Source: an optimization exercise on an open RTL-to-GDS flow (aim: small area and a short achievable clock period). Production flows keep margins and buffers that such runs may drop.
At most, simulation tests tie the RTL to the original design; equivalence was not proved.
The series may have gaps, and a smaller design here may also do less where the tests do not look.
No functional check of the RTL was part of runs 2 to 7.

===== design/flow/design.v =====
`timescale 1ns/1ns
module mult_coeff #(parameter COEFF_WIDTH = 10
                    )
				    (input  logic [3:0] a,
                     input  logic [COEFF_WIDTH - 1:0] coeff,
				     output logic [COEFF_WIDTH + 4 - 1:0] result);
always_comb begin
  result = a * coeff;
end
endmodule
module axis_Gauss_1x5 #(
                parameter DATA_WIDTH = 8,
                parameter COEFF_WIDTH = 10 
                )(
				  input  logic s_axis_aclk,
				  input  logic s_axis_arstn,
				  input  logic [DATA_WIDTH - 1:0] s_axis_tdata,
				  input  logic s_axis_tvalid,
				  input  logic s_axis_tlast,
				  output logic [DATA_WIDTH - 1:0] m_axis_tdata,
				  output logic m_axis_tvalid,
				  output logic m_axis_tlast
				);
logic [DATA_WIDTH - 1:0] s_axis_tdata_delayed [3:0];
logic s_axis_tvalid_delayed [3:0];
logic s_axis_tlast_delayed [3:0];
always @(posedge s_axis_aclk) begin
s_axis_tdata_delayed[0] <= s_axis_tdata;
s_axis_tvalid_delayed[0] <= s_axis_tvalid;
s_axis_tlast_delayed[0] <= s_axis_tlast;
  for (int i = 0; i < 3; i++) begin
    s_axis_tdata_delayed[i + 1] <= s_axis_tdata_delayed[i];
    s_axis_tvalid_delayed[i + 1] <= s_axis_tvalid_delayed[i];
    s_axis_tlast_delayed[i + 1] <= s_axis_tlast_delayed[i];
  end
end
logic [DATA_WIDTH + COEFF_WIDTH - 4 - 1:0] s5_low_d29;
logic [DATA_WIDTH + COEFF_WIDTH - 4 - 1:0] s5_high_d29;
logic [DATA_WIDTH + COEFF_WIDTH - 1:0] s5_d29;
logic [DATA_WIDTH + COEFF_WIDTH - 4 - 1:0] s4_low_d240;
logic [DATA_WIDTH + COEFF_WIDTH - 4 - 1:0] s4_high_d240;
logic [DATA_WIDTH + COEFF_WIDTH - 1:0] s4_d240;
logic [DATA_WIDTH + COEFF_WIDTH - 4 - 1:0] s3_low_d486;
logic [DATA_WIDTH + COEFF_WIDTH - 4 - 1:0] s3_high_d486;
logic [DATA_WIDTH + COEFF_WIDTH - 1:0] s3_d486;
logic [DATA_WIDTH + COEFF_WIDTH - 4 - 1:0] s2_low_d240;
logic [DATA_WIDTH + COEFF_WIDTH - 4 - 1:0] s2_high_d240;
logic [DATA_WIDTH + COEFF_WIDTH - 1:0] s2_d240;
logic [DATA_WIDTH + COEFF_WIDTH - 4 - 1:0] s1_low_d29;
logic [DATA_WIDTH + COEFF_WIDTH - 4 - 1:0] s1_high_d29;
logic [DATA_WIDTH + COEFF_WIDTH - 1:0] s1_d29;
logic [13:0] byte_cnt; 
 mult_coeff #(.COEFF_WIDTH(COEFF_WIDTH)
              ) mult_coeff_s5_low_d29(
			  .a(s_axis_tdata[DATA_WIDTH - 4 - 1:0]),
			  .coeff(10'd29),
			  .result(s5_low_d29)
			  );
 mult_coeff #(.COEFF_WIDTH(COEFF_WIDTH)
              ) mult_coeff_s5_high_d29(
			  .a(s_axis_tdata[DATA_WIDTH - 1:DATA_WIDTH - 4]),
			  .coeff(10'd29),
			  .result(s5_high_d29)
			  );
assign s5_d29 = (s5_high_d29 << 4) + s5_low_d29;
 mult_coeff #(.COEFF_WIDTH(COEFF_WIDTH)
              ) mult_coeff_s4_low_d240(
			  .a(s_axis_tdata_delayed[0][DATA_WIDTH - 4 - 1:0]),
			  .coeff(10'd240),
			  .result(s4_low_d240)
			  );
 mult_coeff #(.COEFF_WIDTH(COEFF_WIDTH)
              ) mult_coeff_s4_high_d240(
			  .a(s_axis_tdata_delayed[0][DATA_WIDTH - 1:DATA_WIDTH - 4]),
			  .coeff(10'd240),
			  .result(s4_high_d240)
			  );
assign s4_d240 = (s4_high_d240 << 4) + s4_low_d240;
 mult_coeff #(.COEFF_WIDTH(COEFF_WIDTH)
              ) mult_coeff_s3_low_d486(
			  .a(s_axis_tdata_delayed[1][DATA_WIDTH - 4 - 1:0]),
			  .coeff(10'd486),
			  .result(s3_low_d486)
			  );
 mult_coeff #(.COEFF_WIDTH(COEFF_WIDTH)
              ) mult_coeff_s3_high_d486(
			  .a(s_axis_tdata_delayed[1][DATA_WIDTH - 1:DATA_WIDTH - 4]),
			  .coeff(10'd486),
			  .result(s3_high_d486)
			  );
assign s3_d486 = (s3_high_d486 << 4) + s3_low_d486;
 mult_coeff #(.COEFF_WIDTH(COEFF_WIDTH)
              ) mult_coeff_s2_low_d240(
			  .a(s_axis_tdata_delayed[2][DATA_WIDTH - 4 - 1:0]),
			  .coeff(10'd240),
			  .result(s2_low_d240)
			  );
 mult_coeff #(.COEFF_WIDTH(COEFF_WIDTH)
              ) mult_coeff_s2_high_d240(
			  .a(s_axis_tdata_delayed[2][DATA_WIDTH - 1:DATA_WIDTH - 4]),
			  .coeff(10'd240),
			  .result(s2_high_d240)
			  );
assign s2_d240 = (s2_high_d240 << 4) + s2_low_d240;
 mult_coeff #(.COEFF_WIDTH(COEFF_WIDTH)
              ) mult_coeff_s1_low_d29(
			  .a(s_axis_tdata_delayed[3][DATA_WIDTH - 4 - 1:0]),
			  .coeff(10'd29),
			  .result(s1_low_d29)
			  );
 mult_coeff #(.COEFF_WIDTH(COEFF_WIDTH)
              ) mult_coeff_s1_high_d29(
			  .a(s_axis_tdata_delayed[3][DATA_WIDTH - 1:DATA_WIDTH - 4]),
			  .coeff(10'd29),
			  .result(s1_high_d29)
			  );
assign s1_d29 = (s1_high_d29 << 4) + s1_low_d29;
always @(posedge s_axis_aclk) begin
  if (!s_axis_arstn) begin
    byte_cnt <= 0;
  end else begin
    if (!s_axis_tlast) begin
	  if (s_axis_tvalid) begin
	    byte_cnt <= byte_cnt + 1;
	  end
	end else begin
	  byte_cnt <= 0;
	end
    if ((byte_cnt == 2) || (byte_cnt == 3)) begin
	  m_axis_tdata <= s_axis_tdata_delayed[1]; 
	  m_axis_tvalid <= s_axis_tvalid_delayed[1]; 
	  m_axis_tlast  <= 1'b0;
	end else begin
	  m_axis_tdata <= (s5_d29 + s4_d240 + s3_d486 + s2_d240 + s1_d29) >> 10; 
	  m_axis_tvalid <= s_axis_tvalid_delayed[1]; 
	  m_axis_tlast  <= s_axis_tlast_delayed[1];
	end
  end
end
endmodule

===== design/flow/run.sh =====
#!/bin/bash
# synth_recipe.tcl (not shown) runs the flow's synth.tcl, then flattens the netlist and writes it again
# the make line also repeats each setting of config.mk as NAME=value (left out here)
make -C /OpenROAD-flow-scripts/flow DESIGN_CONFIG=/design/flow/config.mk WORK_HOME=/design/flow/orfs CLKGATE_MAP_FILE= SYNTH_SCRIPT=/design/flow/synth_recipe.tcl finish

===== design/flow/config.mk =====
export PLATFORM = sky130hd
export DESIGN_NAME = axis_Gauss_1x5
export DESIGN_NICKNAME = axis_Gauss_1x5
export VERILOG_FILES = /design/flow/design.v
export SDC_FILE = /design/flow/constraint.sdc
export NUM_CORES = 4
export LEC_CHECK = 0
export CAP_MARGIN = 20
export CORE_MARGIN = 2
export CORE_UTILIZATION = 40
export SLEW_MARGIN = 20

===== design/flow/constraint.sdc =====
create_clock -name core_clock -period 8.0 [get_ports {s_axis_aclk}]
set_input_delay 1.6000 -clock core_clock [delete_from_list [all_inputs] [get_ports {s_axis_aclk}]]
set_output_delay 1.6000 -clock core_clock [all_outputs]
set_load 0.01 [all_outputs]

==> results_tabular.tex, run 1 <==
\begin{tabular}{lr}
\hline
Metric & Value \\
\hline
\multicolumn{2}{l}{\textbf{Timing}} \\
Fin crit share & approximately 96\% \\
Worst max-slew margin expressed relative to the limit & around two thirds \\
Final setup viols & 0 \\
Fmax & between 100 and 150 MHz \\
Final Critical Period & between 7 and 8 ns \\
\multicolumn{2}{l}{\textbf{Run status}} \\
Run status & timing/DRC/antenna clean \\
\multicolumn{2}{l}{\textbf{Route}} \\
Total length of routed wires & 15.0 mm \\
First DRT Iteration DRCs & about 170 \\
Routed wire per std cell & between 10 and 15 um \\
Count of antenna-violating nets left after detailed routing & 0 \\
DR vias & approximately 5100 \\
Initial DRT Pass Iterations & 4 \\
\multicolumn{2}{l}{\textbf{Synthesis}} \\
Synth Area per Inst & about 10 um2 \\
Net Count, Synth & between 1000 and 1500 \\
Area fraction of the dominant cell type after synthesis & around 28\% \\
Leading cell types by total area after synthesis & ha\_1 28\%, fa\_1 26\%, dfxtp\_1 13\%, inv\_1 7.6\%, xnor2\_1 4.6\% \\
Dominant cell type by area after synthesis & ha\_1 \\
Gate Count Post-Synth & approximately 750 \\
Portion of the post-synthesis area used by sequential elements & around 17\% \\
\multicolumn{2}{l}{\textbf{Global route}} \\
Gr ovfl total & 0 \\
Via count of the first global-routing pass & approximately 5300 \\
Initial antenna violation count & 0 \\
\multicolumn{2}{l}{\textbf{Finish}} \\
Fraction of final layout cells sized beyond drive strength 1 & 8.38\% \\
Most used cells in the layout excluding fill and tap cells & 174 x ha\_1, 160 x inv\_1, 100 x fa\_1, 50 x dfxtp\_1, 40 x xnor2\_1 \\
Core utilization of the finished layout & a little under half \\
Layout Area Growth over Synthesis & 14.6\% \\
Number of filler instances in the final layout & $\sim$1900 \\
Most common library cell in the layout ignoring fill and taps & ha\_1 \\
\multicolumn{2}{l}{\textbf{Critical path}} \\
Reg2reg start & s\_axis\_tdata\_delayed[1][2]\$\_DFF\_P\_ \\
Critical path, cell by cell & dlygate4sd2\_1 > inv\_1 > fa\_1 > inv\_1 > ha\_1 > ha\_1 > buf\_4 > a21o\_1 > a21oi\_2 > xnor2\_1 > fa\_1 > inv\_1 > fa\_1 > fa\_1 > inv\_1 > fa\_1 > fa\_2 > ha\_2 > a211oi\_2 > o21a\_1 > o31ai\_4 > a21oi\_2 > and4b\_1 > or3\_1 \\
Max incr delay on CP & 0.55 ns \\
Endpoint required time on the critical path & 8.10 ns \\
CP Capture Type & register \\
Data arrival time of the critical path & around 8 ns \\
Critical path class & in2reg \\
Worst R2R End & m\_axis\_tdata[7]\$\_DFFE\_PP\_ \\
Largest fanout of any net on the critical path & 5 \\
\multicolumn{2}{l}{\textbf{Place}} \\
Total placed instance area & about 8700 um2 \\
Dpl hpwl & about 13 mm \\
I/O Buffers & 21 \\
Final weighted congestion in routability-driven placement & roughly 0.77 \\
\multicolumn{2}{l}{\textbf{Clock network}} \\
Worst-skew pair later-pin latency & roughly 0.35 ns \\
CTS sink count & 60 \\
Quantity of hold-fixing buffers added after cts & 0 \\
TritonCTS clock tree & built \\
Root buffer cell & clkbuf\_16 \\
Clock-pin slew on the worst setup and hold paths & around 0.06 ns \\
\multicolumn{2}{l}{\textbf{Floorplan}} \\
DIE AREA & 20800 um2 \\
Chip Width & around 140 um \\
\multicolumn{2}{l}{\textbf{Hold path}} \\
Hold-critical path depth & 0 \\
\hline
\end{tabular}
[run 1: synthesized netlist by cell type, types with 2 or more instances]
cell      count
or3_1         3
nor2_1       27
xor2_1       25
inv_1       160
nor2b_1       3
a21o_1       21
or2_2         2
and4_1        3
and2_1        2
fa_1        102
a31oi_1       4
xnor2_1      41
a211oi_1      4
nand2_1       8
nor3_1        4
clkbuf_1      2
o211ai_1      2
a21oi_2       2
ha_1        176
a21oi_1      41
nand3_1       7
dfxtp_1      50
nor4_1        4
edfxtp_1     10
o21ai_0       7
nand4_1       5
and3_1        4
o21bai_1     13
o21a_1        4
[run 1: timing repair]
action / 4_1_cts / 5_1_grt
setup endpoints to repair: 2 / 7
buffers inserted: 1 / 0
pin swaps: 3 / 10
gates resized for setup: 2 / 11
hold endpoints to repair: 0 / 0
[run 1: worst max-delay path: cells and delay by family]
family                   cells  cell delay (ns)
XOR/XNOR                     1             0.10
AND/OR/NAND/NOR              2             0.52
adder cells (fa/ha/maj)      9             3.86
buffers and inverters        6             0.73
AO/OA/AOI/OAI                6             0.99
[run 1: metrics by stage]
stage	setup TNS (ns)	hold WS (ns)	setup WS, ns	cells
after floorplan	0	0.310	0.353	752
after global placement	-1.78	0.312	-0.376	1071
after detailed placement	-1.97	0.318	-0.377	1071
after CTS	0	0.332	0.000440	1088
after global routing	0	0.335	0.00304	1088
final	0	0.328	0.302	1088
[run 1: state kept, by name, indices dropped and copies added (netlist names)]
signal and cells:
byte_cnt 14, m_axis_tdata 8, m_axis_tlast 1, m_axis_tvalid 1, s_axis_tdata_delayed 32, s_axis_tlast_delayed 2
s_axis_tvalid_delayed 2
[run 1: cells by family after synthesis]
family,Yosys count,synth area share (%)
buffers and inverters,163,7.83
flip-flops,60,16.5
AND/OR/NAND/NOR,77,5.08
AO/OA/AOI/OAI,106,8.94
adder cells (fa/ha/maj),278,54.0
multiplexers,2,0.271
XOR/XNOR,66,7.35
[run 1: metal layers]
metal  vias to the layer above  routed length [um]  track usage (%)  share of wire, %
met3                        16                 396             2.78               2.6
met2                        40                7090             27.3                47
met5                         -                   0                0                 0
met1                      2444                7270             23.0                48
met4                         0                 261             5.11               1.7
li1                       2590                   -                -                 -
[run 1: how the worst max path moves through the flow]
stage	startpoint	to	slack, ns	depth (start not counted)
floorplan	s_axis_tdata[1]	m_axis_tdata[4]$_DFFE_PP_	0.35	22
global placement	s_axis_tdata[2]	m_axis_tdata[4]$_DFFE_PP_	-0.38	24
detailed placement	s_axis_tdata[2]	m_axis_tdata[4]$_DFFE_PP_	-0.38	23
CTS	s_axis_tdata[1]	m_axis_tdata[4]$_DFFE_PP_	0.0004	24
global route	s_axis_tdata[2]	m_axis_tdata[4]$_DFFE_PP_	0.003	24
finish	s_axis_tdata[2]	m_axis_tdata[4]$_DFFE_PP_	0.30	24
[run 1: area by class of cell]
| cell class | instances | area, um2 | area share [%] |
|---|---|---|---|
| timing repair buffer | 58 | 492 | 5.46 |
| sequential | 60 | 1300 | 14.4 |
| clock buffer | 11 | 233 | 2.58 |
| multi-input combinational | 529 | 5990 | 66.5 |
| inverter | 160 | 601 | 6.66 |
| clock inverter | 5 | 62.6 | 0.694 |
| tap | 265 | 332 | 3.68 |
Figure 1. Gate families picked out (run 1).
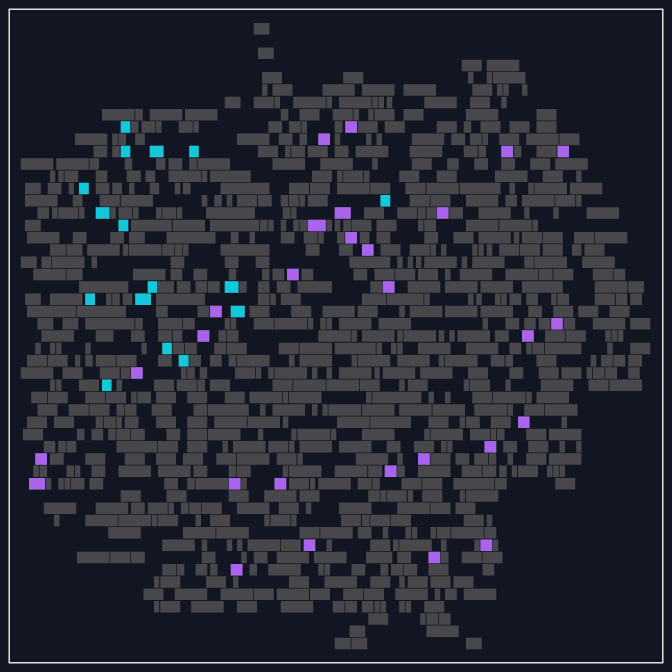
| family | colour | cells |
|---|---|---|
| non-inverting ao/oa cells | purple | 28 |
| and/or cells | cyan | 16 |

Figure 2. Close-up of the layout (run 1).
The bar under the picture is 20 um long. Region (47, 18) to (97, 68) um. Cells in grey, sequential cells in the stronger grey; small squares are vias.
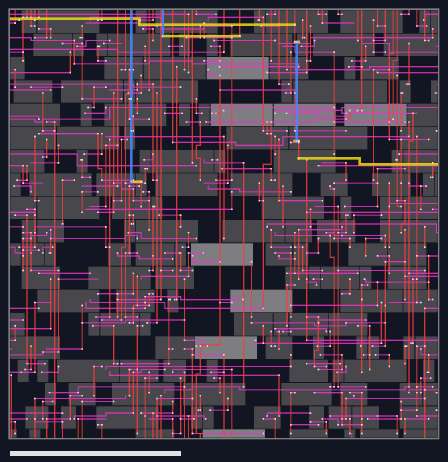
| layer | colour |
|---|---|
| metal 4 | blue |
| metal 3 | yellow |
| metal 1 | magenta |
| metal 2 | red |
cells with their middle in the window: 148
netlist names of flops here include: s_axis_tdata_delayed (7)
sequential cells in the window: 7
most frequent: inv_1 (46), fa_1 (36), ha_1 (28)

Figure 3. Clock routing (run 1).
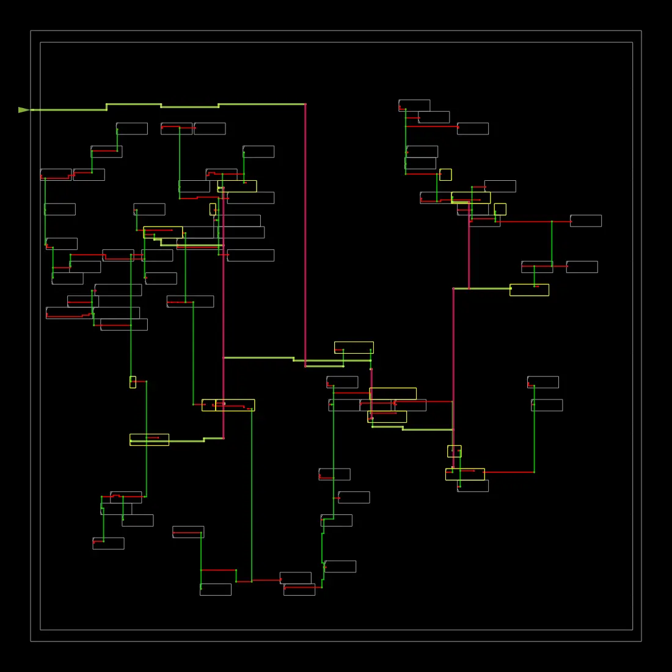
final clock skew: 0.00748 ns
FFs & Latches: 60
number of clock buffers in the layout: 11

Figure 4. Routed metal, one colour a layer (run 1).
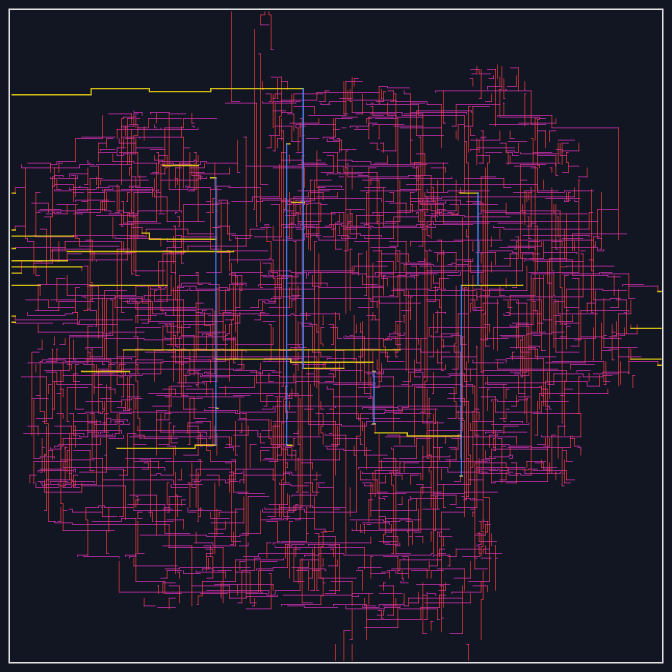

==> inputs of run 2 (changes only) <==
==> design/flow/design.v (replaced) <==
`timescale 1ns/1ns
module axis_Gauss_1x5 (
  input  logic       s_axis_aclk,
  input  logic       s_axis_arstn,
  input  logic [7:0] s_axis_tdata,
  input  logic       s_axis_tvalid,
  input  logic       s_axis_tlast,
  output logic [7:0] m_axis_tdata,
  output logic       m_axis_tvalid,
  output logic       m_axis_tlast
);
logic [7:0]  d1, d2, d3, d4;
logic        v1, v2, l1, l2;
logic [13:0] cnt;
always_ff @(posedge s_axis_aclk) begin
  d1 <= s_axis_tdata;
  d2 <= d1;
  d3 <= d2;
  d4 <= d3;
  v1 <= s_axis_tvalid;
  v2 <= v1;
  l1 <= s_axis_tlast;
  l2 <= l1;
end
always_ff @(posedge s_axis_aclk) begin
  if (!s_axis_arstn || s_axis_tlast)
    cnt <= '0;
  else if (s_axis_tvalid)
    cnt <= cnt + 14'd1;
end
wire edge_pt = (cnt[13:1] == 13'd1);
wire [8:0]  a = s_axis_tdata + d4;
wire [8:0]  b = d1 + d3;
wire [17:0] sum = 18'd29 * a + 18'd240 * b + 18'd486 * d2;
always_ff @(posedge s_axis_aclk) begin
  m_axis_tdata  <= edge_pt ? d2 : sum[17:10];
  m_axis_tvalid <= v2;
  m_axis_tlast  <= l2 & ~edge_pt;
end
endmodule
--- a/design/flow/config.mk
+++ b/design/flow/config.mk
@@ -5,7 +5,9 @@
 export SDC_FILE = /design/flow/constraint.sdc
 export NUM_CORES = 4
 export LEC_CHECK = 0
+export ABC_CLOCK_PERIOD_IN_PS = 3000
 export CAP_MARGIN = 20
 export CORE_MARGIN = 2
 export CORE_UTILIZATION = 40
+export SETUP_SLACK_MARGIN = 5
 export SLEW_MARGIN = 20
Figure 5. Routed metal, one colour a layer (run 2).
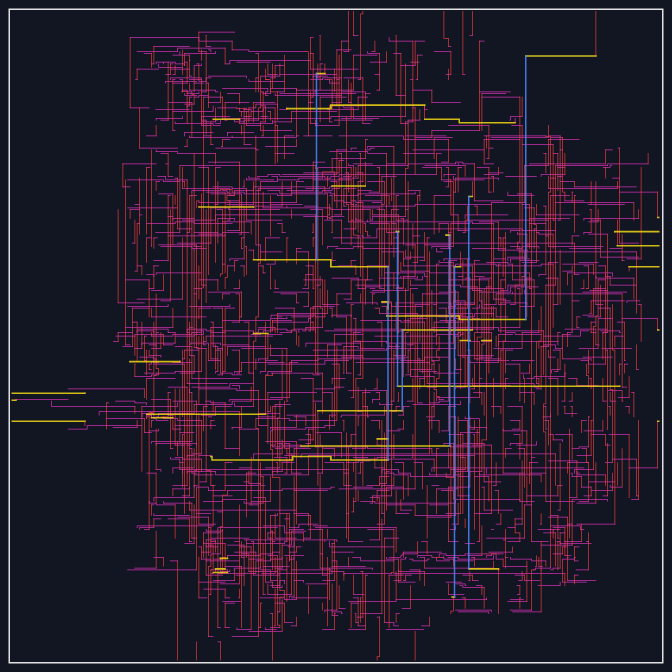
| layer | colour | wire length |
|---|---|---|
| metal 2 | red | 6570 um |
| metal 1 | magenta | 5630 um |
| metal 3 | yellow | 390 um |
| metal 4 | blue | 347 um |

Figure 6. Register map, names as in the netlist (run 2).
The bar under the picture is 50 um long.
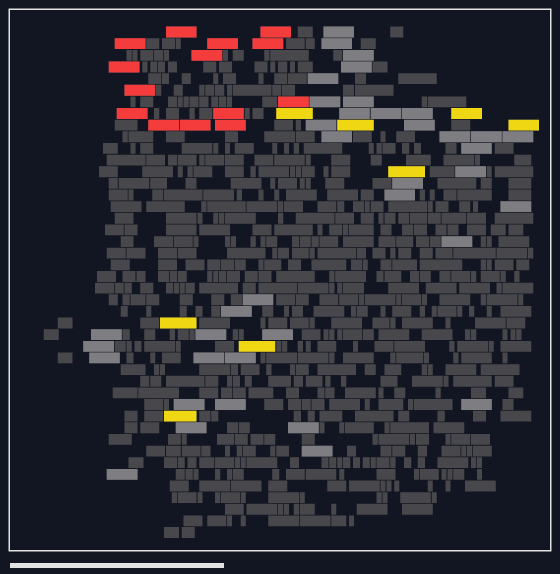
| netlist name | colour | sequential cells |
|---|---|---|
| d2 | yellow | 8 |
| cnt | red | 14 |

==> run 2 against run 1 <==
  * Hold slack better by 0.0055 ns
  * Design area down 17%
  * Maximum frequency increased by 18%
  * Still clean
  * Clock skew is 0.0013 ns lower
  * Largest cell class unchanged
  * Worst setup slack improved by 1.2 ns
  * First-iteration DRC count grew 34%
  * Core utilization rose by 4.9 points
  * Non-clock buffer count decreased by 11
==> results_tabular.tex, run 2 <==
\begin{tabular}{lr}
\hline
Metric & Value \\
\hline
\multicolumn{2}{l}{\textbf{Synthesis}} \\
Total standard cell area after synthesis & around 6000 um2 \\
YS warnings & 1 \\
Leading cell types by total area after synthesis & fa\_1 22\%, ha\_1 22\%, dfxtp\_1 20\%, inv\_1 9.4\%, xor2\_1 3.7\% \\
Top cell types by occurrence after synthesis & 150 x inv\_1, 105 x ha\_1, 67 x fa\_1, 60 x dfxtp\_1, 38 x nor2\_1 \\
Synth Area per Inst & $\sim$9.5 um2 \\
Synth Flop Type & dfxtp\_1 \\
Dominant cell type by area after synthesis & fa\_1 \\
Synth async-reset ratio & 0\% \\
Net Count, Synth & $\sim$800 \\
Area fraction of the dominant cell type after synthesis & 22.5\% \\
Gate Count Post-Synth & 626 \\
Post-synthesis register bit count & 60 \\
Portion of the post-synthesis area used by sequential elements & about a fifth \\
Most frequently used cell type in the post-synthesis netlist & inv\_1 \\
Unique masters post-synth & 51 \\
Number of flops mapped to enable cells by yosys & 0 \\
\multicolumn{2}{l}{\textbf{Critical path}} \\
Reg2reg start & d2[5]\$\_DFF\_P\_ \\
CP Capture Type & register \\
Largest fanout of any net on the critical path & 3 \\
Startpoint of the most critical setup path & s\_axis\_tdata[2] \\
Worst-case register-to-register setup slack & 1.61 ns \\
Endpoint required time on the critical path & 8.22 ns \\
Data arrival time of the critical path & a little under 7 ns \\
Critical path class & in2reg \\
\multicolumn{2}{l}{\textbf{Route}} \\
Count of antenna-violating nets left after detailed routing & 0 \\
Initial DRT Pass Iterations & 4 \\
Total length of routed wires & 12.9 mm \\
Ratio of routed vias to standard cells & between 4 and 5 \\
Post-detailed-route DRC marker count & 0 \\
First DRT Iteration DRCs & roughly 220 \\
Routed wire per std cell & about 15 um \\
DR vias & $\sim$4300 \\
\multicolumn{2}{l}{\textbf{Timing}} \\
Setup TNS & 0 ns \\
Least-Margin Pin Slew & $\sim$0.97 ns \\
Number of slew-limit violations in the final report & 0 \\
Fmax & between 150 and 200 MHz \\
Setup repair after global routing missed its margin & yes \\
Fin crit share & 81.4\% \\
Final clock skew & 0.00618 ns \\
Final-report hold violation count & 0 \\
Final Critical Period & between 6 and 7 ns \\
Worst max-slew margin expressed relative to the limit & a little over a third \\
Final setup viols & 0 \\
\multicolumn{2}{l}{\textbf{Clock network}} \\
Clock-pin slew on the worst setup and hold paths & $\sim$0.06 ns \\
CTS sink count & 60 \\
TritonCTS clock tree & built \\
Worst-skew pair later-pin latency & approximately 0.34 ns \\
Number of H-tree levels & 3 \\
Root buffer cell & clkbuf\_16 \\
CTS Buf Count & 9 \\
\multicolumn{2}{l}{\textbf{Hold path}} \\
HP Start & v2\$\_DFF\_P\_ \\
Min-Delay Path Class & reg2reg \\
\multicolumn{2}{l}{\textbf{Global route}} \\
Maximum number of pins on one net before global-route repair & 16 \\
Global-route wire length before repair & around 21 mm \\
Via count of the first global-routing pass & approximately 4300 \\
Gr ovfl total & 0 \\
Global-route usage over all layers & around 17\% \\
Initial antenna violation count & 0 \\
\multicolumn{2}{l}{\textbf{Finish}} \\
Flip-flop count of the largest register, all copies and words added & 14 \\
Final net count & 865 \\
Most common library cell in the layout ignoring fill and taps & inv\_1 \\
Most used cells in the layout excluding fill and tap cells & 137 x inv\_1, 83 x ha\_1, 65 x fa\_1, 54 x dfxtp\_1, 32 x nor2\_1 \\
Core utilization of the finished layout & roughly 50\% \\
Largest Register & cnt \\
Final cell area excluding filler cells & about 7500 um2 \\
Number of filler instances in the final layout & 1321 \\
Fraction of final layout cells sized beyond drive strength 1 & 20.1\% \\
Layout Area Growth over Synthesis & 25.1\% \\
N\_diodes & 0 \\
\multicolumn{2}{l}{\textbf{Floorplan}} \\
Number of rows in the core area & 44 \\
Starting density of the core & between 40 and 50\% \\
DIE AREA & between 15000 and 20000 um2 \\
I/O pins & 22 \\
Floorplan core area & $\sim$15000 um2 \\
\multicolumn{2}{l}{\textbf{Place}} \\
I/O Buffers & 21 \\
Dpl hpwl & about 10 mm \\
Total placed instance area & $\sim$6500 um2 \\
Final weighted congestion in routability-driven placement & 0.881 \\
\multicolumn{2}{l}{\textbf{Run status}} \\
Run status & timing/DRC/antenna clean \\
\multicolumn{2}{l}{\textbf{Flow run}} \\
Reported max-cap violation count & 0 \\
\hline
\end{tabular}
Figure 7. Close-up of the layout (run 2).
The bar under the picture is 20 um long. Region (38, 13) to (88, 63) um. Cells in grey, sequential cells in the stronger grey; small squares are vias.
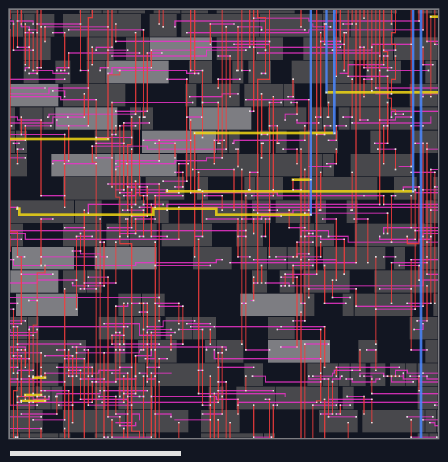
| layer | colour |
|---|---|
| metal 3 | yellow |
| metal 4 | blue |
| metal 1 | magenta |
| metal 2 | red |
cells with their middle in the window: 170
sequential cells in the window: 14
most frequent: inv_1 (33), ha_1 (19), fa_1 (14)
netlist names of flops here include: d1 (3), d2 (3), d3 (3)

Figure 8. The whole layout, all layers (run 2).
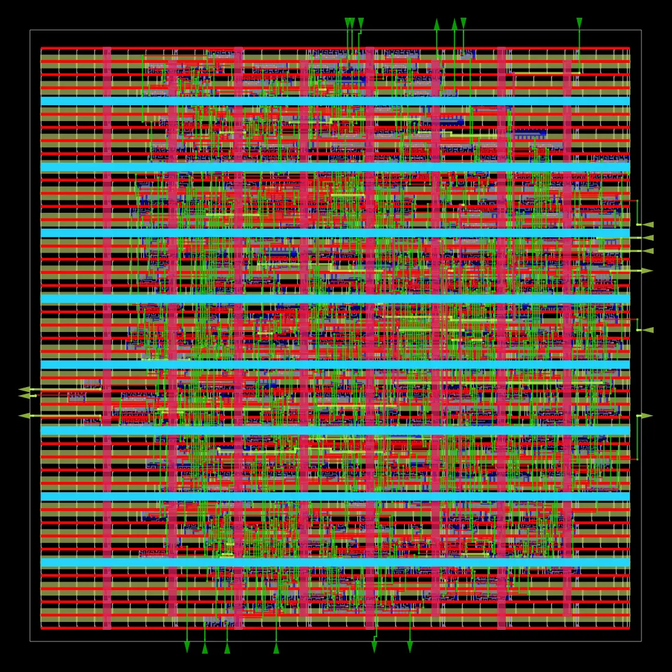
number of standard cells in the final layout excluding fillers: 870
Chip Width: 126 um

## run 2: cell types whose count changed after synthesis, sizes merged, moves of 11 or more
cell   change
ha        -71
fa        -35
xnor2     -19
a21oi     -17
nor2      +11
## run 2: critical path: stages
cell	delay [ns]
clkdlybuf4s15_2	0.22
ha_4	0.24
a21oi_4	0.19
o21ai_2	0.09
a21oi_2	0.18
o21ai_2	0.08
xor2_2	0.17
buf_4	0.17
fa_1	0.57
inv_2	0.05
fa_1	0.53
inv_1	0.05
fa_1	0.51
inv_2	0.04
fa_1	0.51
inv_2	0.04
ha_4	0.28
nand3_4	0.09
a21boi_4	0.20
a211oi_4	0.05
buf_6	0.14
o311ai_4	0.26
a21oi_2	0.09
xnor2_1	0.13
mux2_4	0.25
## run 2: area by class of cell
cell class / count / area, um2 / share of cell area [%]
Clock buffer: 9 / 225 / 3.02
Clock inverter: 7 / 60.1 / 0.804
Inverter: 150 / 566 / 7.57
Multi-Input combinational cell: 413 / 4730 / 63.3
Sequential cell: 60 / 1220 / 16.3
Tap cell: 184 / 230 / 3.08
Timing Repair Buffer: 47 / 442 / 5.91
## run 2: per-stage QoR
step	hold WS (ns)	worst slack [ns]	instances
2_1_floorplan	0.310	1.58	626
3_3_place_gp	0.311	0.729	829
3_5_place_dp	0.313	0.698	829
4_1_cts	0.337	1.49	858
5_1_grt	0.344	1.31	870
6_report	0.334	1.49	870
## run 2: logic make-up (layout without fill, tap and decap cells)
family	Yosys count	count (layout)	share of synthesized area (%)
compound gates	82	82	8.99
xor+xnor	47	47	6.89
fa+ha+maj	172	172	44.5
buf+inv	153	213	9.62
flops	60	60	20.1
mux	6	6	1.13
simple gates	106	106	8.80
## run 2: layer usage
layer	up-vias	wire length (um)	share of wire, %	GRT usage, %
met3	19	389	3.0	3.70
met2	57	6570	51	27.8
met5	-	0	0	0
met1	2105	5630	44	21.7
met4	0	346	2.7	5.69
li1	2105	-	-	-
## run 2: path summary, 6_finish.rpt
kind	end	depth (start not counted)
hold reg to reg	m_axis_tvalid$_DFF_P_	0
setup / recovery	m_axis_tdata[7]$_DFF_P_	25
setup reg to reg	m_axis_tdata[7]$_DFF_P_	28
hold / removal	m_axis_tvalid$_DFF_P_	0
## run 2: what timing repair did
item | 4_1_cts | 5_1_grt
setup buffers | 13 | 12
gates resized for setup | 60 | 48
pin swaps | 49 | 49
endpoints found under the setup margin | 8 | 11
hold buffers | 0 | 0
Figure 9. Clock routing (run 2).
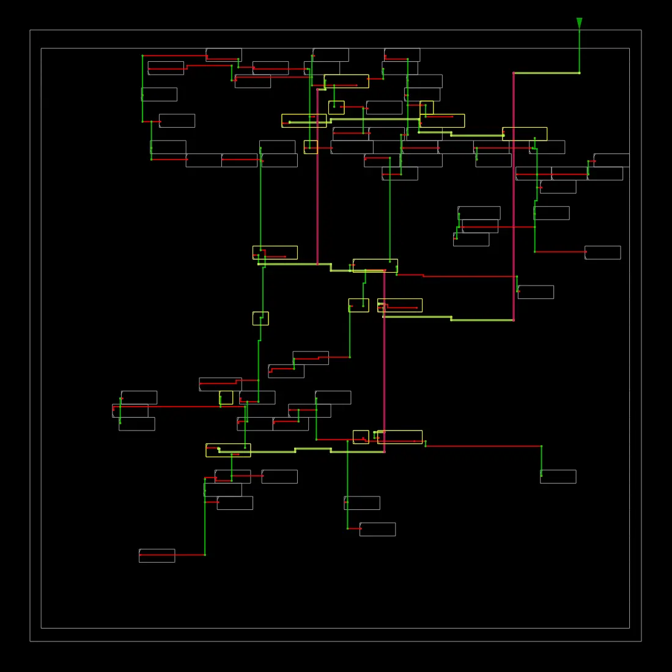

==> inputs of run 3 (changes only) <==
==> design/flow/config.mk (replaced) <==
export PLATFORM = sky130hd
export DESIGN_NAME = axis_Gauss_1x5
export DESIGN_NICKNAME = axis_Gauss_1x5
export VERILOG_FILES = /design/flow/design.v
export SDC_FILE = /design/flow/constraint.sdc
export NUM_CORES = 4
export LEC_CHECK = 0
export CAP_MARGIN = 20
export CORE_MARGIN = 2
export CORE_UTILIZATION = 40
export SLEW_MARGIN = 20
Figure 10. Clock routing (run 3).
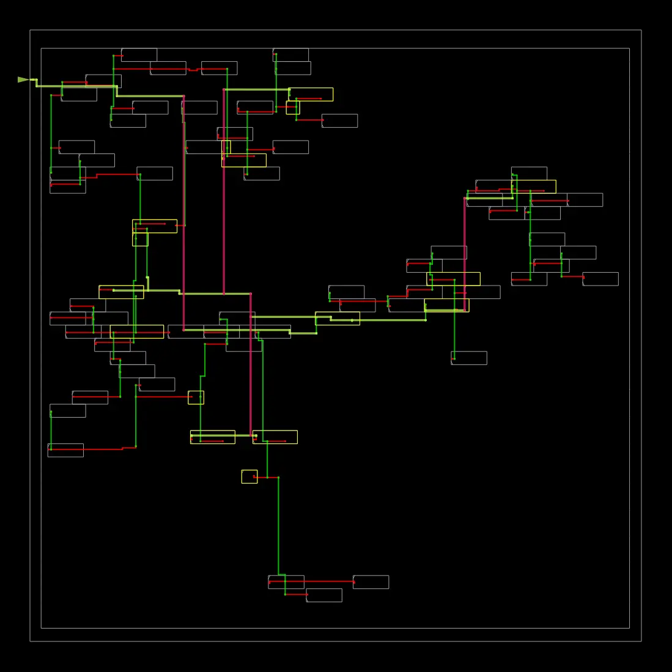
final clock skew: 0.00316 ns
number of clock buffers in the layout: 9
CTS Buf Count: 9

Figure 11. Close-up of the layout (run 3).
The bar under the picture is 20 um long. Region (38, 13) to (88, 63) um. Cells in grey, sequential cells in the stronger grey; small squares are vias.
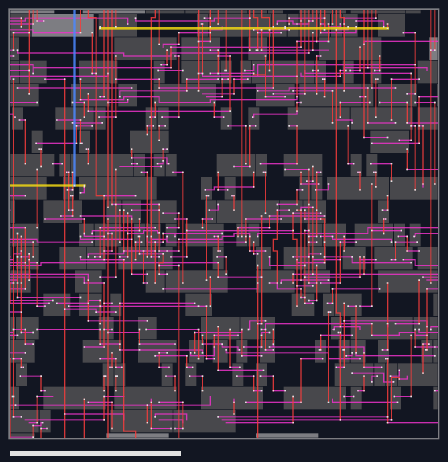

Figure 12. The whole layout, all layers (run 3).
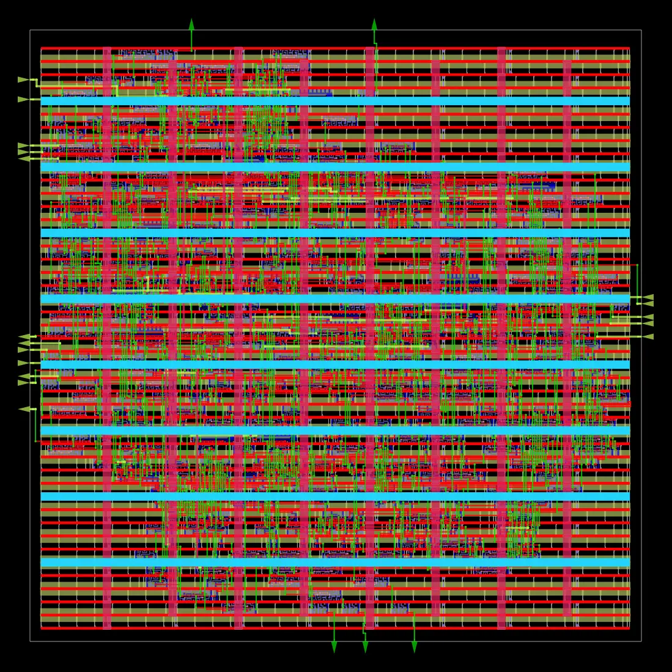
number of standard cells in the final layout excluding fillers: 845
Die H: 126 um
final cell area excluding filler cells: 6740 um2

Figure 13. Routed metal, one colour a layer (run 3).
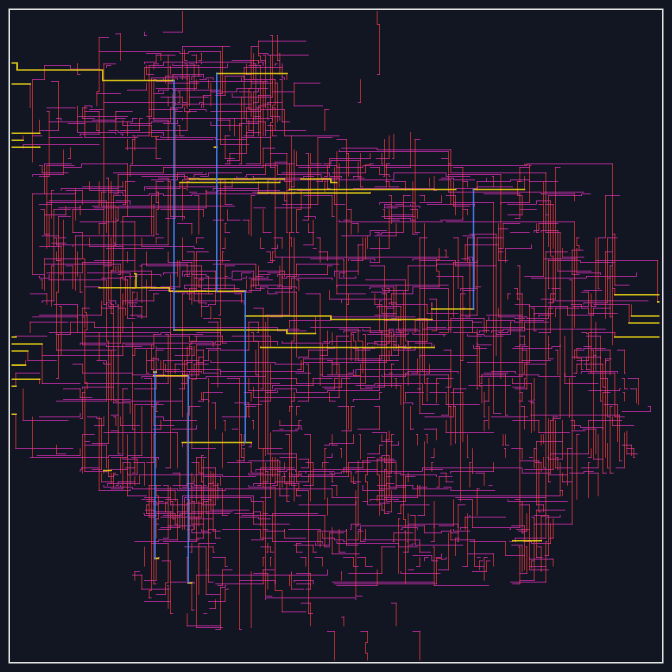
DR vias: 4089
total length of routed wires: 11.8 mm
global-route usage over all layers: 15.9%
Routed wire per std cell: 13.9 um

==> run 3 against run 2 <==
  * Hold slack got worse by 0.0076 ns
  * Sequential cell count did not move
  * Synthesized area did not move
  * Still clean on timing, DRC and antenna
  * Via count fell by 4.6%
  * Maximum frequency fell by 13%
  * Sequential share of layout area rose by 1.5 points
  * Synthesized cell count did not move
  * Final cell count fell by 2.9%
  * Die area did not move
==> results_tabular.tex, run 3 <==
\begin{tabular}{lr}
\hline
Metric & Value \\
\hline
\multicolumn{2}{l}{\textbf{Run status}} \\
Run status & timing/DRC/antenna clean \\
\multicolumn{2}{l}{\textbf{Global route}} \\
Global-route wire length before repair & between 15 and 20 mm \\
Initial antenna violation count & 0 \\
Gr ovfl total & 0 \\
\multicolumn{2}{l}{\textbf{Timing}} \\
Final-report hold violation count & 0 \\
Fmax & about 130 MHz \\
Final Critical Period & 7.50 ns \\
Number of slew-limit violations in the final report & 0 \\
Least-Margin Pin Slew & 0.855 ns \\
Worst max-slew margin expressed relative to the limit & a little over two fifths \\
\multicolumn{2}{l}{\textbf{Synthesis}} \\
Unique masters post-synth & 51 \\
Top cell types by occurrence after synthesis & 150 x inv\_1, 105 x ha\_1, 67 x fa\_1, 60 x dfxtp\_1, 38 x nor2\_1 \\
Dominant cell type by area after synthesis & fa\_1 \\
Gate Count Post-Synth & 626 \\
Synth Area per Inst & around 9.5 um2 \\
Most frequently used cell type in the post-synthesis netlist & inv\_1 \\
Total standard cell area after synthesis & 5970 um2 \\
Number of flops mapped to enable cells by yosys & 0 \\
\multicolumn{2}{l}{\textbf{Critical path}} \\
CP Capture Type & register \\
Endpoint required time on the critical path & $\sim$8.2 ns \\
Largest fanout of any net on the critical path & 3 \\
CP Depth & 26 \\
Critical path class & in2reg \\
Worst-case register-to-register setup slack & between 1 and 1.5 ns \\
Kind of cell adding the most delay to the critical path & adder cells \\
\multicolumn{2}{l}{\textbf{Clock network}} \\
TritonCTS clock tree & built \\
Root buffer cell & clkbuf\_16 \\
Clock-pin slew on the worst setup and hold paths & 0.06 ns \\
Worst-skew pair later-pin latency & between 0.3 and 0.4 ns \\
Postcts setup bufs & 0 \\
Quantity of hold-fixing buffers added after cts & 0 \\
Number of H-tree levels & 3 \\
\multicolumn{2}{l}{\textbf{Finish}} \\
Final net count & 840 \\
Area used by sequential logic in the layout & 1200 um2 \\
Multi-input combinational cell area & approximately 4200 um2 \\
N\_diodes & 0 \\
Layout Area Growth over Synthesis & 12.9\% \\
Most common library cell in the layout ignoring fill and taps & inv\_1 \\
Core utilization of the finished layout & a little under half \\
Most used cells in the layout excluding fill and tap cells & 150 x inv\_1, 105 x ha\_1, 67 x fa\_1, 60 x dfxtp\_1, 38 x nor2\_1 \\
Fraction of final layout cells sized beyond drive strength 1 & 4.24\% \\
Number of filler instances in the final layout & about 1400 \\
\multicolumn{2}{l}{\textbf{Hold path}} \\
Destination of the worst hold path & m\_axis\_tvalid\$\_DFF\_P\_ \\
Min-Delay Path Class & reg2reg \\
Hold-critical path depth & 0 \\
\multicolumn{2}{l}{\textbf{Floorplan}} \\
I/O pins & 22 \\
Starting density of the core & 41.1\% \\
\multicolumn{2}{l}{\textbf{Flow run}} \\
Reported max-cap violation count & 0 \\
\multicolumn{2}{l}{\textbf{Route}} \\
Initial DRT Pass Iterations & 4 \\
Ratio of routed vias to standard cells & approximately 4.8 \\
First DRT Iteration DRCs & around 180 \\
Count of antenna-violating nets left after detailed routing & 0 \\
\multicolumn{2}{l}{\textbf{Place}} \\
Dpl hpwl & 9.92 mm \\
\hline
\end{tabular}
## run 3: cell types whose count changed in the layout (fill, tap and decap cells not counted), moves of 5 or more
cell             previous run  this run
inv_2                      12         0
dfxtp_1                    54        60
ha_4                       19         0
nor2_1                     32        38
inv_1                     137       150
o21ai_0                     5        12
xnor2_1                    15        22
buf_4                      22         1
clkdlybuf4s50_1            13        21
a21oi_1                    20        25
xnor2_2                     5         0
o21ai_2                     6         0
dfxtp_4                     5         0
ha_1                       83       105
## run 3: area by class of cell
class	instances	area share, %
multi-input cells	413	62.4
inverters	150	8.35
flip-flops and latches	60	17.8
clock buffers	9	3.34
repair buffers	22	3.23
well taps	184	3.42
clock inverters	7	1.47
## run 3: worst max path at each step
stage	startpoint	end	slack, ns
2_1_floorplan	s_axis_tdata[0]	m_axis_tdata[7]$_DFF_P_	1.04
6_report	s_axis_tdata[0]	m_axis_tdata[7]$_DFF_P_	0.50
3_5_place_dp	s_axis_tdata[0]	m_axis_tdata[7]$_DFF_P_	0.06
5_1_grt	s_axis_tdata[0]	m_axis_tdata[7]$_DFF_P_	0.06
3_3_place_gp	s_axis_tdata[0]	m_axis_tdata[7]$_DFF_P_	0.24
4_1_cts	s_axis_tdata[0]	m_axis_tdata[7]$_DFF_P_	0.40
## run 3: kinds of logic (layout without fill, tap and decap cells)
group                    Yosys count  after routing  share of synthesized area [%]
AND/OR/NAND/NOR                  106            106                           8.80
multiplexers                       6              6                           1.13
AO/OA/AOI/OAI                     82             82                           8.99
buffers and inverters            153            188                           9.62
flip-flops                        60             60                           20.1
adder cells (fa/ha/maj)          172            172                           44.5
XOR/XNOR                          47             47                           6.89
## run 3: repair_timing
item	in CTS	in global routing
resized for setup	0	1
hold endpoints to repair	0	0
setup endpoints to repair	0	1
## run 3: stage by stage
step / std cells / setup WS, ns / hold WS (ns) / instance area [um2]
3_3_place_gp: 829 / 0.239 / 0.314 / 6410
6_report: 845 / 0.501 / 0.326 / 6740
2_1_floorplan: 626 / 1.04 / 0.310 / 5970
5_1_grt: 845 / 0.0553 / 0.338 / 6740
4_1_cts: 845 / 0.399 / 0.329 / 6730
3_5_place_dp: 829 / 0.0646 / 0.315 / 6410
## run 3: metal layers
metal | vias to the layer above | part of all wire, % | GRT usage, %
li1 | 2056 | - | -
met1 | 1969 | 48 | 21.6
met2 | 50 | 47 | 25.6
met3 | 14 | 3.3 | 3.44
met4 | 0 | 1.9 | 4.85
met5 | - | 0 | 0
Figure 14. Gate families picked out (run 3).
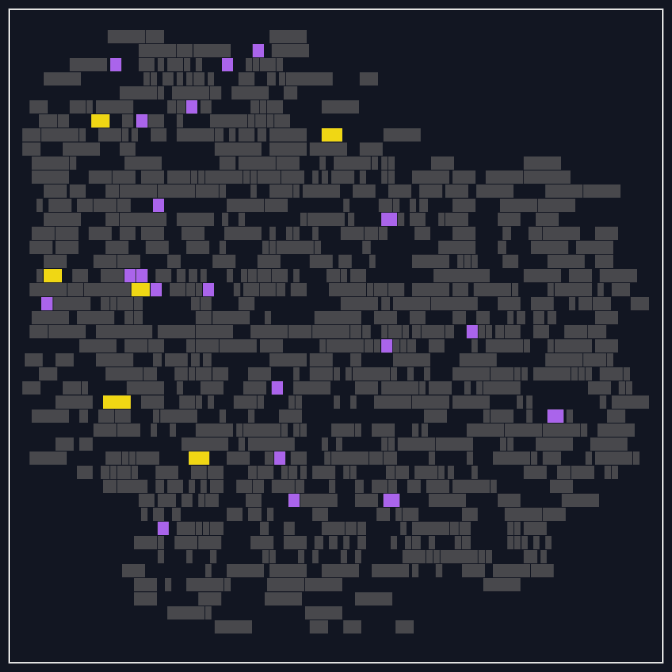

--- run 4 (changed files replaced; the others as in run 3) ---
==> design/flow/design.v <==
`timescale 1ns/1ns
module axis_Gauss_1x5 (
  input  logic       s_axis_aclk,
  input  logic       s_axis_arstn,
  input  logic [7:0] s_axis_tdata,
  input  logic       s_axis_tvalid,
  input  logic       s_axis_tlast,
  output logic [7:0] m_axis_tdata,
  output logic       m_axis_tvalid,
  output logic       m_axis_tlast
);
logic [7:0]  d1, d2, d3, d4;
logic        v1, v2, l1, l2;
logic [13:0] cnt;
always_ff @(posedge s_axis_aclk) begin
  d1 <= s_axis_tdata;
  d2 <= d1;
  d3 <= d2;
  d4 <= d3;
  v1 <= s_axis_tvalid;
  v2 <= v1;
  l1 <= s_axis_tlast;
  l2 <= l1;
end
always_ff @(posedge s_axis_aclk) begin
  if (!s_axis_arstn || s_axis_tlast)
    cnt <= '0;
  else if (s_axis_tvalid)
    cnt <= cnt + 14'd1;
end
wire edge_pt = (cnt[13:1] == 13'd1);
wire [7:0] x0 = s_axis_tdata;
wire h1_s, h1_c;
gha h1 (.a(d1[0]), .b(d2[1]), .s(h1_s), .co(h1_c));
wire f2_s, f2_c;
gfa f2 (.a(d1[1]), .b(d2[2]), .c(h1_c), .s(f2_s), .co(f2_c));
wire f3_s, f3_c;
gfa f3 (.a(d1[2]), .b(d2[3]), .c(f2_c), .s(f3_s), .co(f3_c));
wire f4_s, f4_c;
gfa f4 (.a(d1[3]), .b(d2[4]), .c(f3_c), .s(f4_s), .co(f4_c));
wire f5_s, f5_c;
gfa f5 (.a(d1[4]), .b(d2[5]), .c(x0[5]), .s(f5_s), .co(f5_c));
wire f6_s, f6_c;
gfa f6 (.a(d1[5]), .b(d2[6]), .c(x0[6]), .s(f6_s), .co(f6_c));
wire f7_s, f7_c;
gfa f7 (.a(d1[6]), .b(d2[7]), .c(x0[7]), .s(f7_s), .co(f7_c));
wire g8 = d2[0] & x0[0];
wire p9 = d2[0] ^ x0[0];
wire g10 = h1_s & x0[1];
wire p11 = h1_s ^ x0[1];
wire g12 = f2_s & x0[2];
wire p13 = f2_s ^ x0[2];
wire g14 = f3_s & x0[3];
wire p15 = f3_s ^ x0[3];
wire g16 = x0[4] & f4_s;
wire p17 = x0[4] ^ f4_s;
wire g18 = f4_c & f5_s;
wire p19 = f4_c ^ f5_s;
wire g20 = f5_c & f6_s;
wire p21 = f5_c ^ f6_s;
wire g22 = f6_c & f7_s;
wire p23 = f6_c ^ f7_s;
wire g24 = d1[7] & f7_c;
wire p25 = d1[7] ^ f7_c;
wire G26 = g10 | (p11 & g8);
wire P27 = p11 & p9;
wire G28 = g14 | (p15 & g12);
wire P29 = p15 & p13;
wire G30 = g18 | (p19 & g16);
wire P31 = p19 & p17;
wire G32 = g22 | (p23 & g20);
wire P33 = p23 & p21;
wire G34 = g12 | (p13 & G26);
wire P35 = p13 & P27;
wire G36 = G28 | (P29 & G26);
wire P37 = P29 & P27;
wire G38 = g20 | (p21 & G30);
wire P39 = p21 & P31;
wire G40 = G32 | (P33 & G30);
wire P41 = P33 & P31;
wire G42 = g16 | (p17 & G36);
wire P43 = p17 & P37;
wire G44 = G30 | (P31 & G36);
wire P45 = P31 & P37;
wire G46 = G38 | (P39 & G36);
wire P47 = P39 & P37;
wire G48 = G40 | (P41 & G36);
wire P49 = P41 & P37;
wire G50 = g24 | (p25 & G48);
wire P51 = p25 & P49;
wire b52 = p9 ^ 1'b0;
wire b53 = p11 ^ g8;
wire b54 = p13 ^ G26;
wire b55 = p15 ^ G34;
wire b56 = p17 ^ G36;
wire b57 = p19 ^ G42;
wire b58 = p21 ^ G44;
wire b59 = p23 ^ G46;
wire b60 = p25 ^ G48;
wire b61 = 1'b0 ^ G50;
wire [9:0] bnext = {b61, b60, b59, b58, b57, b56, b55, b54, b53, b52};
wire h62_s, h62_c;
gha h62 (.a(d4[1]), .b(d2[0]), .s(h62_s), .co(h62_c));
wire f63_s, f63_c;
gfa f63 (.a(d4[2]), .b(d2[1]), .c(d2[0]), .s(f63_s), .co(f63_c));
wire i64 = ~d4[0];
wire f65_s, f65_c;
gfa f65 (.a(i64), .b(h62_c), .c(f63_s), .s(f65_s), .co(f65_c));
wire h66_s, h66_c;
gha h66 (.a(f65_s), .b(x0[2]), .s(h66_s), .co(h66_c));
wire i67 = ~d2[2];
wire f68_s, f68_c;
gfa f68 (.a(d4[3]), .b(d4[1]), .c(i67), .s(f68_s), .co(f68_c));
wire i69 = ~f68_s;
wire f70_s, f70_c;
gfa f70 (.a(d2[1]), .b(f63_c), .c(i69), .s(f70_s), .co(f70_c));
wire f71_s, f71_c;
gfa f71 (.a(f65_c), .b(f70_s), .c(x0[3]), .s(f71_s), .co(f71_c));
wire h72_s, h72_c;
gha h72 (.a(h66_c), .b(f71_s), .s(h72_s), .co(h72_c));
wire f73_s, f73_c;
gfa f73 (.a(d4[4]), .b(d4[2]), .c(b[0]), .s(f73_s), .co(f73_c));
wire f74_s, f74_c;
gfa f74 (.a(d2[3]), .b(d2[2]), .c(d4[3]), .s(f74_s), .co(f74_c));
wire i75 = ~f74_s;
wire f76_s, f76_c;
gfa f76 (.a(f68_c), .b(f73_s), .c(i75), .s(f76_s), .co(f76_c));
wire i77 = ~f76_s;
wire f78_s, f78_c;
gfa f78 (.a(i77), .b(f70_c), .c(x0[4]), .s(f78_s), .co(f78_c));
wire i79 = ~x0[2];
wire f80_s, f80_c;
gfa f80 (.a(i79), .b(f71_c), .c(f78_s), .s(f80_s), .co(f80_c));
wire f81_s, f81_c;
gfa f81 (.a(d4[5]), .b(d4[0]), .c(d2[4]), .s(f81_s), .co(f81_c));
wire i82 = ~d2[3];
wire f83_s, f83_c;
gfa f83 (.a(d4[3]), .b(b[1]), .c(i82), .s(f83_s), .co(f83_c));
wire i84 = ~f73_c;
wire f85_s, f85_c;
gfa f85 (.a(d4[4]), .b(i84), .c(f74_c), .s(f85_s), .co(f85_c));
wire i86 = ~f81_s;
wire f87_s, f87_c;
gfa f87 (.a(i86), .b(f83_s), .c(f76_c), .s(f87_s), .co(f87_c));
wire i88 = ~f87_s;
wire f89_s, f89_c;
gfa f89 (.a(f85_s), .b(i88), .c(x0[5]), .s(f89_s), .co(f89_c));
wire i90 = ~x0[3];
wire f91_s, f91_c;
gfa f91 (.a(i90), .b(x0[0]), .c(f78_c), .s(f91_s), .co(f91_c));
wire h92_s, h92_c;
gha h92 (.a(f89_s), .b(f80_c), .s(h92_s), .co(h92_c));
wire f93_s, f93_c;
gfa f93 (.a(d4[6]), .b(d4[1]), .c(d2[5]), .s(f93_s), .co(f93_c));
wire i94 = ~d2[4];
wire f95_s, f95_c;
gfa f95 (.a(d4[4]), .b(b[2]), .c(i94), .s(f95_s), .co(f95_c));
wire i96 = ~f83_c;
wire f97_s, f97_c;
gfa f97 (.a(f81_c), .b(i96), .c(f93_s), .s(f97_s), .co(f97_c));
wire i98 = ~f95_s;
wire f99_s, f99_c;
gfa f99 (.a(i98), .b(f85_c), .c(f97_s), .s(f99_s), .co(f99_c));
wire f100_s, f100_c;
gfa f100 (.a(x0[6]), .b(x0[1]), .c(f99_s), .s(f100_s), .co(f100_c));
wire i101 = ~f89_c;
wire f102_s, f102_c;
gfa f102 (.a(f87_c), .b(x0[4]), .c(i101), .s(f102_s), .co(f102_c));
wire i103 = ~f102_s;
wire f104_s, f104_c;
gfa f104 (.a(f100_s), .b(f91_c), .c(i103), .s(f104_s), .co(f104_c));
wire f105_s, f105_c;
gfa f105 (.a(d4[7]), .b(d4[2]), .c(d2[6]), .s(f105_s), .co(f105_c));
wire i106 = ~d2[5];
wire f107_s, f107_c;
gfa f107 (.a(d4[5]), .b(b[3]), .c(i106), .s(f107_s), .co(f107_c));
wire i108 = ~f95_c;
wire f109_s, f109_c;
gfa f109 (.a(f93_c), .b(i108), .c(f105_s), .s(f109_s), .co(f109_c));
wire i110 = ~f107_s;
wire f111_s, f111_c;
gfa f111 (.a(i110), .b(f97_c), .c(f109_s), .s(f111_s), .co(f111_c));
wire f112_s, f112_c;
gfa f112 (.a(f99_c), .b(x0[7]), .c(x0[2]), .s(f112_s), .co(f112_c));
wire i113 = ~x0[5];
wire f114_s, f114_c;
gfa f114 (.a(i113), .b(f111_s), .c(f100_c), .s(f114_s), .co(f114_c));
wire i115 = ~f102_c;
wire f116_s, f116_c;
gfa f116 (.a(f112_s), .b(f114_s), .c(i115), .s(f116_s), .co(f116_c));
wire f117_s, f117_c;
gfa f117 (.a(d4[3]), .b(b[0]), .c(d2[7]), .s(f117_s), .co(f117_c));
wire i118 = ~d2[6];
wire f119_s, f119_c;
gfa f119 (.a(d4[6]), .b(b[4]), .c(i118), .s(f119_s), .co(f119_c));
wire i120 = ~f107_c;
wire f121_s, f121_c;
gfa f121 (.a(f105_c), .b(i120), .c(f117_s), .s(f121_s), .co(f121_c));
wire i122 = ~f119_s;
wire f123_s, f123_c;
gfa f123 (.a(i122), .b(f109_c), .c(f121_s), .s(f123_s), .co(f123_c));
wire f124_s, f124_c;
gfa f124 (.a(f111_c), .b(x0[3]), .c(f123_s), .s(f124_s), .co(f124_c));
wire i125 = ~x0[6];
wire f126_s, f126_c;
gfa f126 (.a(i125), .b(f112_c), .c(f124_s), .s(f126_s), .co(f126_c));
wire h127_s, h127_c;
gha h127 (.a(f114_c), .b(f126_s), .s(h127_s), .co(h127_c));
wire f128_s, f128_c;
gfa f128 (.a(d4[4]), .b(b[1]), .c(d2[7]), .s(f128_s), .co(f128_c));
wire i129 = ~f117_c;
wire f130_s, f130_c;
gfa f130 (.a(d4[7]), .b(b[5]), .c(i129), .s(f130_s), .co(f130_c));
wire i131 = ~f119_c;
wire f132_s, f132_c;
gfa f132 (.a(i131), .b(f128_s), .c(f121_c), .s(f132_s), .co(f132_c));
wire i133 = ~f130_s;
wire f134_s, f134_c;
gfa f134 (.a(i133), .b(f123_c), .c(f132_s), .s(f134_s), .co(f134_c));
wire i135 = ~x0[7];
wire f136_s, f136_c;
gfa f136 (.a(i135), .b(x0[4]), .c(f124_c), .s(f136_s), .co(f136_c));
wire f137_s, f137_c;
gfa f137 (.a(f134_s), .b(f126_c), .c(f136_s), .s(f137_s), .co(f137_c));
wire i138 = ~b[6];
wire f139_s, f139_c;
gfa f139 (.a(d4[5]), .b(i138), .c(b[2]), .s(f139_s), .co(f139_c));
wire i140 = ~f130_c;
wire f141_s, f141_c;
gfa f141 (.a(f128_c), .b(f139_s), .c(i140), .s(f141_s), .co(f141_c));
wire f142_s, f142_c;
gfa f142 (.a(f132_c), .b(f141_s), .c(x0[5]), .s(f142_s), .co(f142_c));
wire f143_s, f143_c;
gfa f143 (.a(f134_c), .b(f142_s), .c(f136_c), .s(f143_s), .co(f143_c));
wire i144 = ~b[3];
wire f145_s, f145_c;
gfa f145 (.a(d4[6]), .b(b[7]), .c(i144), .s(f145_s), .co(f145_c));
wire i146 = ~f145_s;
wire f147_s, f147_c;
gfa f147 (.a(f139_c), .b(i146), .c(f141_c), .s(f147_s), .co(f147_c));
wire f148_s, f148_c;
gfa f148 (.a(x0[6]), .b(f147_s), .c(f142_c), .s(f148_s), .co(f148_c));
wire i149 = ~b[4];
wire f150_s, f150_c;
gfa f150 (.a(d4[7]), .b(b[8]), .c(i149), .s(f150_s), .co(f150_c));
wire i151 = ~d4[6];
wire f152_s, f152_c;
gfa f152 (.a(i151), .b(f145_c), .c(f150_s), .s(f152_s), .co(f152_c));
wire i153 = ~f152_s;
wire f154_s, f154_c;
gfa f154 (.a(i153), .b(x0[7]), .c(f147_c), .s(f154_s), .co(f154_c));
wire f155_s, f155_c;
gfa f155 (.a(b[9]), .b(b[5]), .c(d4[7]), .s(f155_s), .co(f155_c));
wire i156 = ~f155_s;
wire f157_s, f157_c;
gfa f157 (.a(f150_c), .b(i156), .c(f152_c), .s(f157_s), .co(f157_c));
wire i158 = ~b[9];
wire f159_s, f159_c;
gfa f159 (.a(b[6]), .b(i158), .c(f155_c), .s(f159_s), .co(f159_c));
wire i160 = ~x0[0];
wire i161 = ~x0[1];
wire i162 = ~f157_s;
wire i163 = ~f157_c;
wire i164 = ~b[7];
wire i165 = ~b[8];
wire g166 = d4[0] & x0[0];
wire p167 = d4[0] ^ x0[0];
wire g168 = h62_s & x0[1];
wire p169 = h62_s ^ x0[1];
wire g170 = i160 & h66_s;
wire p171 = i160 ^ h66_s;
wire g172 = i161 & h72_s;
wire p173 = i161 ^ h72_s;
wire g174 = h72_c & f80_s;
wire p175 = h72_c ^ f80_s;
wire g176 = f91_s & h92_s;
wire p177 = f91_s ^ h92_s;
wire g178 = h92_c & f104_s;
wire p179 = h92_c ^ f104_s;
wire g180 = f104_c & f116_s;
wire p181 = f104_c ^ f116_s;
wire g182 = h127_s & f116_c;
wire p183 = h127_s ^ f116_c;
wire g184 = h127_c & f137_s;
wire p185 = h127_c ^ f137_s;
wire g186 = f137_c & f143_s;
wire p187 = f137_c ^ f143_s;
wire g188 = f148_s & f143_c;
wire p189 = f148_s ^ f143_c;
wire g190 = f154_s & f148_c;
wire p191 = f154_s ^ f148_c;
wire g192 = i162 & f154_c;
wire p193 = i162 ^ f154_c;
wire g194 = f159_s & i163;
wire p195 = f159_s ^ i163;
wire g196 = i164 & f159_c;
wire p197 = i164 ^ f159_c;
wire g198 = i165 & b[7];
wire p199 = i165 ^ b[7];
wire g200 = i158 & b[8];
wire p201 = i158 ^ b[8];
wire G202 = g168 | (p169 & g166);
wire P203 = p169 & p167;
wire G204 = g172 | (p173 & g170);
wire P205 = p173 & p171;
wire G206 = g176 | (p177 & g174);
wire P207 = p177 & p175;
wire G208 = g180 | (p181 & g178);
wire P209 = p181 & p179;
wire G210 = g184 | (p185 & g182);
wire P211 = p185 & p183;
wire G212 = g170 | (p171 & G202);
wire P213 = p171 & P203;
wire G214 = G204 | (P205 & G202);
wire P215 = P205 & P203;
wire G216 = g178 | (p179 & G206);
wire P217 = p179 & P207;
wire G218 = G208 | (P209 & G206);
wire P219 = P209 & P207;
wire G220 = g174 | (p175 & G214);
wire P221 = p175 & P215;
wire G222 = G206 | (P207 & G214);
wire P223 = P207 & P215;
wire G224 = G216 | (P217 & G214);
wire P225 = P217 & P215;
wire G226 = G218 | (P219 & G214);
wire P227 = P219 & P215;
wire G228 = g182 | (p183 & G226);
wire P229 = p183 & P227;
wire G230 = G210 | (P211 & G226);
wire P231 = P211 & P227;
wire [7:0] ua = {i158, i165, i164, f159_s, i162, f154_s, f148_s, f137_c};
wire [7:0] ub = {b[8], b[7], f159_c, i163, f154_c, f148_c, f143_c, f143_s};
wire uc = G230;
logic [9:0] b;
always_ff @(posedge s_axis_aclk) b <= bnext;
logic [7:0] oa, ob;
logic       oc;
always_ff @(posedge s_axis_aclk) begin
  oa <= edge_pt ? d2 : ua;
  ob <= edge_pt ? 8'd0 : ub;
  oc <= ~edge_pt & uc;
  m_axis_tvalid <= v2;
  m_axis_tlast  <= l2 & ~edge_pt;
end
assign m_axis_tdata = oa + ob + {7'd0, oc};
endmodule
module gha (
  input  logic a,
  input  logic b,
  output logic s,
  output logic co
);
assign s  = a ^ b;
assign co = a & b;
endmodule
module gfa (
  input  logic a,
  input  logic b,
  input  logic c,
  output logic s,
  output logic co
);
assign s  = a ^ b ^ c;
assign co = (a & b) | (a & c) | (b & c);
endmodule
==> design/flow/config.mk <==
export PLATFORM = sky130hd
export DESIGN_NAME = axis_Gauss_1x5
export DESIGN_NICKNAME = axis_Gauss_1x5
export VERILOG_FILES = /design/flow/design.v
export SDC_FILE = /design/flow/constraint.sdc
export NUM_CORES = 4
export LEC_CHECK = 0
export CAP_MARGIN = 20
export CORE_MARGIN = 2
export CORE_UTILIZATION = 40
export SETUP_SLACK_MARGIN = 5
export SLEW_MARGIN = 20
export SYNTH_HIERARCHICAL = 1
export SYNTH_MINIMUM_KEEP_SIZE = 0
Figure 15. Gate families picked out (run 4).
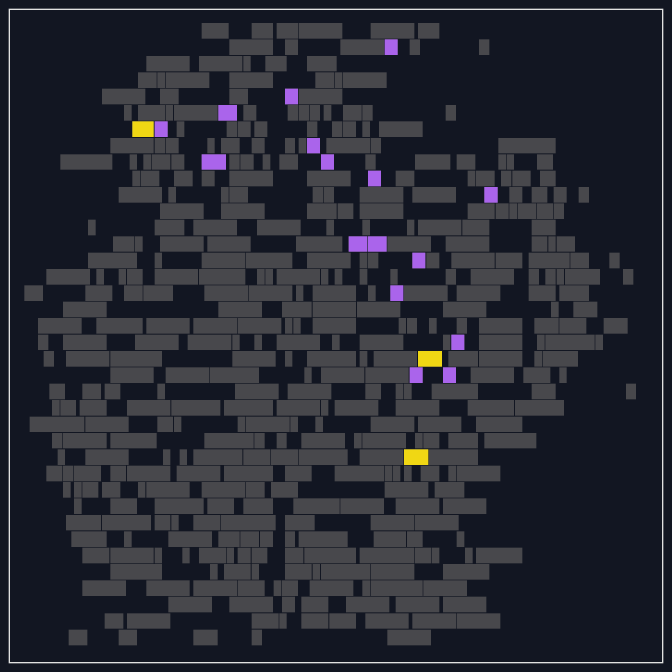
| family | colour | cells |
|---|---|---|
| mux cells | yellow | 3 |
| and/or cells | purple | 16 |

Figure 16. The whole layout, all layers (run 4).
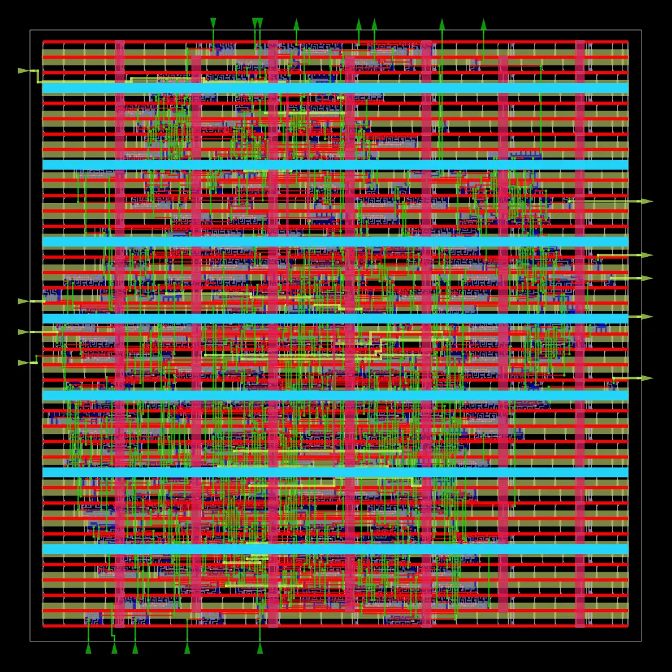
DIE AREA: 11700 um2
I/O pins: 22
total length of routed wires: 8.38 mm
number of rows in the core area: 38
core utilization of the finished layout: 48.6%

==> run 4 against run 3 <==
  * Global-route usage rose by 0.90 points
  * First-iteration DRC count fell by 14%
  * Synthesized area fell by 27%
  * Clock skew rose by 0.0071 ns
  * Count of clock-buffer cells in the layout rose by 1
  * Hold slack barely moved
  * Critical path type is now reg2reg
  * Critical endpoint is now oc$_DFF_P_
==> results_tabular.tex, run 4 <==
\begin{tabular}{lr}
\hline
Metric & Value \\
\hline
\multicolumn{2}{l}{\textbf{Route}} \\
Ratio of routed vias to standard cells & about 4.7 \\
DR vias & 2650 \\
Count of antenna-violating nets left after detailed routing & 0 \\
Initial DRT Pass Iterations & 4 \\
Post-detailed-route DRC marker count & 0 \\
Routed wire per std cell & between 10 and 15 um \\
First DRT Iteration DRCs & 151 \\
\multicolumn{2}{l}{\textbf{Hold path}} \\
Hold-critical path depth & 0 \\
Min-Delay Path Class & reg2reg \\
\multicolumn{2}{l}{\textbf{Run status}} \\
Run status & timing/DRC/antenna clean \\
\multicolumn{2}{l}{\textbf{Floorplan}} \\
Starting density of the core & a little over 40\% \\
Chip Width & around 110 um \\
Floorplan core area & 10700 um2 \\
Die H & 108 um \\
\multicolumn{2}{l}{\textbf{Finish}} \\
Fraction of final layout cells sized beyond drive strength 1 & 26.1\% \\
Largest Register & cnt \\
N\_diodes & 0 \\
Number of standard cells in the final layout excluding fillers & between 500 and 600 \\
Flip-flop count of the largest register, all copies and words added & 14 \\
Most common library cell in the layout ignoring fill and taps & dfxtp\_1 \\
Final net count & between 500 and 600 \\
Most used cells in the layout excluding fill and tap cells & 62 x dfxtp\_1, 53 x inv\_1, 50 x fa\_1, 25 x ha\_1, 23 x nor2\_1 \\
Layout Area Growth over Synthesis & 19.8\% \\
Area used by sequential logic in the layout & 1620 um2 \\
Number of filler instances in the final layout & roughly 1000 \\
Largest registers ranked by flip-flop count & cnt x14, b x10 \\
Multi-input combinational cell area & between 2000 and 3000 um2 \\
\multicolumn{2}{l}{\textbf{Critical path}} \\
Number of cells on the worst reg-to-reg path & 15 \\
Most frequent cell on the critical path & fa\_1 \\
Critical path class & reg2reg \\
Max incr delay on CP & 0.54 ns \\
Data arrival time of the critical path & between 4 and 5 ns \\
Worst Setup Start Kind & register \\
Critical path, cell by cell & fa\_1 > inv\_1 > fa\_2 > fa\_1 > inv\_2 > fa\_2 > inv\_2 > fa\_1 > inv\_2 > fa\_1 > ha\_4 > nand3\_2 > o22ai\_1 > o21ai\_1 > a21oi\_1 \\
Endpoint required time on the critical path & around 8.3 ns \\
CP Capture Type & register \\
Max stage delay cell, worst path & fa\_1 \\
Largest fanout of any net on the critical path & 4 \\
\multicolumn{2}{l}{\textbf{Clock network}} \\
Root buffer cell & clkbuf\_8 \\
CTS Buf Count & 9 \\
Worst-skew pair later-pin latency & between 0.3 and 0.4 ns \\
Number of H-tree levels & 3 \\
TritonCTS clock tree & built \\
Clock-pin slew on the worst setup and hold paths & 0.08 ns \\
CTS sink count & approximately 80 \\
Maximum clock insertion buffer count & 2 \\
\multicolumn{2}{l}{\textbf{Synthesis}} \\
Top cell types by occurrence after synthesis & 79 x dfxtp\_1, 67 x fa\_1, 59 x inv\_1, 29 x ha\_1, 25 x nor2\_1 \\
Synth Area per Inst & 11.7 um2 \\
Dominant cell type by area after synthesis & dfxtp\_1 \\
Area fraction of the dominant cell type after synthesis & roughly 36\% \\
Most frequently used cell type in the post-synthesis netlist & dfxtp\_1 \\
Unique masters post-synth & 41 \\
Portion of the post-synthesis area used by sequential elements & a little over a third \\
Leading cell types by total area after synthesis & dfxtp\_1 36\%, fa\_1 31\%, ha\_1 8.4\%, inv\_1 5.1\%, nor2\_1 2.2\% \\
Total standard cell area after synthesis & 4340 um2 \\
YS warnings & 7 \\
Synth async-reset ratio & 0\% \\
Post-synthesis register bit count & 79 \\
Net Count, Synth & 480 \\
Gate Count Post-Synth & 372 \\
Number of flops mapped to enable cells by yosys & 0 \\
Synth Flop Type & dfxtp\_1 \\
\multicolumn{2}{l}{\textbf{Timing}} \\
Final setup viols & 0 \\
Final worst-path setup slack & between 3 and 4 ns \\
Final Critical Period & between 4 and 5 ns \\
Final-report hold violation count & 0 \\
Final clock skew & slightly above 0.01 ns \\
Setup TNS & 0 ns \\
Worst max-slew margin expressed relative to the limit & between 40\% and 50\% \\
Fin crit share & roughly half \\
Least-Margin Pin Slew & between 0.8 and 0.9 ns \\
Setup repair after global routing missed its margin & yes \\
Number of slew-limit violations in the final report & 0 \\
Final hold slack & 0.326 ns \\
Fmax & 245 MHz \\
\multicolumn{2}{l}{\textbf{Global route}} \\
Via count of the first global-routing pass & approximately 2900 \\
Global-route track usage on met3 & around 4.5\% \\
Maximum number of pins on one net before global-route repair & 23 \\
Global routing met1 resource utilization & a little under a quarter \\
Global-route usage over all layers & between 10\% and 20\% \\
Met2 track demand over resource & 25.2\% \\
Gr ovfl total & 0 \\
Initial antenna violation count & 0 \\
Most utilized layer in the global route result & met2 \\
Global-route wire length before repair & $\sim$15 mm \\
\multicolumn{2}{l}{\textbf{Place}} \\
Placed Cells incl. Taps & about 530 \\
Final weighted congestion in routability-driven placement & roughly 0.86 \\
Worst setup slack after placement & between 3 and 4 ns \\
Dpl hpwl & around 6.7 mm \\
I/O Buffers & 21 \\
\multicolumn{2}{l}{\textbf{Flow run}} \\
Reported max-cap violation count & 0 \\
\hline
\end{tabular}
Figure 17. Routed metal, one colour a layer (run 4).
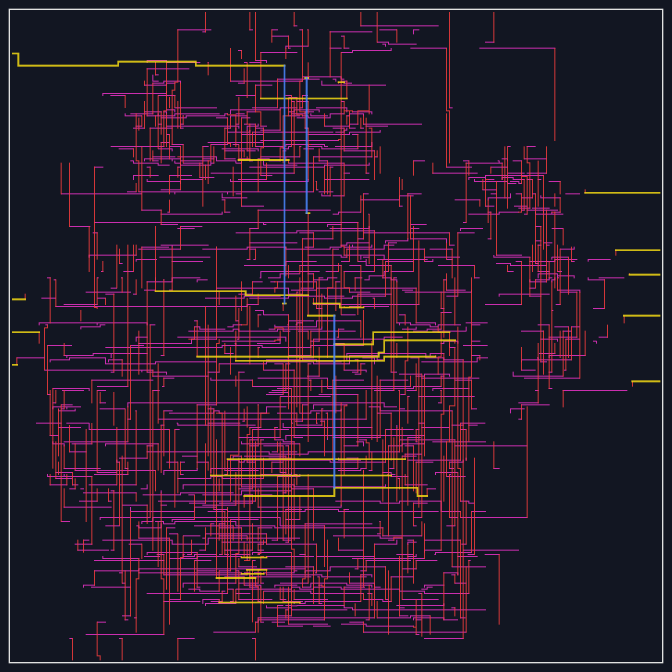
| layer | colour | wire length |
|---|---|---|
| metal 3 | yellow | 378 um |
| metal 2 | red | 3760 um |
| metal 1 | magenta | 4150 um |
| metal 4 | blue | 90.4 um |

Figure 18. Register map, names as in the netlist (run 4).
The bar under the picture is 20 um long.
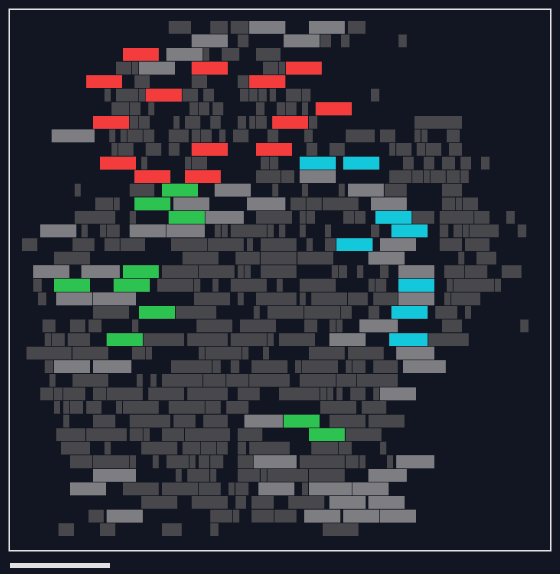
| netlist name | colour | sequential cells |
|---|---|---|
| b | green | 10 |
| cnt | red | 14 |
| ob | cyan | 8 |
not coloured: 47

-- run 4: changes by cell type in the layout (fill, tap and decap cells not counted), moves of 15 or more --
| cell | before | now |
|---|---|---|
| a21oi_1 | 25 | 6 |
| nor2_1 | 38 | 23 |
| ha_1 | 105 | 25 |
| fa_2 | 0 | 17 |
| clkdlybuf4s50_1 | 21 | 4 |
| fa_1 | 67 | 50 |
| xor2_1 | 25 | 8 |
| xnor2_1 | 22 | 7 |
| inv_1 | 150 | 53 |
-- run 4: worst paths after layout --
| kind | startpoint | to | slack, ns |
|---|---|---|---|
| worst max-delay path | d2[3]$_DFF_P_ | oc$_DFF_P_ | 3.93 |
| worst min-delay path | d3[3]$_DFF_P_ | d4[3]$_DFF_P_ | 0.33 |
| worst max register to register | d2[3]$_DFF_P_ | oc$_DFF_P_ | 3.93 |
| worst min register to register | d3[3]$_DFF_P_ | d4[3]$_DFF_P_ | 0.33 |
-- run 4: cell families (layout without fill, tap and decap cells) --
logic type / count (synthesis) / in the layout / synth area share, %
adder cells (fa/ha/maj): 96 / 96 / 39.3
AO/OA/AOI/OAI: 36 / 36 / 5.22
AND/OR/NAND/NOR: 77 / 77 / 9.16
buffers and inverters: 63 / 112 / 5.56
XOR/XNOR: 18 / 18 / 3.63
multiplexers: 3 / 3 / 0.749
flip-flops: 79 / 79 / 36.4
-- run 4: timing repair --
item	CTS	global route
hold buffers	0	0
buffers inserted	9	7
gates resized for setup	72	24
endpoints found under the setup margin	21	18
pin swaps	21	13
-- run 4: area by class of cell --
| cell class | count | area share, % |
|---|---|---|
| clock inverters | 6 | 0.842 |
| flip-flops and latches | 79 | 31.1 |
| repair buffers | 37 | 5.68 |
| clock buffers | 10 | 2.65 |
| multi-input cells | 230 | 52.1 |
| well taps | 140 | 3.37 |
| inverters | 59 | 4.26 |
-- run 4: per-module statistics from Yosys, one instance, submodules excluded --
module          cells  times used  cell area [um2]
gfa                 1          61             20.0
axis_Gauss_1x5    305           1             3050
gha                 1           6             12.5
-- run 4: routing by layer --
metal	routed length (um)	up-vias
met4	90	0
li1	-	1278
met5	0	-
met1	4150	1320
met3	377	7
met2	3760	45
-- run 4: critical path: cells and delay by family (launching register included) --
family,cells,cell delay [ns]
adders and majority gates,7,2.91
AOI/OAI and AO/OA,3,0.39
DFF,1,0.38
buffers and inverters,4,0.25
and+or+nand+nor,1,0.07
-- run 4: through the flow --
stage / instance area (um2)
after global placement: 4810
after CTS: 5070
after detailed placement: 4810
after global routing: 5200
final: 5200
after floorplan: 4440
Figure 19. Clock routing (run 4).
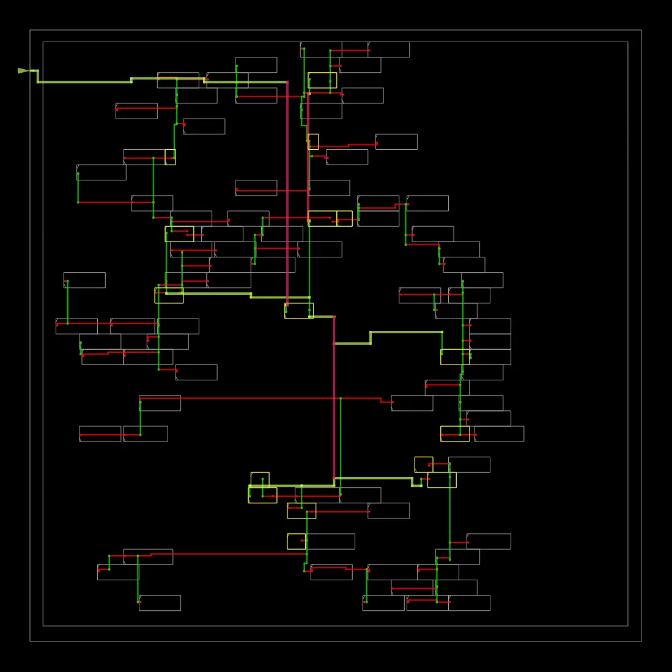

==> inputs of run 5 (changes only) <==
--- a/design/flow/config.mk
+++ b/design/flow/config.mk
@@ -8,7 +8,6 @@
 export CAP_MARGIN = 20
 export CORE_MARGIN = 2
 export CORE_UTILIZATION = 40
-export SETUP_SLACK_MARGIN = 5
 export SLEW_MARGIN = 20
 export SYNTH_HIERARCHICAL = 1
 export SYNTH_MINIMUM_KEEP_SIZE = 0
Figure 20. Clock routing (run 5).
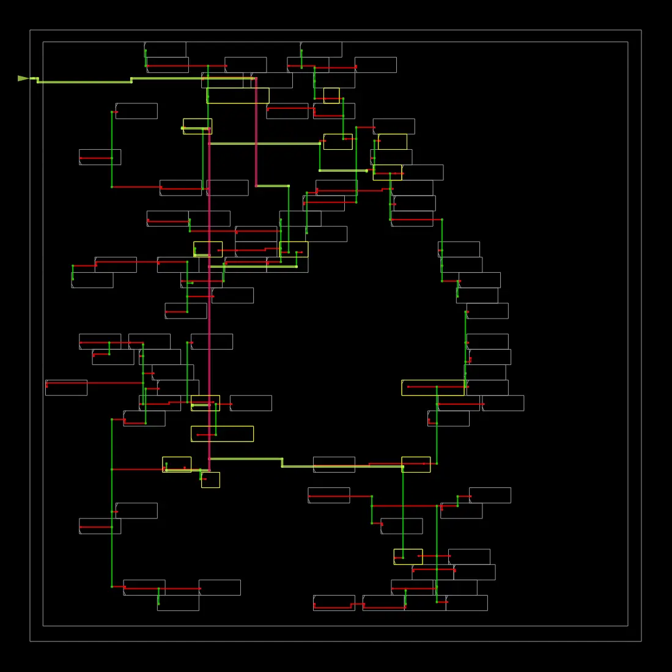
final clock skew: 0.00719 ns
number of clock buffers in the layout: 10
FFs & Latches: 79
CTS sink count: 79

Figure 21. Routed metal, one colour a layer (run 5).
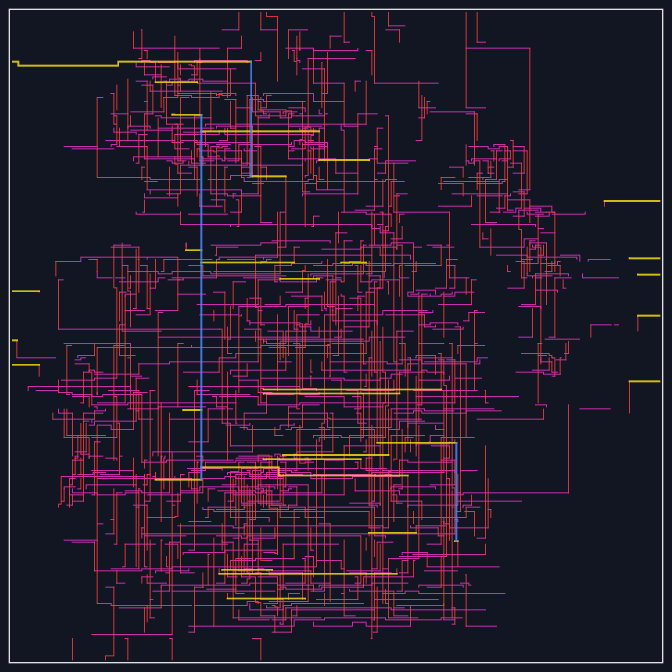
| layer | colour | wire length |
|---|---|---|
| metal 1 | magenta | 4050 um |
| metal 2 | red | 3620 um |
| metal 4 | blue | 95.9 um |
| metal 3 | yellow | 354 um |

Figure 22. The whole layout, all layers (run 5).
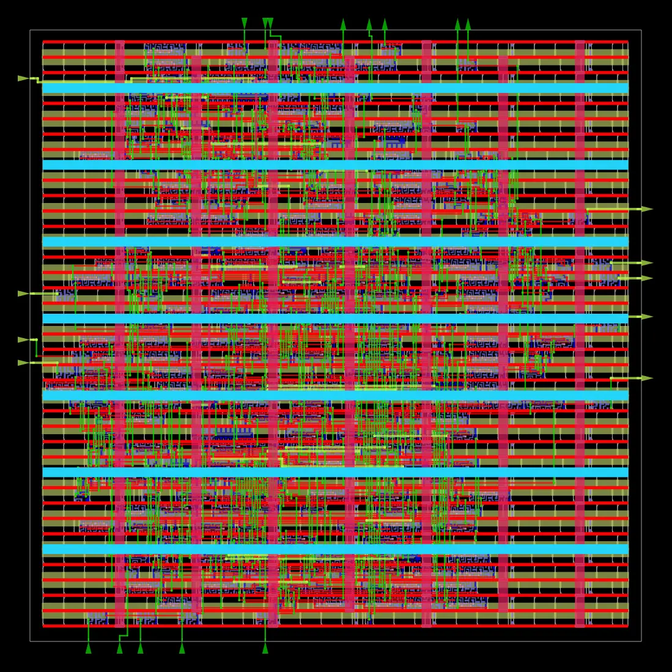
Die H: 108 um
total length of routed wires: 8.13 mm

Figure 23. Gate families picked out (run 5).
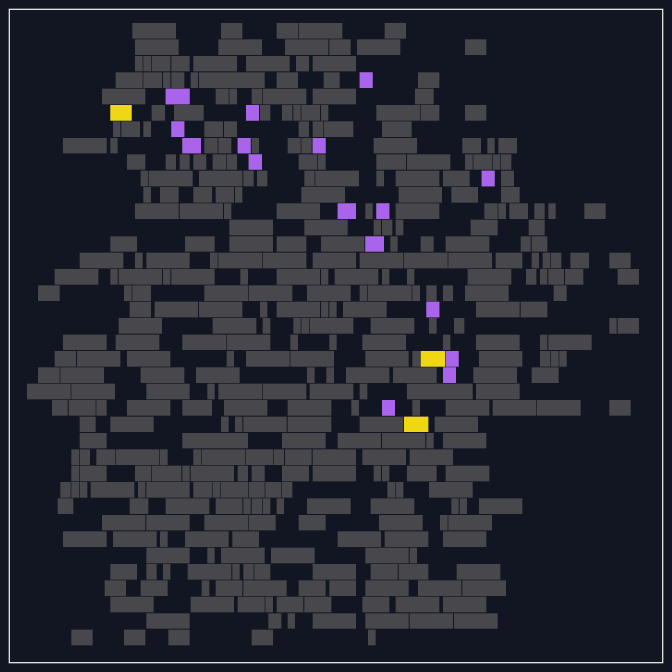
| family | colour | cells |
|---|---|---|
| mux cells | yellow | 3 |
| and/or cells | purple | 16 |

==> run 5 against run 4 <==
  * Still clean
  * Synthesized cell count is the same
  * Sequential share of layout area up 0.83 points
  * Synthesized area unchanged
  * Via count shrank 2.2%
  * Maximum frequency fell by 9.3%
  * Critical path depth decreased by 7
  * Routed wire length fell by 3.1%
  * Core utilization shrank 2.3 points
  * Count of clock-buffer cells in the layout unchanged
  * Design area shrank 4.8%
  * Largest cell class unchanged
  * Highest routed layer unchanged
==> results_tabular.tex, run 5 <==
\begin{tabular}{lr}
\hline
Metric & Value \\
\hline
\multicolumn{2}{l}{\textbf{Finish}} \\
Layout Area Growth over Synthesis & 14.0\% \\
Most used cells in the layout excluding fill and tap cells & 79 x dfxtp\_1, 67 x fa\_1, 59 x inv\_1, 29 x ha\_1, 25 x nor2\_1 \\
Flip-flop count of the largest register, all copies and words added & 14 \\
Final cell area excluding filler cells & 4950 um2 \\
Final net count & approximately 510 \\
Largest Register & cnt \\
Number of standard cells in the final layout excluding fillers & $\sim$540 \\
\multicolumn{2}{l}{\textbf{Critical path}} \\
CP Capture Type & output port \\
Data arrival time of the critical path & $\sim$2.9 ns \\
Largest fanout of any net on the critical path & 3 \\
Critical path class & reg2out \\
Worst Setup Start Kind & register \\
\multicolumn{2}{l}{\textbf{Floorplan}} \\
DIE AREA & between 10000 and 15000 um2 \\
Floorplan core area & roughly 11000 um2 \\
Starting density of the core & 40.6\% \\
\multicolumn{2}{l}{\textbf{Clock network}} \\
CTS Buf Count & 9 \\
TritonCTS clock tree & built \\
Number of H-tree levels & 3 \\
Quantity of hold-fixing buffers added after cts & 0 \\
Clock-pin slew on the worst setup and hold paths & 0.07 ns \\
Maximum clock insertion buffer count & 2 \\
Postcts setup bufs & 0 \\
\multicolumn{2}{l}{\textbf{Synthesis}} \\
Gate Count Post-Synth & 372 \\
Most frequently used cell type in the post-synthesis netlist & dfxtp\_1 \\
Number of flops mapped to enable cells by yosys & 0 \\
Top cell types by occurrence after synthesis & 79 x dfxtp\_1, 67 x fa\_1, 59 x inv\_1, 29 x ha\_1, 25 x nor2\_1 \\
Leading cell types by total area after synthesis & dfxtp\_1 36\%, fa\_1 31\%, ha\_1 8.4\%, inv\_1 5.1\%, nor2\_1 2.2\% \\
YS warnings & 7 \\
Dominant cell type by area after synthesis & dfxtp\_1 \\
Portion of the post-synthesis area used by sequential elements & 36.4\% \\
Area fraction of the dominant cell type after synthesis & a little over a third \\
Synth async-reset ratio & 0\% \\
Total standard cell area after synthesis & about 4300 um2 \\
\multicolumn{2}{l}{\textbf{Run status}} \\
Run status & timing/DRC/antenna clean \\
\multicolumn{2}{l}{\textbf{Place}} \\
Total placed instance area & between 4000 and 5000 um2 \\
I/O Buffers & 21 \\
Placed Cells incl. Taps & between 500 and 600 \\
Dpl hpwl & 6.67 mm \\
\multicolumn{2}{l}{\textbf{Global route}} \\
Via count of the first global-routing pass & approximately 2800 \\
Gr ovfl total & 0 \\
Initial antenna violation count & 0 \\
\multicolumn{2}{l}{\textbf{Route}} \\
Post-detailed-route DRC marker count & 0 \\
Routed wire per std cell & around 15 um \\
First DRT Iteration DRCs & about 100 \\
DR vias & 2591 \\
\multicolumn{2}{l}{\textbf{Timing}} \\
Setup repair after global routing missed its margin & no \\
Least-Margin Pin Slew & between 0.8 and 0.9 ns \\
Fin crit share & 56.2\% \\
Worst max-slew margin expressed relative to the limit & about 44\% \\
Final setup viols & 0 \\
Fmax & roughly 220 MHz \\
\multicolumn{2}{l}{\textbf{Flow run}} \\
Reported max-cap violation count & 0 \\
\hline
\end{tabular}
run 5: cell types whose count changed in the layout (fill, tap and decap cells not counted), moves of 10 or more:
cell / previous run / this run
dfxtp_2: 11 / 0
fa_1: 50 / 67
fa_2: 17 / 0
buf_2: 10 / 0
dfxtp_1: 62 / 79
buf_4: 12 / 0
clkdlybuf4s50_1: 4 / 21
run 5: logic make-up after synthesis:
| kind of cell | synth area share (%) |
|---|---|
| DFF | 36.4 |
| buffers and inverters | 5.56 |
| xor gates and xnor gates | 3.63 |
| AOI/OAI and AO/OA | 5.22 |
| and+or+nand+nor | 9.16 |
| adders and majority gates | 39.3 |
| muxes | 0.749 |
run 5: path summary, 6_finish.rpt:
check	slack (ns)	from	cells after the start	to
max	3.51	oa[0]$_DFF_P_	8	m_axis_tdata[6]
min	0.33	v1$_DFF_P_	0	v2$_DFF_P_
max reg2reg	3.61	d2[2]$_DFF_P_	15	oc$_DFF_P_
min reg2reg	0.33	v1$_DFF_P_	0	v2$_DFF_P_
run 5: worst max-delay path, cell delays in order (launching register included):
cell             delay (ns)
dfxtp_1                0.33
fa_1                   0.44
inv_1                  0.08
fa_1                   0.19
nand2b_1               0.10
a21boi_0               0.13
o21a_1                 0.22
o311ai_0               0.43
clkdlybuf4s50_1        0.62
run 5: per-module statistics from Yosys (local to each module, per instance):
module / times used / flip-flops and latches / cells inside / cell area [um2]
gfa: 61 / 0 / 1 / 20.0
gha: 6 / 0 / 1 / 12.5
axis_Gauss_1x5: 1 / 79 / 305 / 3050
run 5: metal layers:
metal	vias to the layer above	track usage, %	part of all wire [%]
met5	-	0	0
met1	1295	23.6	50
met4	0	4.67	1.2
li1	1242	-	-
met3	11	3.56	4.3
met2	43	23.5	45
run 5: final cells by class:
class	count	area [um2]	area share, %
multi-input combinational	230	2520	50.9
sequential	79	1580	31.9
inverter	59	221	4.47
timing repair buffer	21	210	4.25
tap	140	175	3.54
clock buffer	10	138	2.78
clock inverter	5	106	2.15
run 5: metrics by stage:
stage | util (%) | hold WS, ns
5_1_grt | 46.3 | 0.336
2_1_floorplan | - | 0.310
3_3_place_gp | 44.0 | 0.310
6_report | 46.3 | 0.329
3_5_place_dp | 44.0 | 0.312
4_1_cts | 46.3 | 0.331
Figure 24. Close-up of the layout (run 5).
The bar under the picture is 20 um long. Region (29, 7) to (79, 57) um. Cells in grey, sequential cells in the stronger grey; small squares are vias.
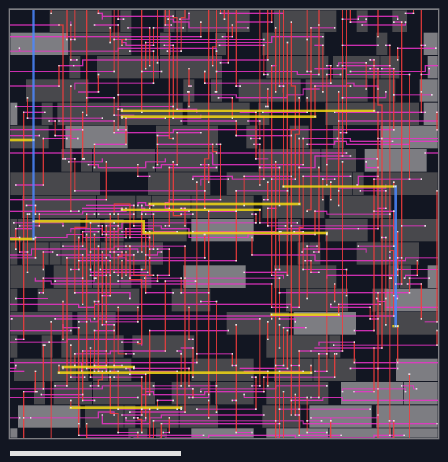

==> run 6: too many edits to list; what changed since run 5 <==
design/flow/design.v: 366 -> 404 lines; modules unchanged: 2
  axis_Gauss_1x5: edited, 346 -> 384 lines
==> design/flow/flow/run.sh (new file) <==
#!/bin/bash
# Layout flow: the standard flow, with plain buffers on the ports and a clock
# tree without dummy loads.
export BUFFER_PORTS_ARGS="-buffer_cell sky130_fd_sc_hd__buf_2"
export CTS_ARGS="-sink_clustering_enable -repair_clock_nets -dont_use_dummy_load"
bash standard.sh > standard.log 2>&1
==> design/flow/standard.sh (new file) <==
#!/bin/bash
# synth_recipe.tcl (not shown) runs the flow's synth.tcl, then flattens the netlist and writes it again
# the make line also repeats each setting of config.mk as NAME=value (left out here)
make -C /OpenROAD-flow-scripts/flow DESIGN_CONFIG=/design/flow/config.mk WORK_HOME=/design/flow/orfs CLKGATE_MAP_FILE= SYNTH_SCRIPT=/design/flow/synth_recipe.tcl "${@:-finish}"
--- a/design/flow/config.mk
+++ b/design/flow/config.mk
@@ -9,4 +9,5 @@
 export CORE_MARGIN = 2
 export CORE_UTILIZATION = 40
+export SETUP_SLACK_MARGIN = 5
 export SLEW_MARGIN = 20
 export SYNTH_HIERARCHICAL = 1
removed: design/flow/run.sh
Figure 25. Close-up of the layout (run 6).
The bar under the picture is 20 um long. Region (30, 8) to (80, 58) um. Cells in grey, sequential cells in the stronger grey; small squares are vias.
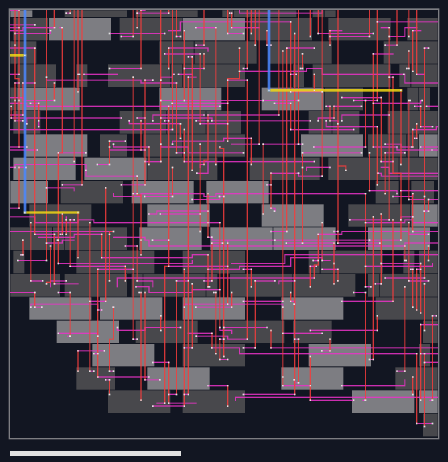

Figure 26. The whole layout, all layers (run 6).
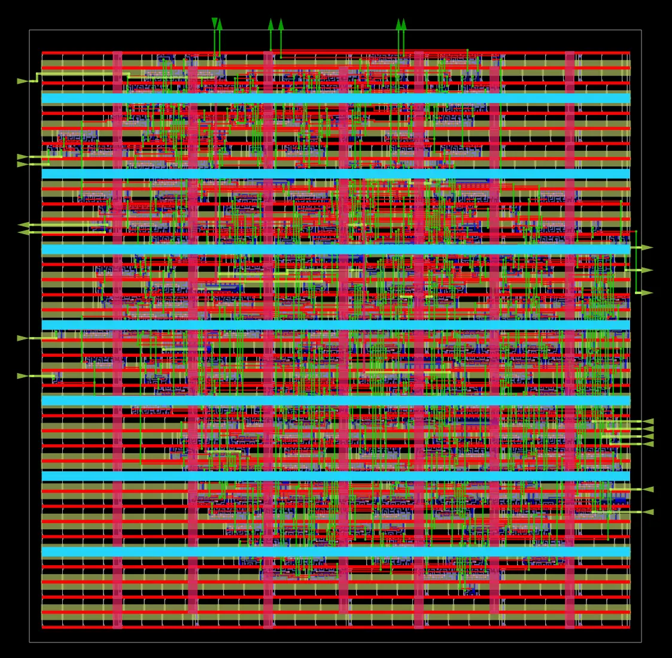
core utilization of the finished layout: 47.2%
total length of routed wires: 8.12 mm
DIE AREA: 12100 um2
Die H: 110 um
final cell area excluding filler cells: 5160 um2

Figure 27. Routed metal, one colour a layer (run 6).
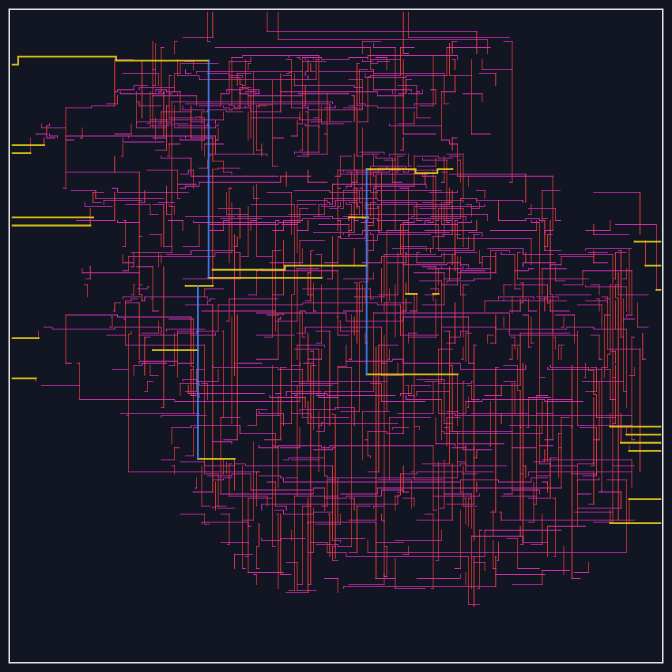
| layer | colour | wire length |
|---|---|---|
| metal 3 | yellow | 227 um |
| metal 1 | magenta | 3980 um |
| metal 4 | blue | 101 um |
| metal 2 | red | 3820 um |

Figure 28. Clock routing (run 6).
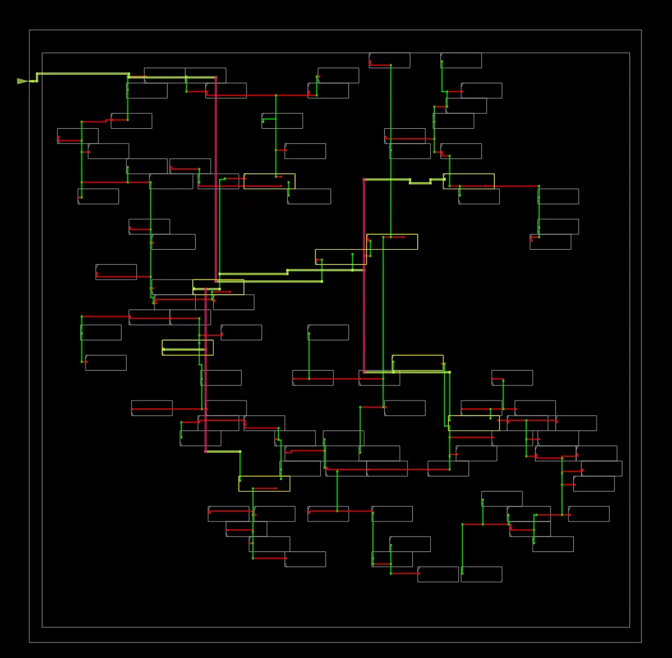
number of clock buffers in the layout: 9
final clock skew: 0.0183 ns
FFs & Latches: 86

==> run 6 against run 5 <==
  * Critical path depth increased by 5
  * Synthesized area increased by 3.9%
  * Hold slack got worse by 0.0037 ns
==> results_tabular.tex, run 6 <==
\begin{tabular}{lr}
\hline
Metric & Value \\
\hline
\multicolumn{2}{l}{\textbf{Run status}} \\
Run status & timing/DRC/antenna clean \\
\multicolumn{2}{l}{\textbf{Floorplan}} \\
Starting density of the core & 41.3\% \\
Chip Width & roughly 110 um \\
Floorplan core area & $\sim$11000 um2 \\
\multicolumn{2}{l}{\textbf{Timing}} \\
Final hold slack & $\sim$0.33 ns \\
Final Critical Period & 4.05 ns \\
Final worst-path setup slack & 3.95 ns \\
Final setup viols & 0 \\
Final-report hold violation count & 0 \\
Fmax & 247 MHz \\
\multicolumn{2}{l}{\textbf{Place}} \\
Worst setup slack after placement & 3.70 ns \\
Final weighted congestion in routability-driven placement & 0.806 \\
I/O Buffers & 21 \\
Placed Cells incl. Taps & between 500 and 600 \\
\multicolumn{2}{l}{\textbf{Clock network}} \\
Clock-pin slew on the worst setup and hold paths & approximately 0.060 ns \\
Worst-skew pair later-pin latency & between 0.3 and 0.4 ns \\
CTS Buf Count & 9 \\
Number of H-tree levels & 3 \\
TritonCTS clock tree & built \\
Root buffer cell & clkbuf\_16 \\
Maximum clock insertion buffer count & 2 \\
CTS sink count & 86 \\
\multicolumn{2}{l}{\textbf{Finish}} \\
Flip-flop count of the largest register, all copies and words added & 22 \\
Largest Register & f \\
Layout Area Growth over Synthesis & 14.3\% \\
N\_diodes & 0 \\
Largest registers ranked by flip-flop count & f x22, cnt x14, b x10 \\
Most used cells in the layout excluding fill and tap cells & 82 x dfxtp\_1, 55 x fa\_1, 37 x inv\_1, 37 x ha\_1, 20 x nor2\_1 \\
Fraction of final layout cells sized beyond drive strength 1 & approximately 18\% \\
\multicolumn{2}{l}{\textbf{Hold path}} \\
Min-Delay Path Class & reg2reg \\
\multicolumn{2}{l}{\textbf{Route}} \\
Post-detailed-route DRC marker count & 0 \\
First DRT Iteration DRCs & 96 \\
Ratio of routed vias to standard cells & between 4 and 5 \\
Routed wire per std cell & 15.0 um \\
Count of antenna-violating nets left after detailed routing & 0 \\
Initial DRT Pass Iterations & 4 \\
\multicolumn{2}{l}{\textbf{Critical path}} \\
Critical path, cell by cell & inv\_2 > fa\_1 > fa\_2 > fa\_2 > fa\_2 > fa\_1 > ha\_1 > nand4\_1 > a21oi\_2 > a2111oi\_2 > nor3\_1 > xor2\_1 > mux2\_2 \\
Critical path buffer and inverter count & 1 \\
Max stage delay cell, worst path & fa\_2 \\
Worst Setup Start Kind & register \\
Data arrival time of the critical path & between 4 and 5 ns \\
Critical path class & reg2reg \\
Most frequent cell on the critical path & fa\_2 \\
Max incr delay on CP & between 0.5 and 0.6 ns \\
Endpoint required time on the critical path & approximately 8 ns \\
\multicolumn{2}{l}{\textbf{Synthesis}} \\
Portion of the post-synthesis area used by sequential elements & between 30\% and 40\% \\
Number of flops mapped to enable cells by yosys & 0 \\
Leading cell types by total area after synthesis & dfxtp\_1 38\%, fa\_1 29\%, ha\_1 11\%, inv\_1 3.4\%, xor2\_1 2.7\% \\
Gate Count Post-Synth & 369 \\
Synth Flop Type & dfxtp\_1 \\
Synth async-reset ratio & 0\% \\
YS warnings & 7 \\
Unique masters post-synth & 42 \\
Top cell types by occurrence after synthesis & 86 x dfxtp\_1, 65 x fa\_1, 41 x inv\_1, 38 x ha\_1, 20 x nor2\_1 \\
\multicolumn{2}{l}{\textbf{Flow run}} \\
Reported max-cap violation count & 0 \\
\multicolumn{2}{l}{\textbf{Global route}} \\
Global-route wire length before repair & about 14 mm \\
Global-route usage over all layers & approximately 16\% \\
Maximum number of pins on one net before global-route repair & 17 \\
\hline
\end{tabular}
run 6: cell count changes in the layout (fill, tap and decap cells not counted), sizes merged, moves of 6 or more:
cell           previous run  this run
clkdlybuf4s50            21         0
inv                      59        41
a21o                      0         7
buf                       0        28
dfxtp                    79        86
nand2                     9        15
ha                       29        38
run 6: cell families (layout without fill, tap and decap cells):
family | Yosys count | after routing | share of synthesized area [%]
buffers and inverters | 44 | 78 | 3.99
AND/OR/NAND/NOR | 71 | 71 | 8.32
adder cells (fa/ha/maj) | 103 | 103 | 39.4
AO/OA/AOI/OAI | 41 | 41 | 5.38
flip-flops | 86 | 86 | 38.2
XOR/XNOR | 21 | 21 | 4.08
multiplexers | 3 | 3 | 0.693
run 6: Yosys stat by module, one instance, submodules excluded:
module / times used / cells
axis_Gauss_1x5: 1 / 294
gfa: 60 / 1
gha: 15 / 1
run 6: worst reg2reg max path, delay by kind of cell (launching register included):
family                     cells  cell delay, ns
AOI/OAI and AO/OA              2            0.36
buffers and inverters          1            0.04
DFF                            1            0.34
and+or+nand+nor                2            0.20
adders and majority gates      6            2.58
muxes                          1            0.26
xor gates and xnor gates       1            0.15
run 6: final timing paths:
path / slack (ns) / endpoint / startpoint / cells past startpoint
worst max register to register: 3.95 / olo[0]$_DFF_P_ / b[1]$_DFF_P_ / 13
worst min-delay path: 0.33 / l2$_DFF_P_ / l1$_DFF_P_ / 0
worst min register to register: 0.33 / l2$_DFF_P_ / l1$_DFF_P_ / 0
worst max-delay path: 3.95 / olo[0]$_DFF_P_ / b[1]$_DFF_P_ / 13
run 6: final cells by class:
type | count | area [um2]
clock buffers | 9 | 225
fillers | 1016 | 5780
inverters | 41 | 154
multi-input cells | 239 | 2680
flip-flops and latches | 86 | 1730
well taps | 140 | 175
repair buffers | 28 | 194
run 6: what timing repair did:
action	in CTS	in global routing
setup endpoints to repair	12	14
hold endpoints to repair	0	0
setup buffers	4	3
hold buffers	0	0
pin swaps	13	14
resized for setup	18	12
run 6: routing by layer:
layer  global-route usage (%)  vias up  share of wire (%)
li1                         -     1270                  -
met1                     20.7     1278                 49
met2                     25.4       31                 47
met3                     3.70        8                2.8
met4                     4.55        0                1.2
met5                        0        -                  0
Figure 29. Register map, names as in the netlist (run 6).
The bar under the picture is 20 um long.
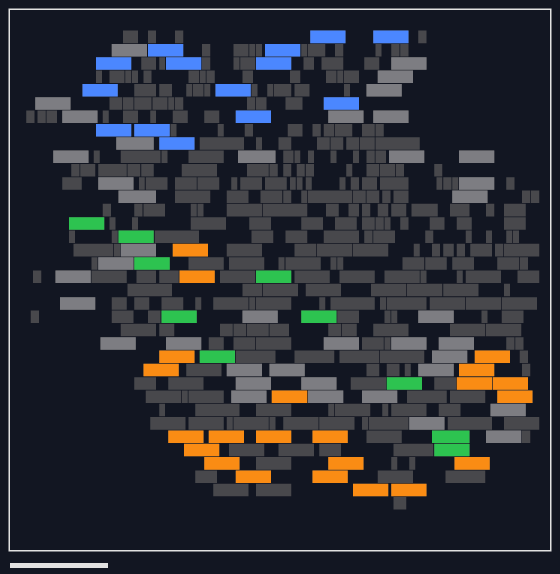

==> inputs of run 7 (changes only) <==
==> design/flow/flow/run.sh (replaced) <==
#!/bin/bash
# Layout flow: the standard flow, with the port buffers made from plain buffers.
export BUFFER_PORTS_ARGS="-buffer_cell sky130_fd_sc_hd__buf_2"
bash standard.sh > standard.log 2>&1
Figure 30. Register map, names as in the netlist (run 7).
The bar under the picture is 20 um long.
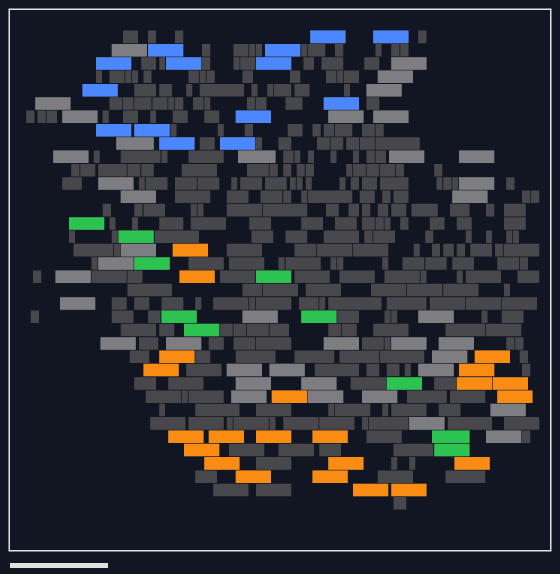
| netlist name | colour | sequential cells |
|---|---|---|
| f | orange | 22 |
| b | green | 10 |
| cnt | blue | 14 |
not coloured: 40

Figure 31. Gate families picked out (run 7).
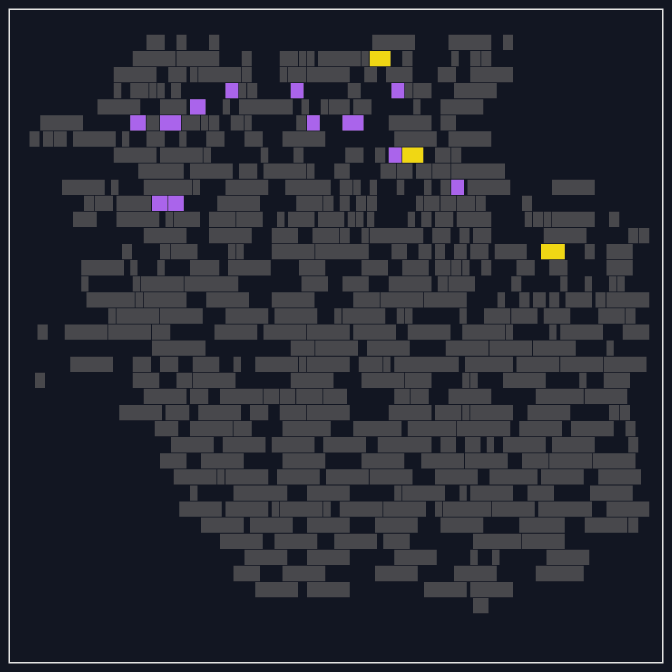
| family | colour | cells |
|---|---|---|
| mux cells | yellow | 3 |
| and/or cells | purple | 12 |

Figure 32. Close-up of the layout (run 7).
The bar under the picture is 20 um long. Region (30, 8) to (80, 58) um. Cells in grey, sequential cells in the stronger grey; small squares are vias.
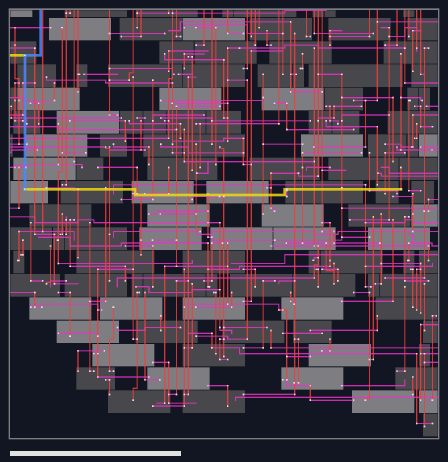
| layer | colour |
|---|---|
| metal 1 | magenta |
| metal 2 | red |
| metal 3 | yellow |
| metal 4 | blue |
sequential cells in the window: 28
netlist names of flops here include: f (14), b (4), d3 (4)
cells with their middle in the window: 98
most frequent: fa_1 (29), dfxtp_1 (28), inv_1 (13)

Figure 33. The whole layout, all layers (run 7).
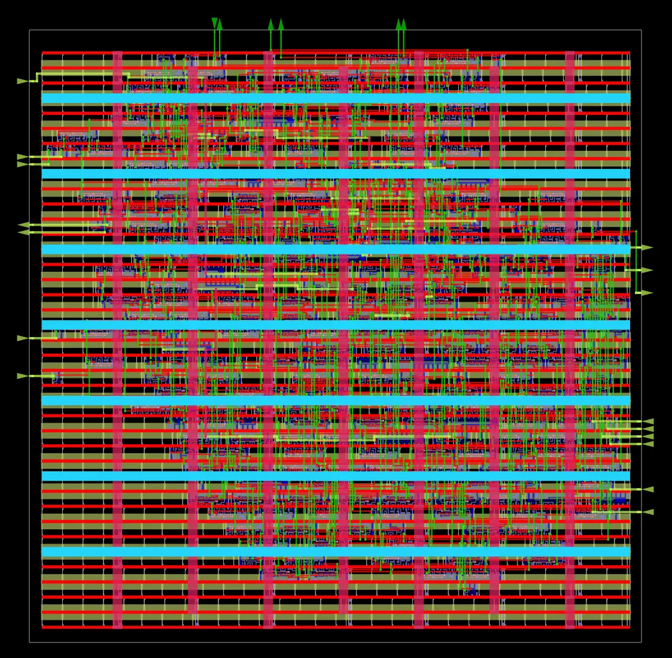
final cell area excluding filler cells: 5250 um2
total length of routed wires: 8.18 mm
core utilization of the finished layout: 48.0%
Chip Width: 110 um
number of standard cells in the final layout excluding fillers: 550

==> run 7 against run 6 <==
  * Die area stayed put
  * Highest routed layer unchanged
  * Final cell count is 1.3% higher
  * Count of clock-buffer cells in the layout is 1 higher
  * Via count is 1.7% higher
  * Synthesized area stayed put
  * Core utilization is 0.84 points higher
  * Critical path depth stayed put
  * Non-clock buffer count stayed put
  * Global-route usage hardly changed
  * Maximum frequency is 0.23% higher
==> results_tabular.tex, run 7 <==
\begin{tabular}{lr}
\hline
Metric & Value \\
\hline
\multicolumn{2}{l}{\textbf{Synthesis}} \\
Total standard cell area after synthesis & around 4500 um2 \\
Most frequently used cell type in the post-synthesis netlist & dfxtp\_1 \\
Net Count, Synth & 484 \\
Number of flops mapped to enable cells by yosys & 0 \\
Synth async-reset ratio & 0\% \\
Synth Area per Inst & approximately 12 um2 \\
Gate Count Post-Synth & 369 \\
Post-synthesis register bit count & 86 \\
Synth Flop Type & dfxtp\_1 \\
Area fraction of the dominant cell type after synthesis & between 30\% and 40\% \\
Dominant cell type by area after synthesis & dfxtp\_1 \\
YS warnings & 7 \\
Portion of the post-synthesis area used by sequential elements & a little under two fifths \\
Leading cell types by total area after synthesis & dfxtp\_1 38\%, fa\_1 29\%, ha\_1 11\%, inv\_1 3.4\%, xor2\_1 2.7\% \\
Unique masters post-synth & 42 \\
\multicolumn{2}{l}{\textbf{Clock network}} \\
Quantity of hold-fixing buffers added after cts & 0 \\
Maximum clock insertion buffer count & 2 \\
CTS Buf Count & 9 \\
Root buffer cell & clkbuf\_16 \\
Clock-pin slew on the worst setup and hold paths & around 0.07 ns \\
CTS sink count & 86 \\
TritonCTS clock tree & built \\
Number of H-tree levels & 3 \\
Worst-skew pair later-pin latency & roughly 0.34 ns \\
\multicolumn{2}{l}{\textbf{Place}} \\
I/O Buffers & 21 \\
Worst setup slack after placement & roughly 3.7 ns \\
Final weighted congestion in routability-driven placement & a little over 0.8 \\
Dpl hpwl & between 6 and 7 mm \\
\multicolumn{2}{l}{\textbf{Finish}} \\
Final net count & 520 \\
Most used cells in the layout excluding fill and tap cells & 83 x dfxtp\_1, 54 x fa\_1, 37 x inv\_1, 37 x ha\_1, 20 x nor2\_1 \\
Flip-flop count of the largest register, all copies and words added & 22 \\
Number of filler instances in the final layout & 1018 \\
Largest Register & f \\
Largest registers ranked by flip-flop count & f x22, cnt x14, b x10 \\
Fraction of final layout cells sized beyond drive strength 1 & approximately a fifth \\
Most common library cell in the layout ignoring fill and taps & dfxtp\_1 \\
Layout Area Growth over Synthesis & 16.4\% \\
Multi-input combinational cell area & $\sim$2700 um2 \\
\multicolumn{2}{l}{\textbf{Timing}} \\
Final-report hold violation count & 0 \\
Fmax & around 250 MHz \\
Fin crit share & 50.6\% \\
Final setup viols & 0 \\
Final Critical Period & roughly 4.0 ns \\
Worst max-slew margin expressed relative to the limit & 63.0\% \\
Setup TNS & 0 ns \\
Final clock skew & 0.00820 ns \\
Setup repair after global routing missed its margin & yes \\
Final worst-path setup slack & a little under 4 ns \\
Least-Margin Pin Slew & about 0.55 ns \\
\multicolumn{2}{l}{\textbf{Route}} \\
First DRT Iteration DRCs & slightly below 90 \\
Post-detailed-route DRC marker count & 0 \\
Count of antenna-violating nets left after detailed routing & 0 \\
Routed wire per std cell & 14.9 um \\
Ratio of routed vias to standard cells & 4.78 \\
DR vias & 2630 \\
\multicolumn{2}{l}{\textbf{Flow run}} \\
Reported max-cap violation count & 0 \\
\multicolumn{2}{l}{\textbf{Critical path}} \\
Worst Setup Start Kind & register \\
Data arrival time of the critical path & around 4.3 ns \\
Endpoint required time on the critical path & 8.23 ns \\
Reg2reg start & b[1]\$\_DFF\_P\_ \\
Largest fanout of any net on the critical path & 2 \\
Most frequent cell on the critical path & fa\_2 \\
Kind of cell adding the most delay to the critical path & adder cells \\
Critical path, cell by cell & inv\_2 > fa\_1 > fa\_2 > fa\_2 > fa\_2 > fa\_1 > ha\_1 > nand4\_1 > a21oi\_2 > a2111oi\_2 > nor3\_1 > xor2\_1 > mux2\_2 \\
Startpoint of the most critical setup path & b[1]\$\_DFF\_P\_ \\
Max stage delay cell, worst path & fa\_2 \\
Critical path class & reg2reg \\
Critical path buffer and inverter count & 1 \\
Max incr delay on CP & about 0.56 ns \\
\multicolumn{2}{l}{\textbf{Global route}} \\
Global-route usage over all layers & approximately 16\% \\
Initial antenna violation count & 0 \\
Gr ovfl total & 0 \\
Global-route wire length before repair & roughly 14 mm \\
Via count of the first global-routing pass & 2834 \\
Maximum number of pins on one net before global-route repair & 17 \\
\multicolumn{2}{l}{\textbf{Hold path}} \\
Min-Delay Path Class & reg2reg \\
HP Start & l1\$\_DFF\_P\_ \\
\multicolumn{2}{l}{\textbf{Floorplan}} \\
I/O pins & 22 \\
DIE AREA & 12100 um2 \\
Starting density of the core & between 40\% and 50\% \\
Number of rows in the core area & 38 \\
Floorplan core area & 10900 um2 \\
\multicolumn{2}{l}{\textbf{Run status}} \\
Run status & timing/DRC/antenna clean \\
\hline
\end{tabular}
[run 7: cell counts after synthesis]
No cell type changed its count.
[run 7: stage by stage]
step	utilization, %	hold WS (ns)	instances	area (um2)
after floorplan	-	0.310	369	4540
after global placement	43.8	0.310	527	4790
after detailed placement	43.8	0.313	527	4790
after CTS	47.5	0.330	547	5190
after global routing	48.0	0.335	550	5250
final	48.0	0.327	550	5250
[run 7: layout make-up]
type / count / area share [%]
timing repair buffer: 28 / 3.69
sequential: 86 / 32.9
clock buffer: 10 / 4.55
multi-input combinational: 239 / 51.2
clock inverter: 6 / 1.45
inverter: 41 / 2.93
tap: 140 / 3.34
[run 7: worst paths after layout]
check | endpoint | slack [ns] | depth (start not counted)
min | l2$_DFF_P_ | 0.33 | 0
min reg2reg | l2$_DFF_P_ | 0.33 | 0
max reg2reg | olo[0]$_DFF_P_ | 3.96 | 13
max | olo[0]$_DFF_P_ | 3.96 | 13
[run 7: cells by family (layout without fill, tap and decap cells)]
kind of cell	Yosys count	in the layout	share of synthesized area, %
muxes	3	3	0.693
buffers and inverters	44	85	3.99
DFF	86	86	38.2
adders and majority gates	103	103	39.4
xor gates and xnor gates	21	21	4.08
AOI/OAI and AO/OA	41	41	5.38
and+or+nand+nor	71	71	8.32
[run 7: routing by layer]
layer	share of wire (%)	global-route usage [%]	up-vias
met4	1.0	3.75	0
met3	4.0	4.23	8
met2	47	25.5	44
met5	0	0	-
li1	-	-	1276
met1	48	20.7	1302
[run 7: per-module statistics from Yosys, one instance, submodules excluded]
module / cells inside / flip-flops and latches / cell area [um2] / copies in the design
axis_Gauss_1x5: 294 / 86 / 3120 / 1
gha: 1 / 0 / 12.5 / 15
gfa: 1 / 0 / 20.0 / 60
[run 7: what timing repair did]
| action | in CTS | in global routing |
|---|---|---|
| gates resized for setup | 18 | 12 |
| gates cloned | 0 | 0 |
| setup endpoints to repair | 12 | 13 |
| hold endpoints to repair | 0 | 0 |
| pin swaps | 13 | 14 |
| buffers inserted | 4 | 3 |

==> layout pictures side by side <==
Register map, names as in the netlist.
picture 1
The bar under the picture is 20 um long.
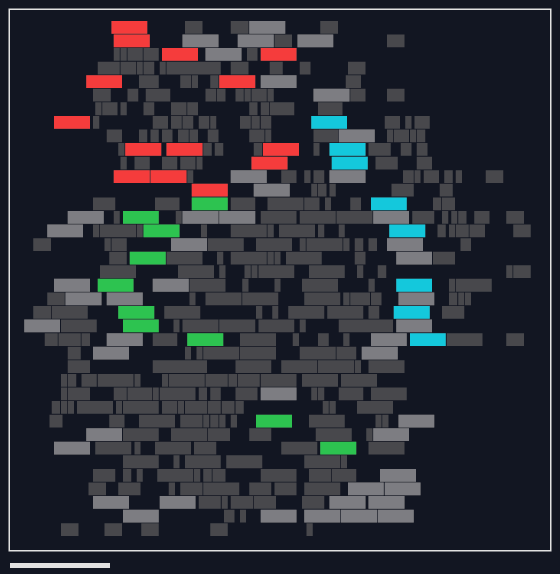
picture 2
The bar under the picture is 50 um long.
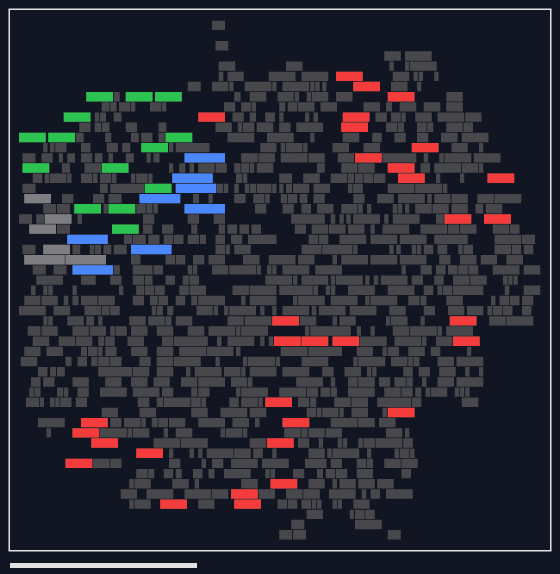
picture 3
The bar under the picture is 50 um long.
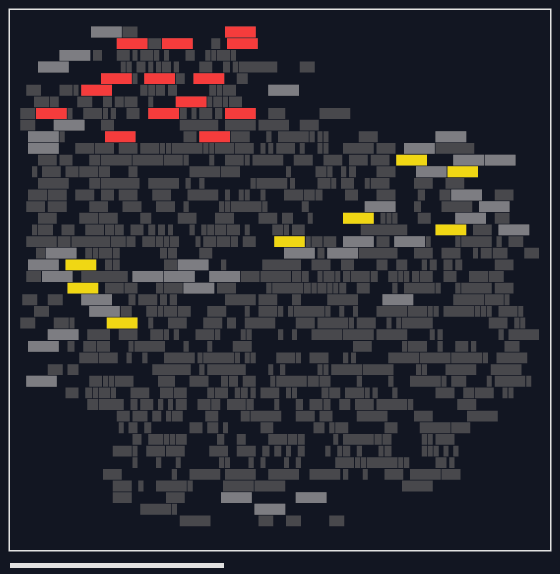
The one with the largest die is picture 2.
The one with the most sequential cells is picture 1.
Run 1 is picture 2.
Run 3 is picture 3.
Run 5 is picture 1.

Key to picture 2:
| netlist name | colour | sequential cells |
|---|---|---|
| s_axis_tdata_delayed | red | 32 |
| byte_cnt | green | 14 |
| m_axis_tdata | blue | 8 |

-- what the ideal ports hide --
Ports are ideal in the flow. The routed layouts listed here were re-timed in OpenROAD.
Step 1 sets driving cells, clkbuf_16 on the clock port and buf_2 on the other inputs (assumed; they add their load-dependent delay and slew).
Step 2 adds t to the input delays and takes it off the output delays; t is the mean of the earliest and latest rising clock arrival at the registers after step 1. Input paths then give back, and output paths get back, about the clock's delay inside the block.
Slacks: ideal ports / drivers / drivers and shift; pairs: ideal ports / drivers.
run | t (ns) | setup WS [ns] | hold WS [ns] | worst slew at a driven data input, ns | pins driven straight from the clock port
run 1 | 0.390 | 0.302 / 0.325 / -0.065 | 0.328 / 0.328 / 0.328 | 0.03 | 1
run 2 | 0.377 | 1.487 / 1.493 / 1.117 | 0.334 / 0.334 / 0.334 | 0.05 | 1
run 3 | 0.378 | 0.501 / 0.511 / 0.133 | 0.326 / 0.326 / 0.326 | 0.03 | 1
run 4 | 0.378 | 3.925 / 3.925 / 3.845 | 0.326 / 0.326 / 0.326 | 0.03 | 1
run 5 | 0.382 | 3.505 / 3.476 / 3.419 | 0.329 / 0.329 / 0.329 | 0.03 | 1
run 6 | 0.364 | 3.946 / 3.946 / 3.735 | 0.326 / 0.326 / 0.326 | 0.06 | 1
run 7 | 0.370 | 3.955 / 3.955 / 3.723 | 0.327 / 0.327 / 0.327 | 0.06 | 1
With both steps, setup timing fails in run 1, where it was met with ideal ports. The setup slack of run 2, which loses most, moves by +0.006 ns with the drivers and by -0.370 ns with both steps.
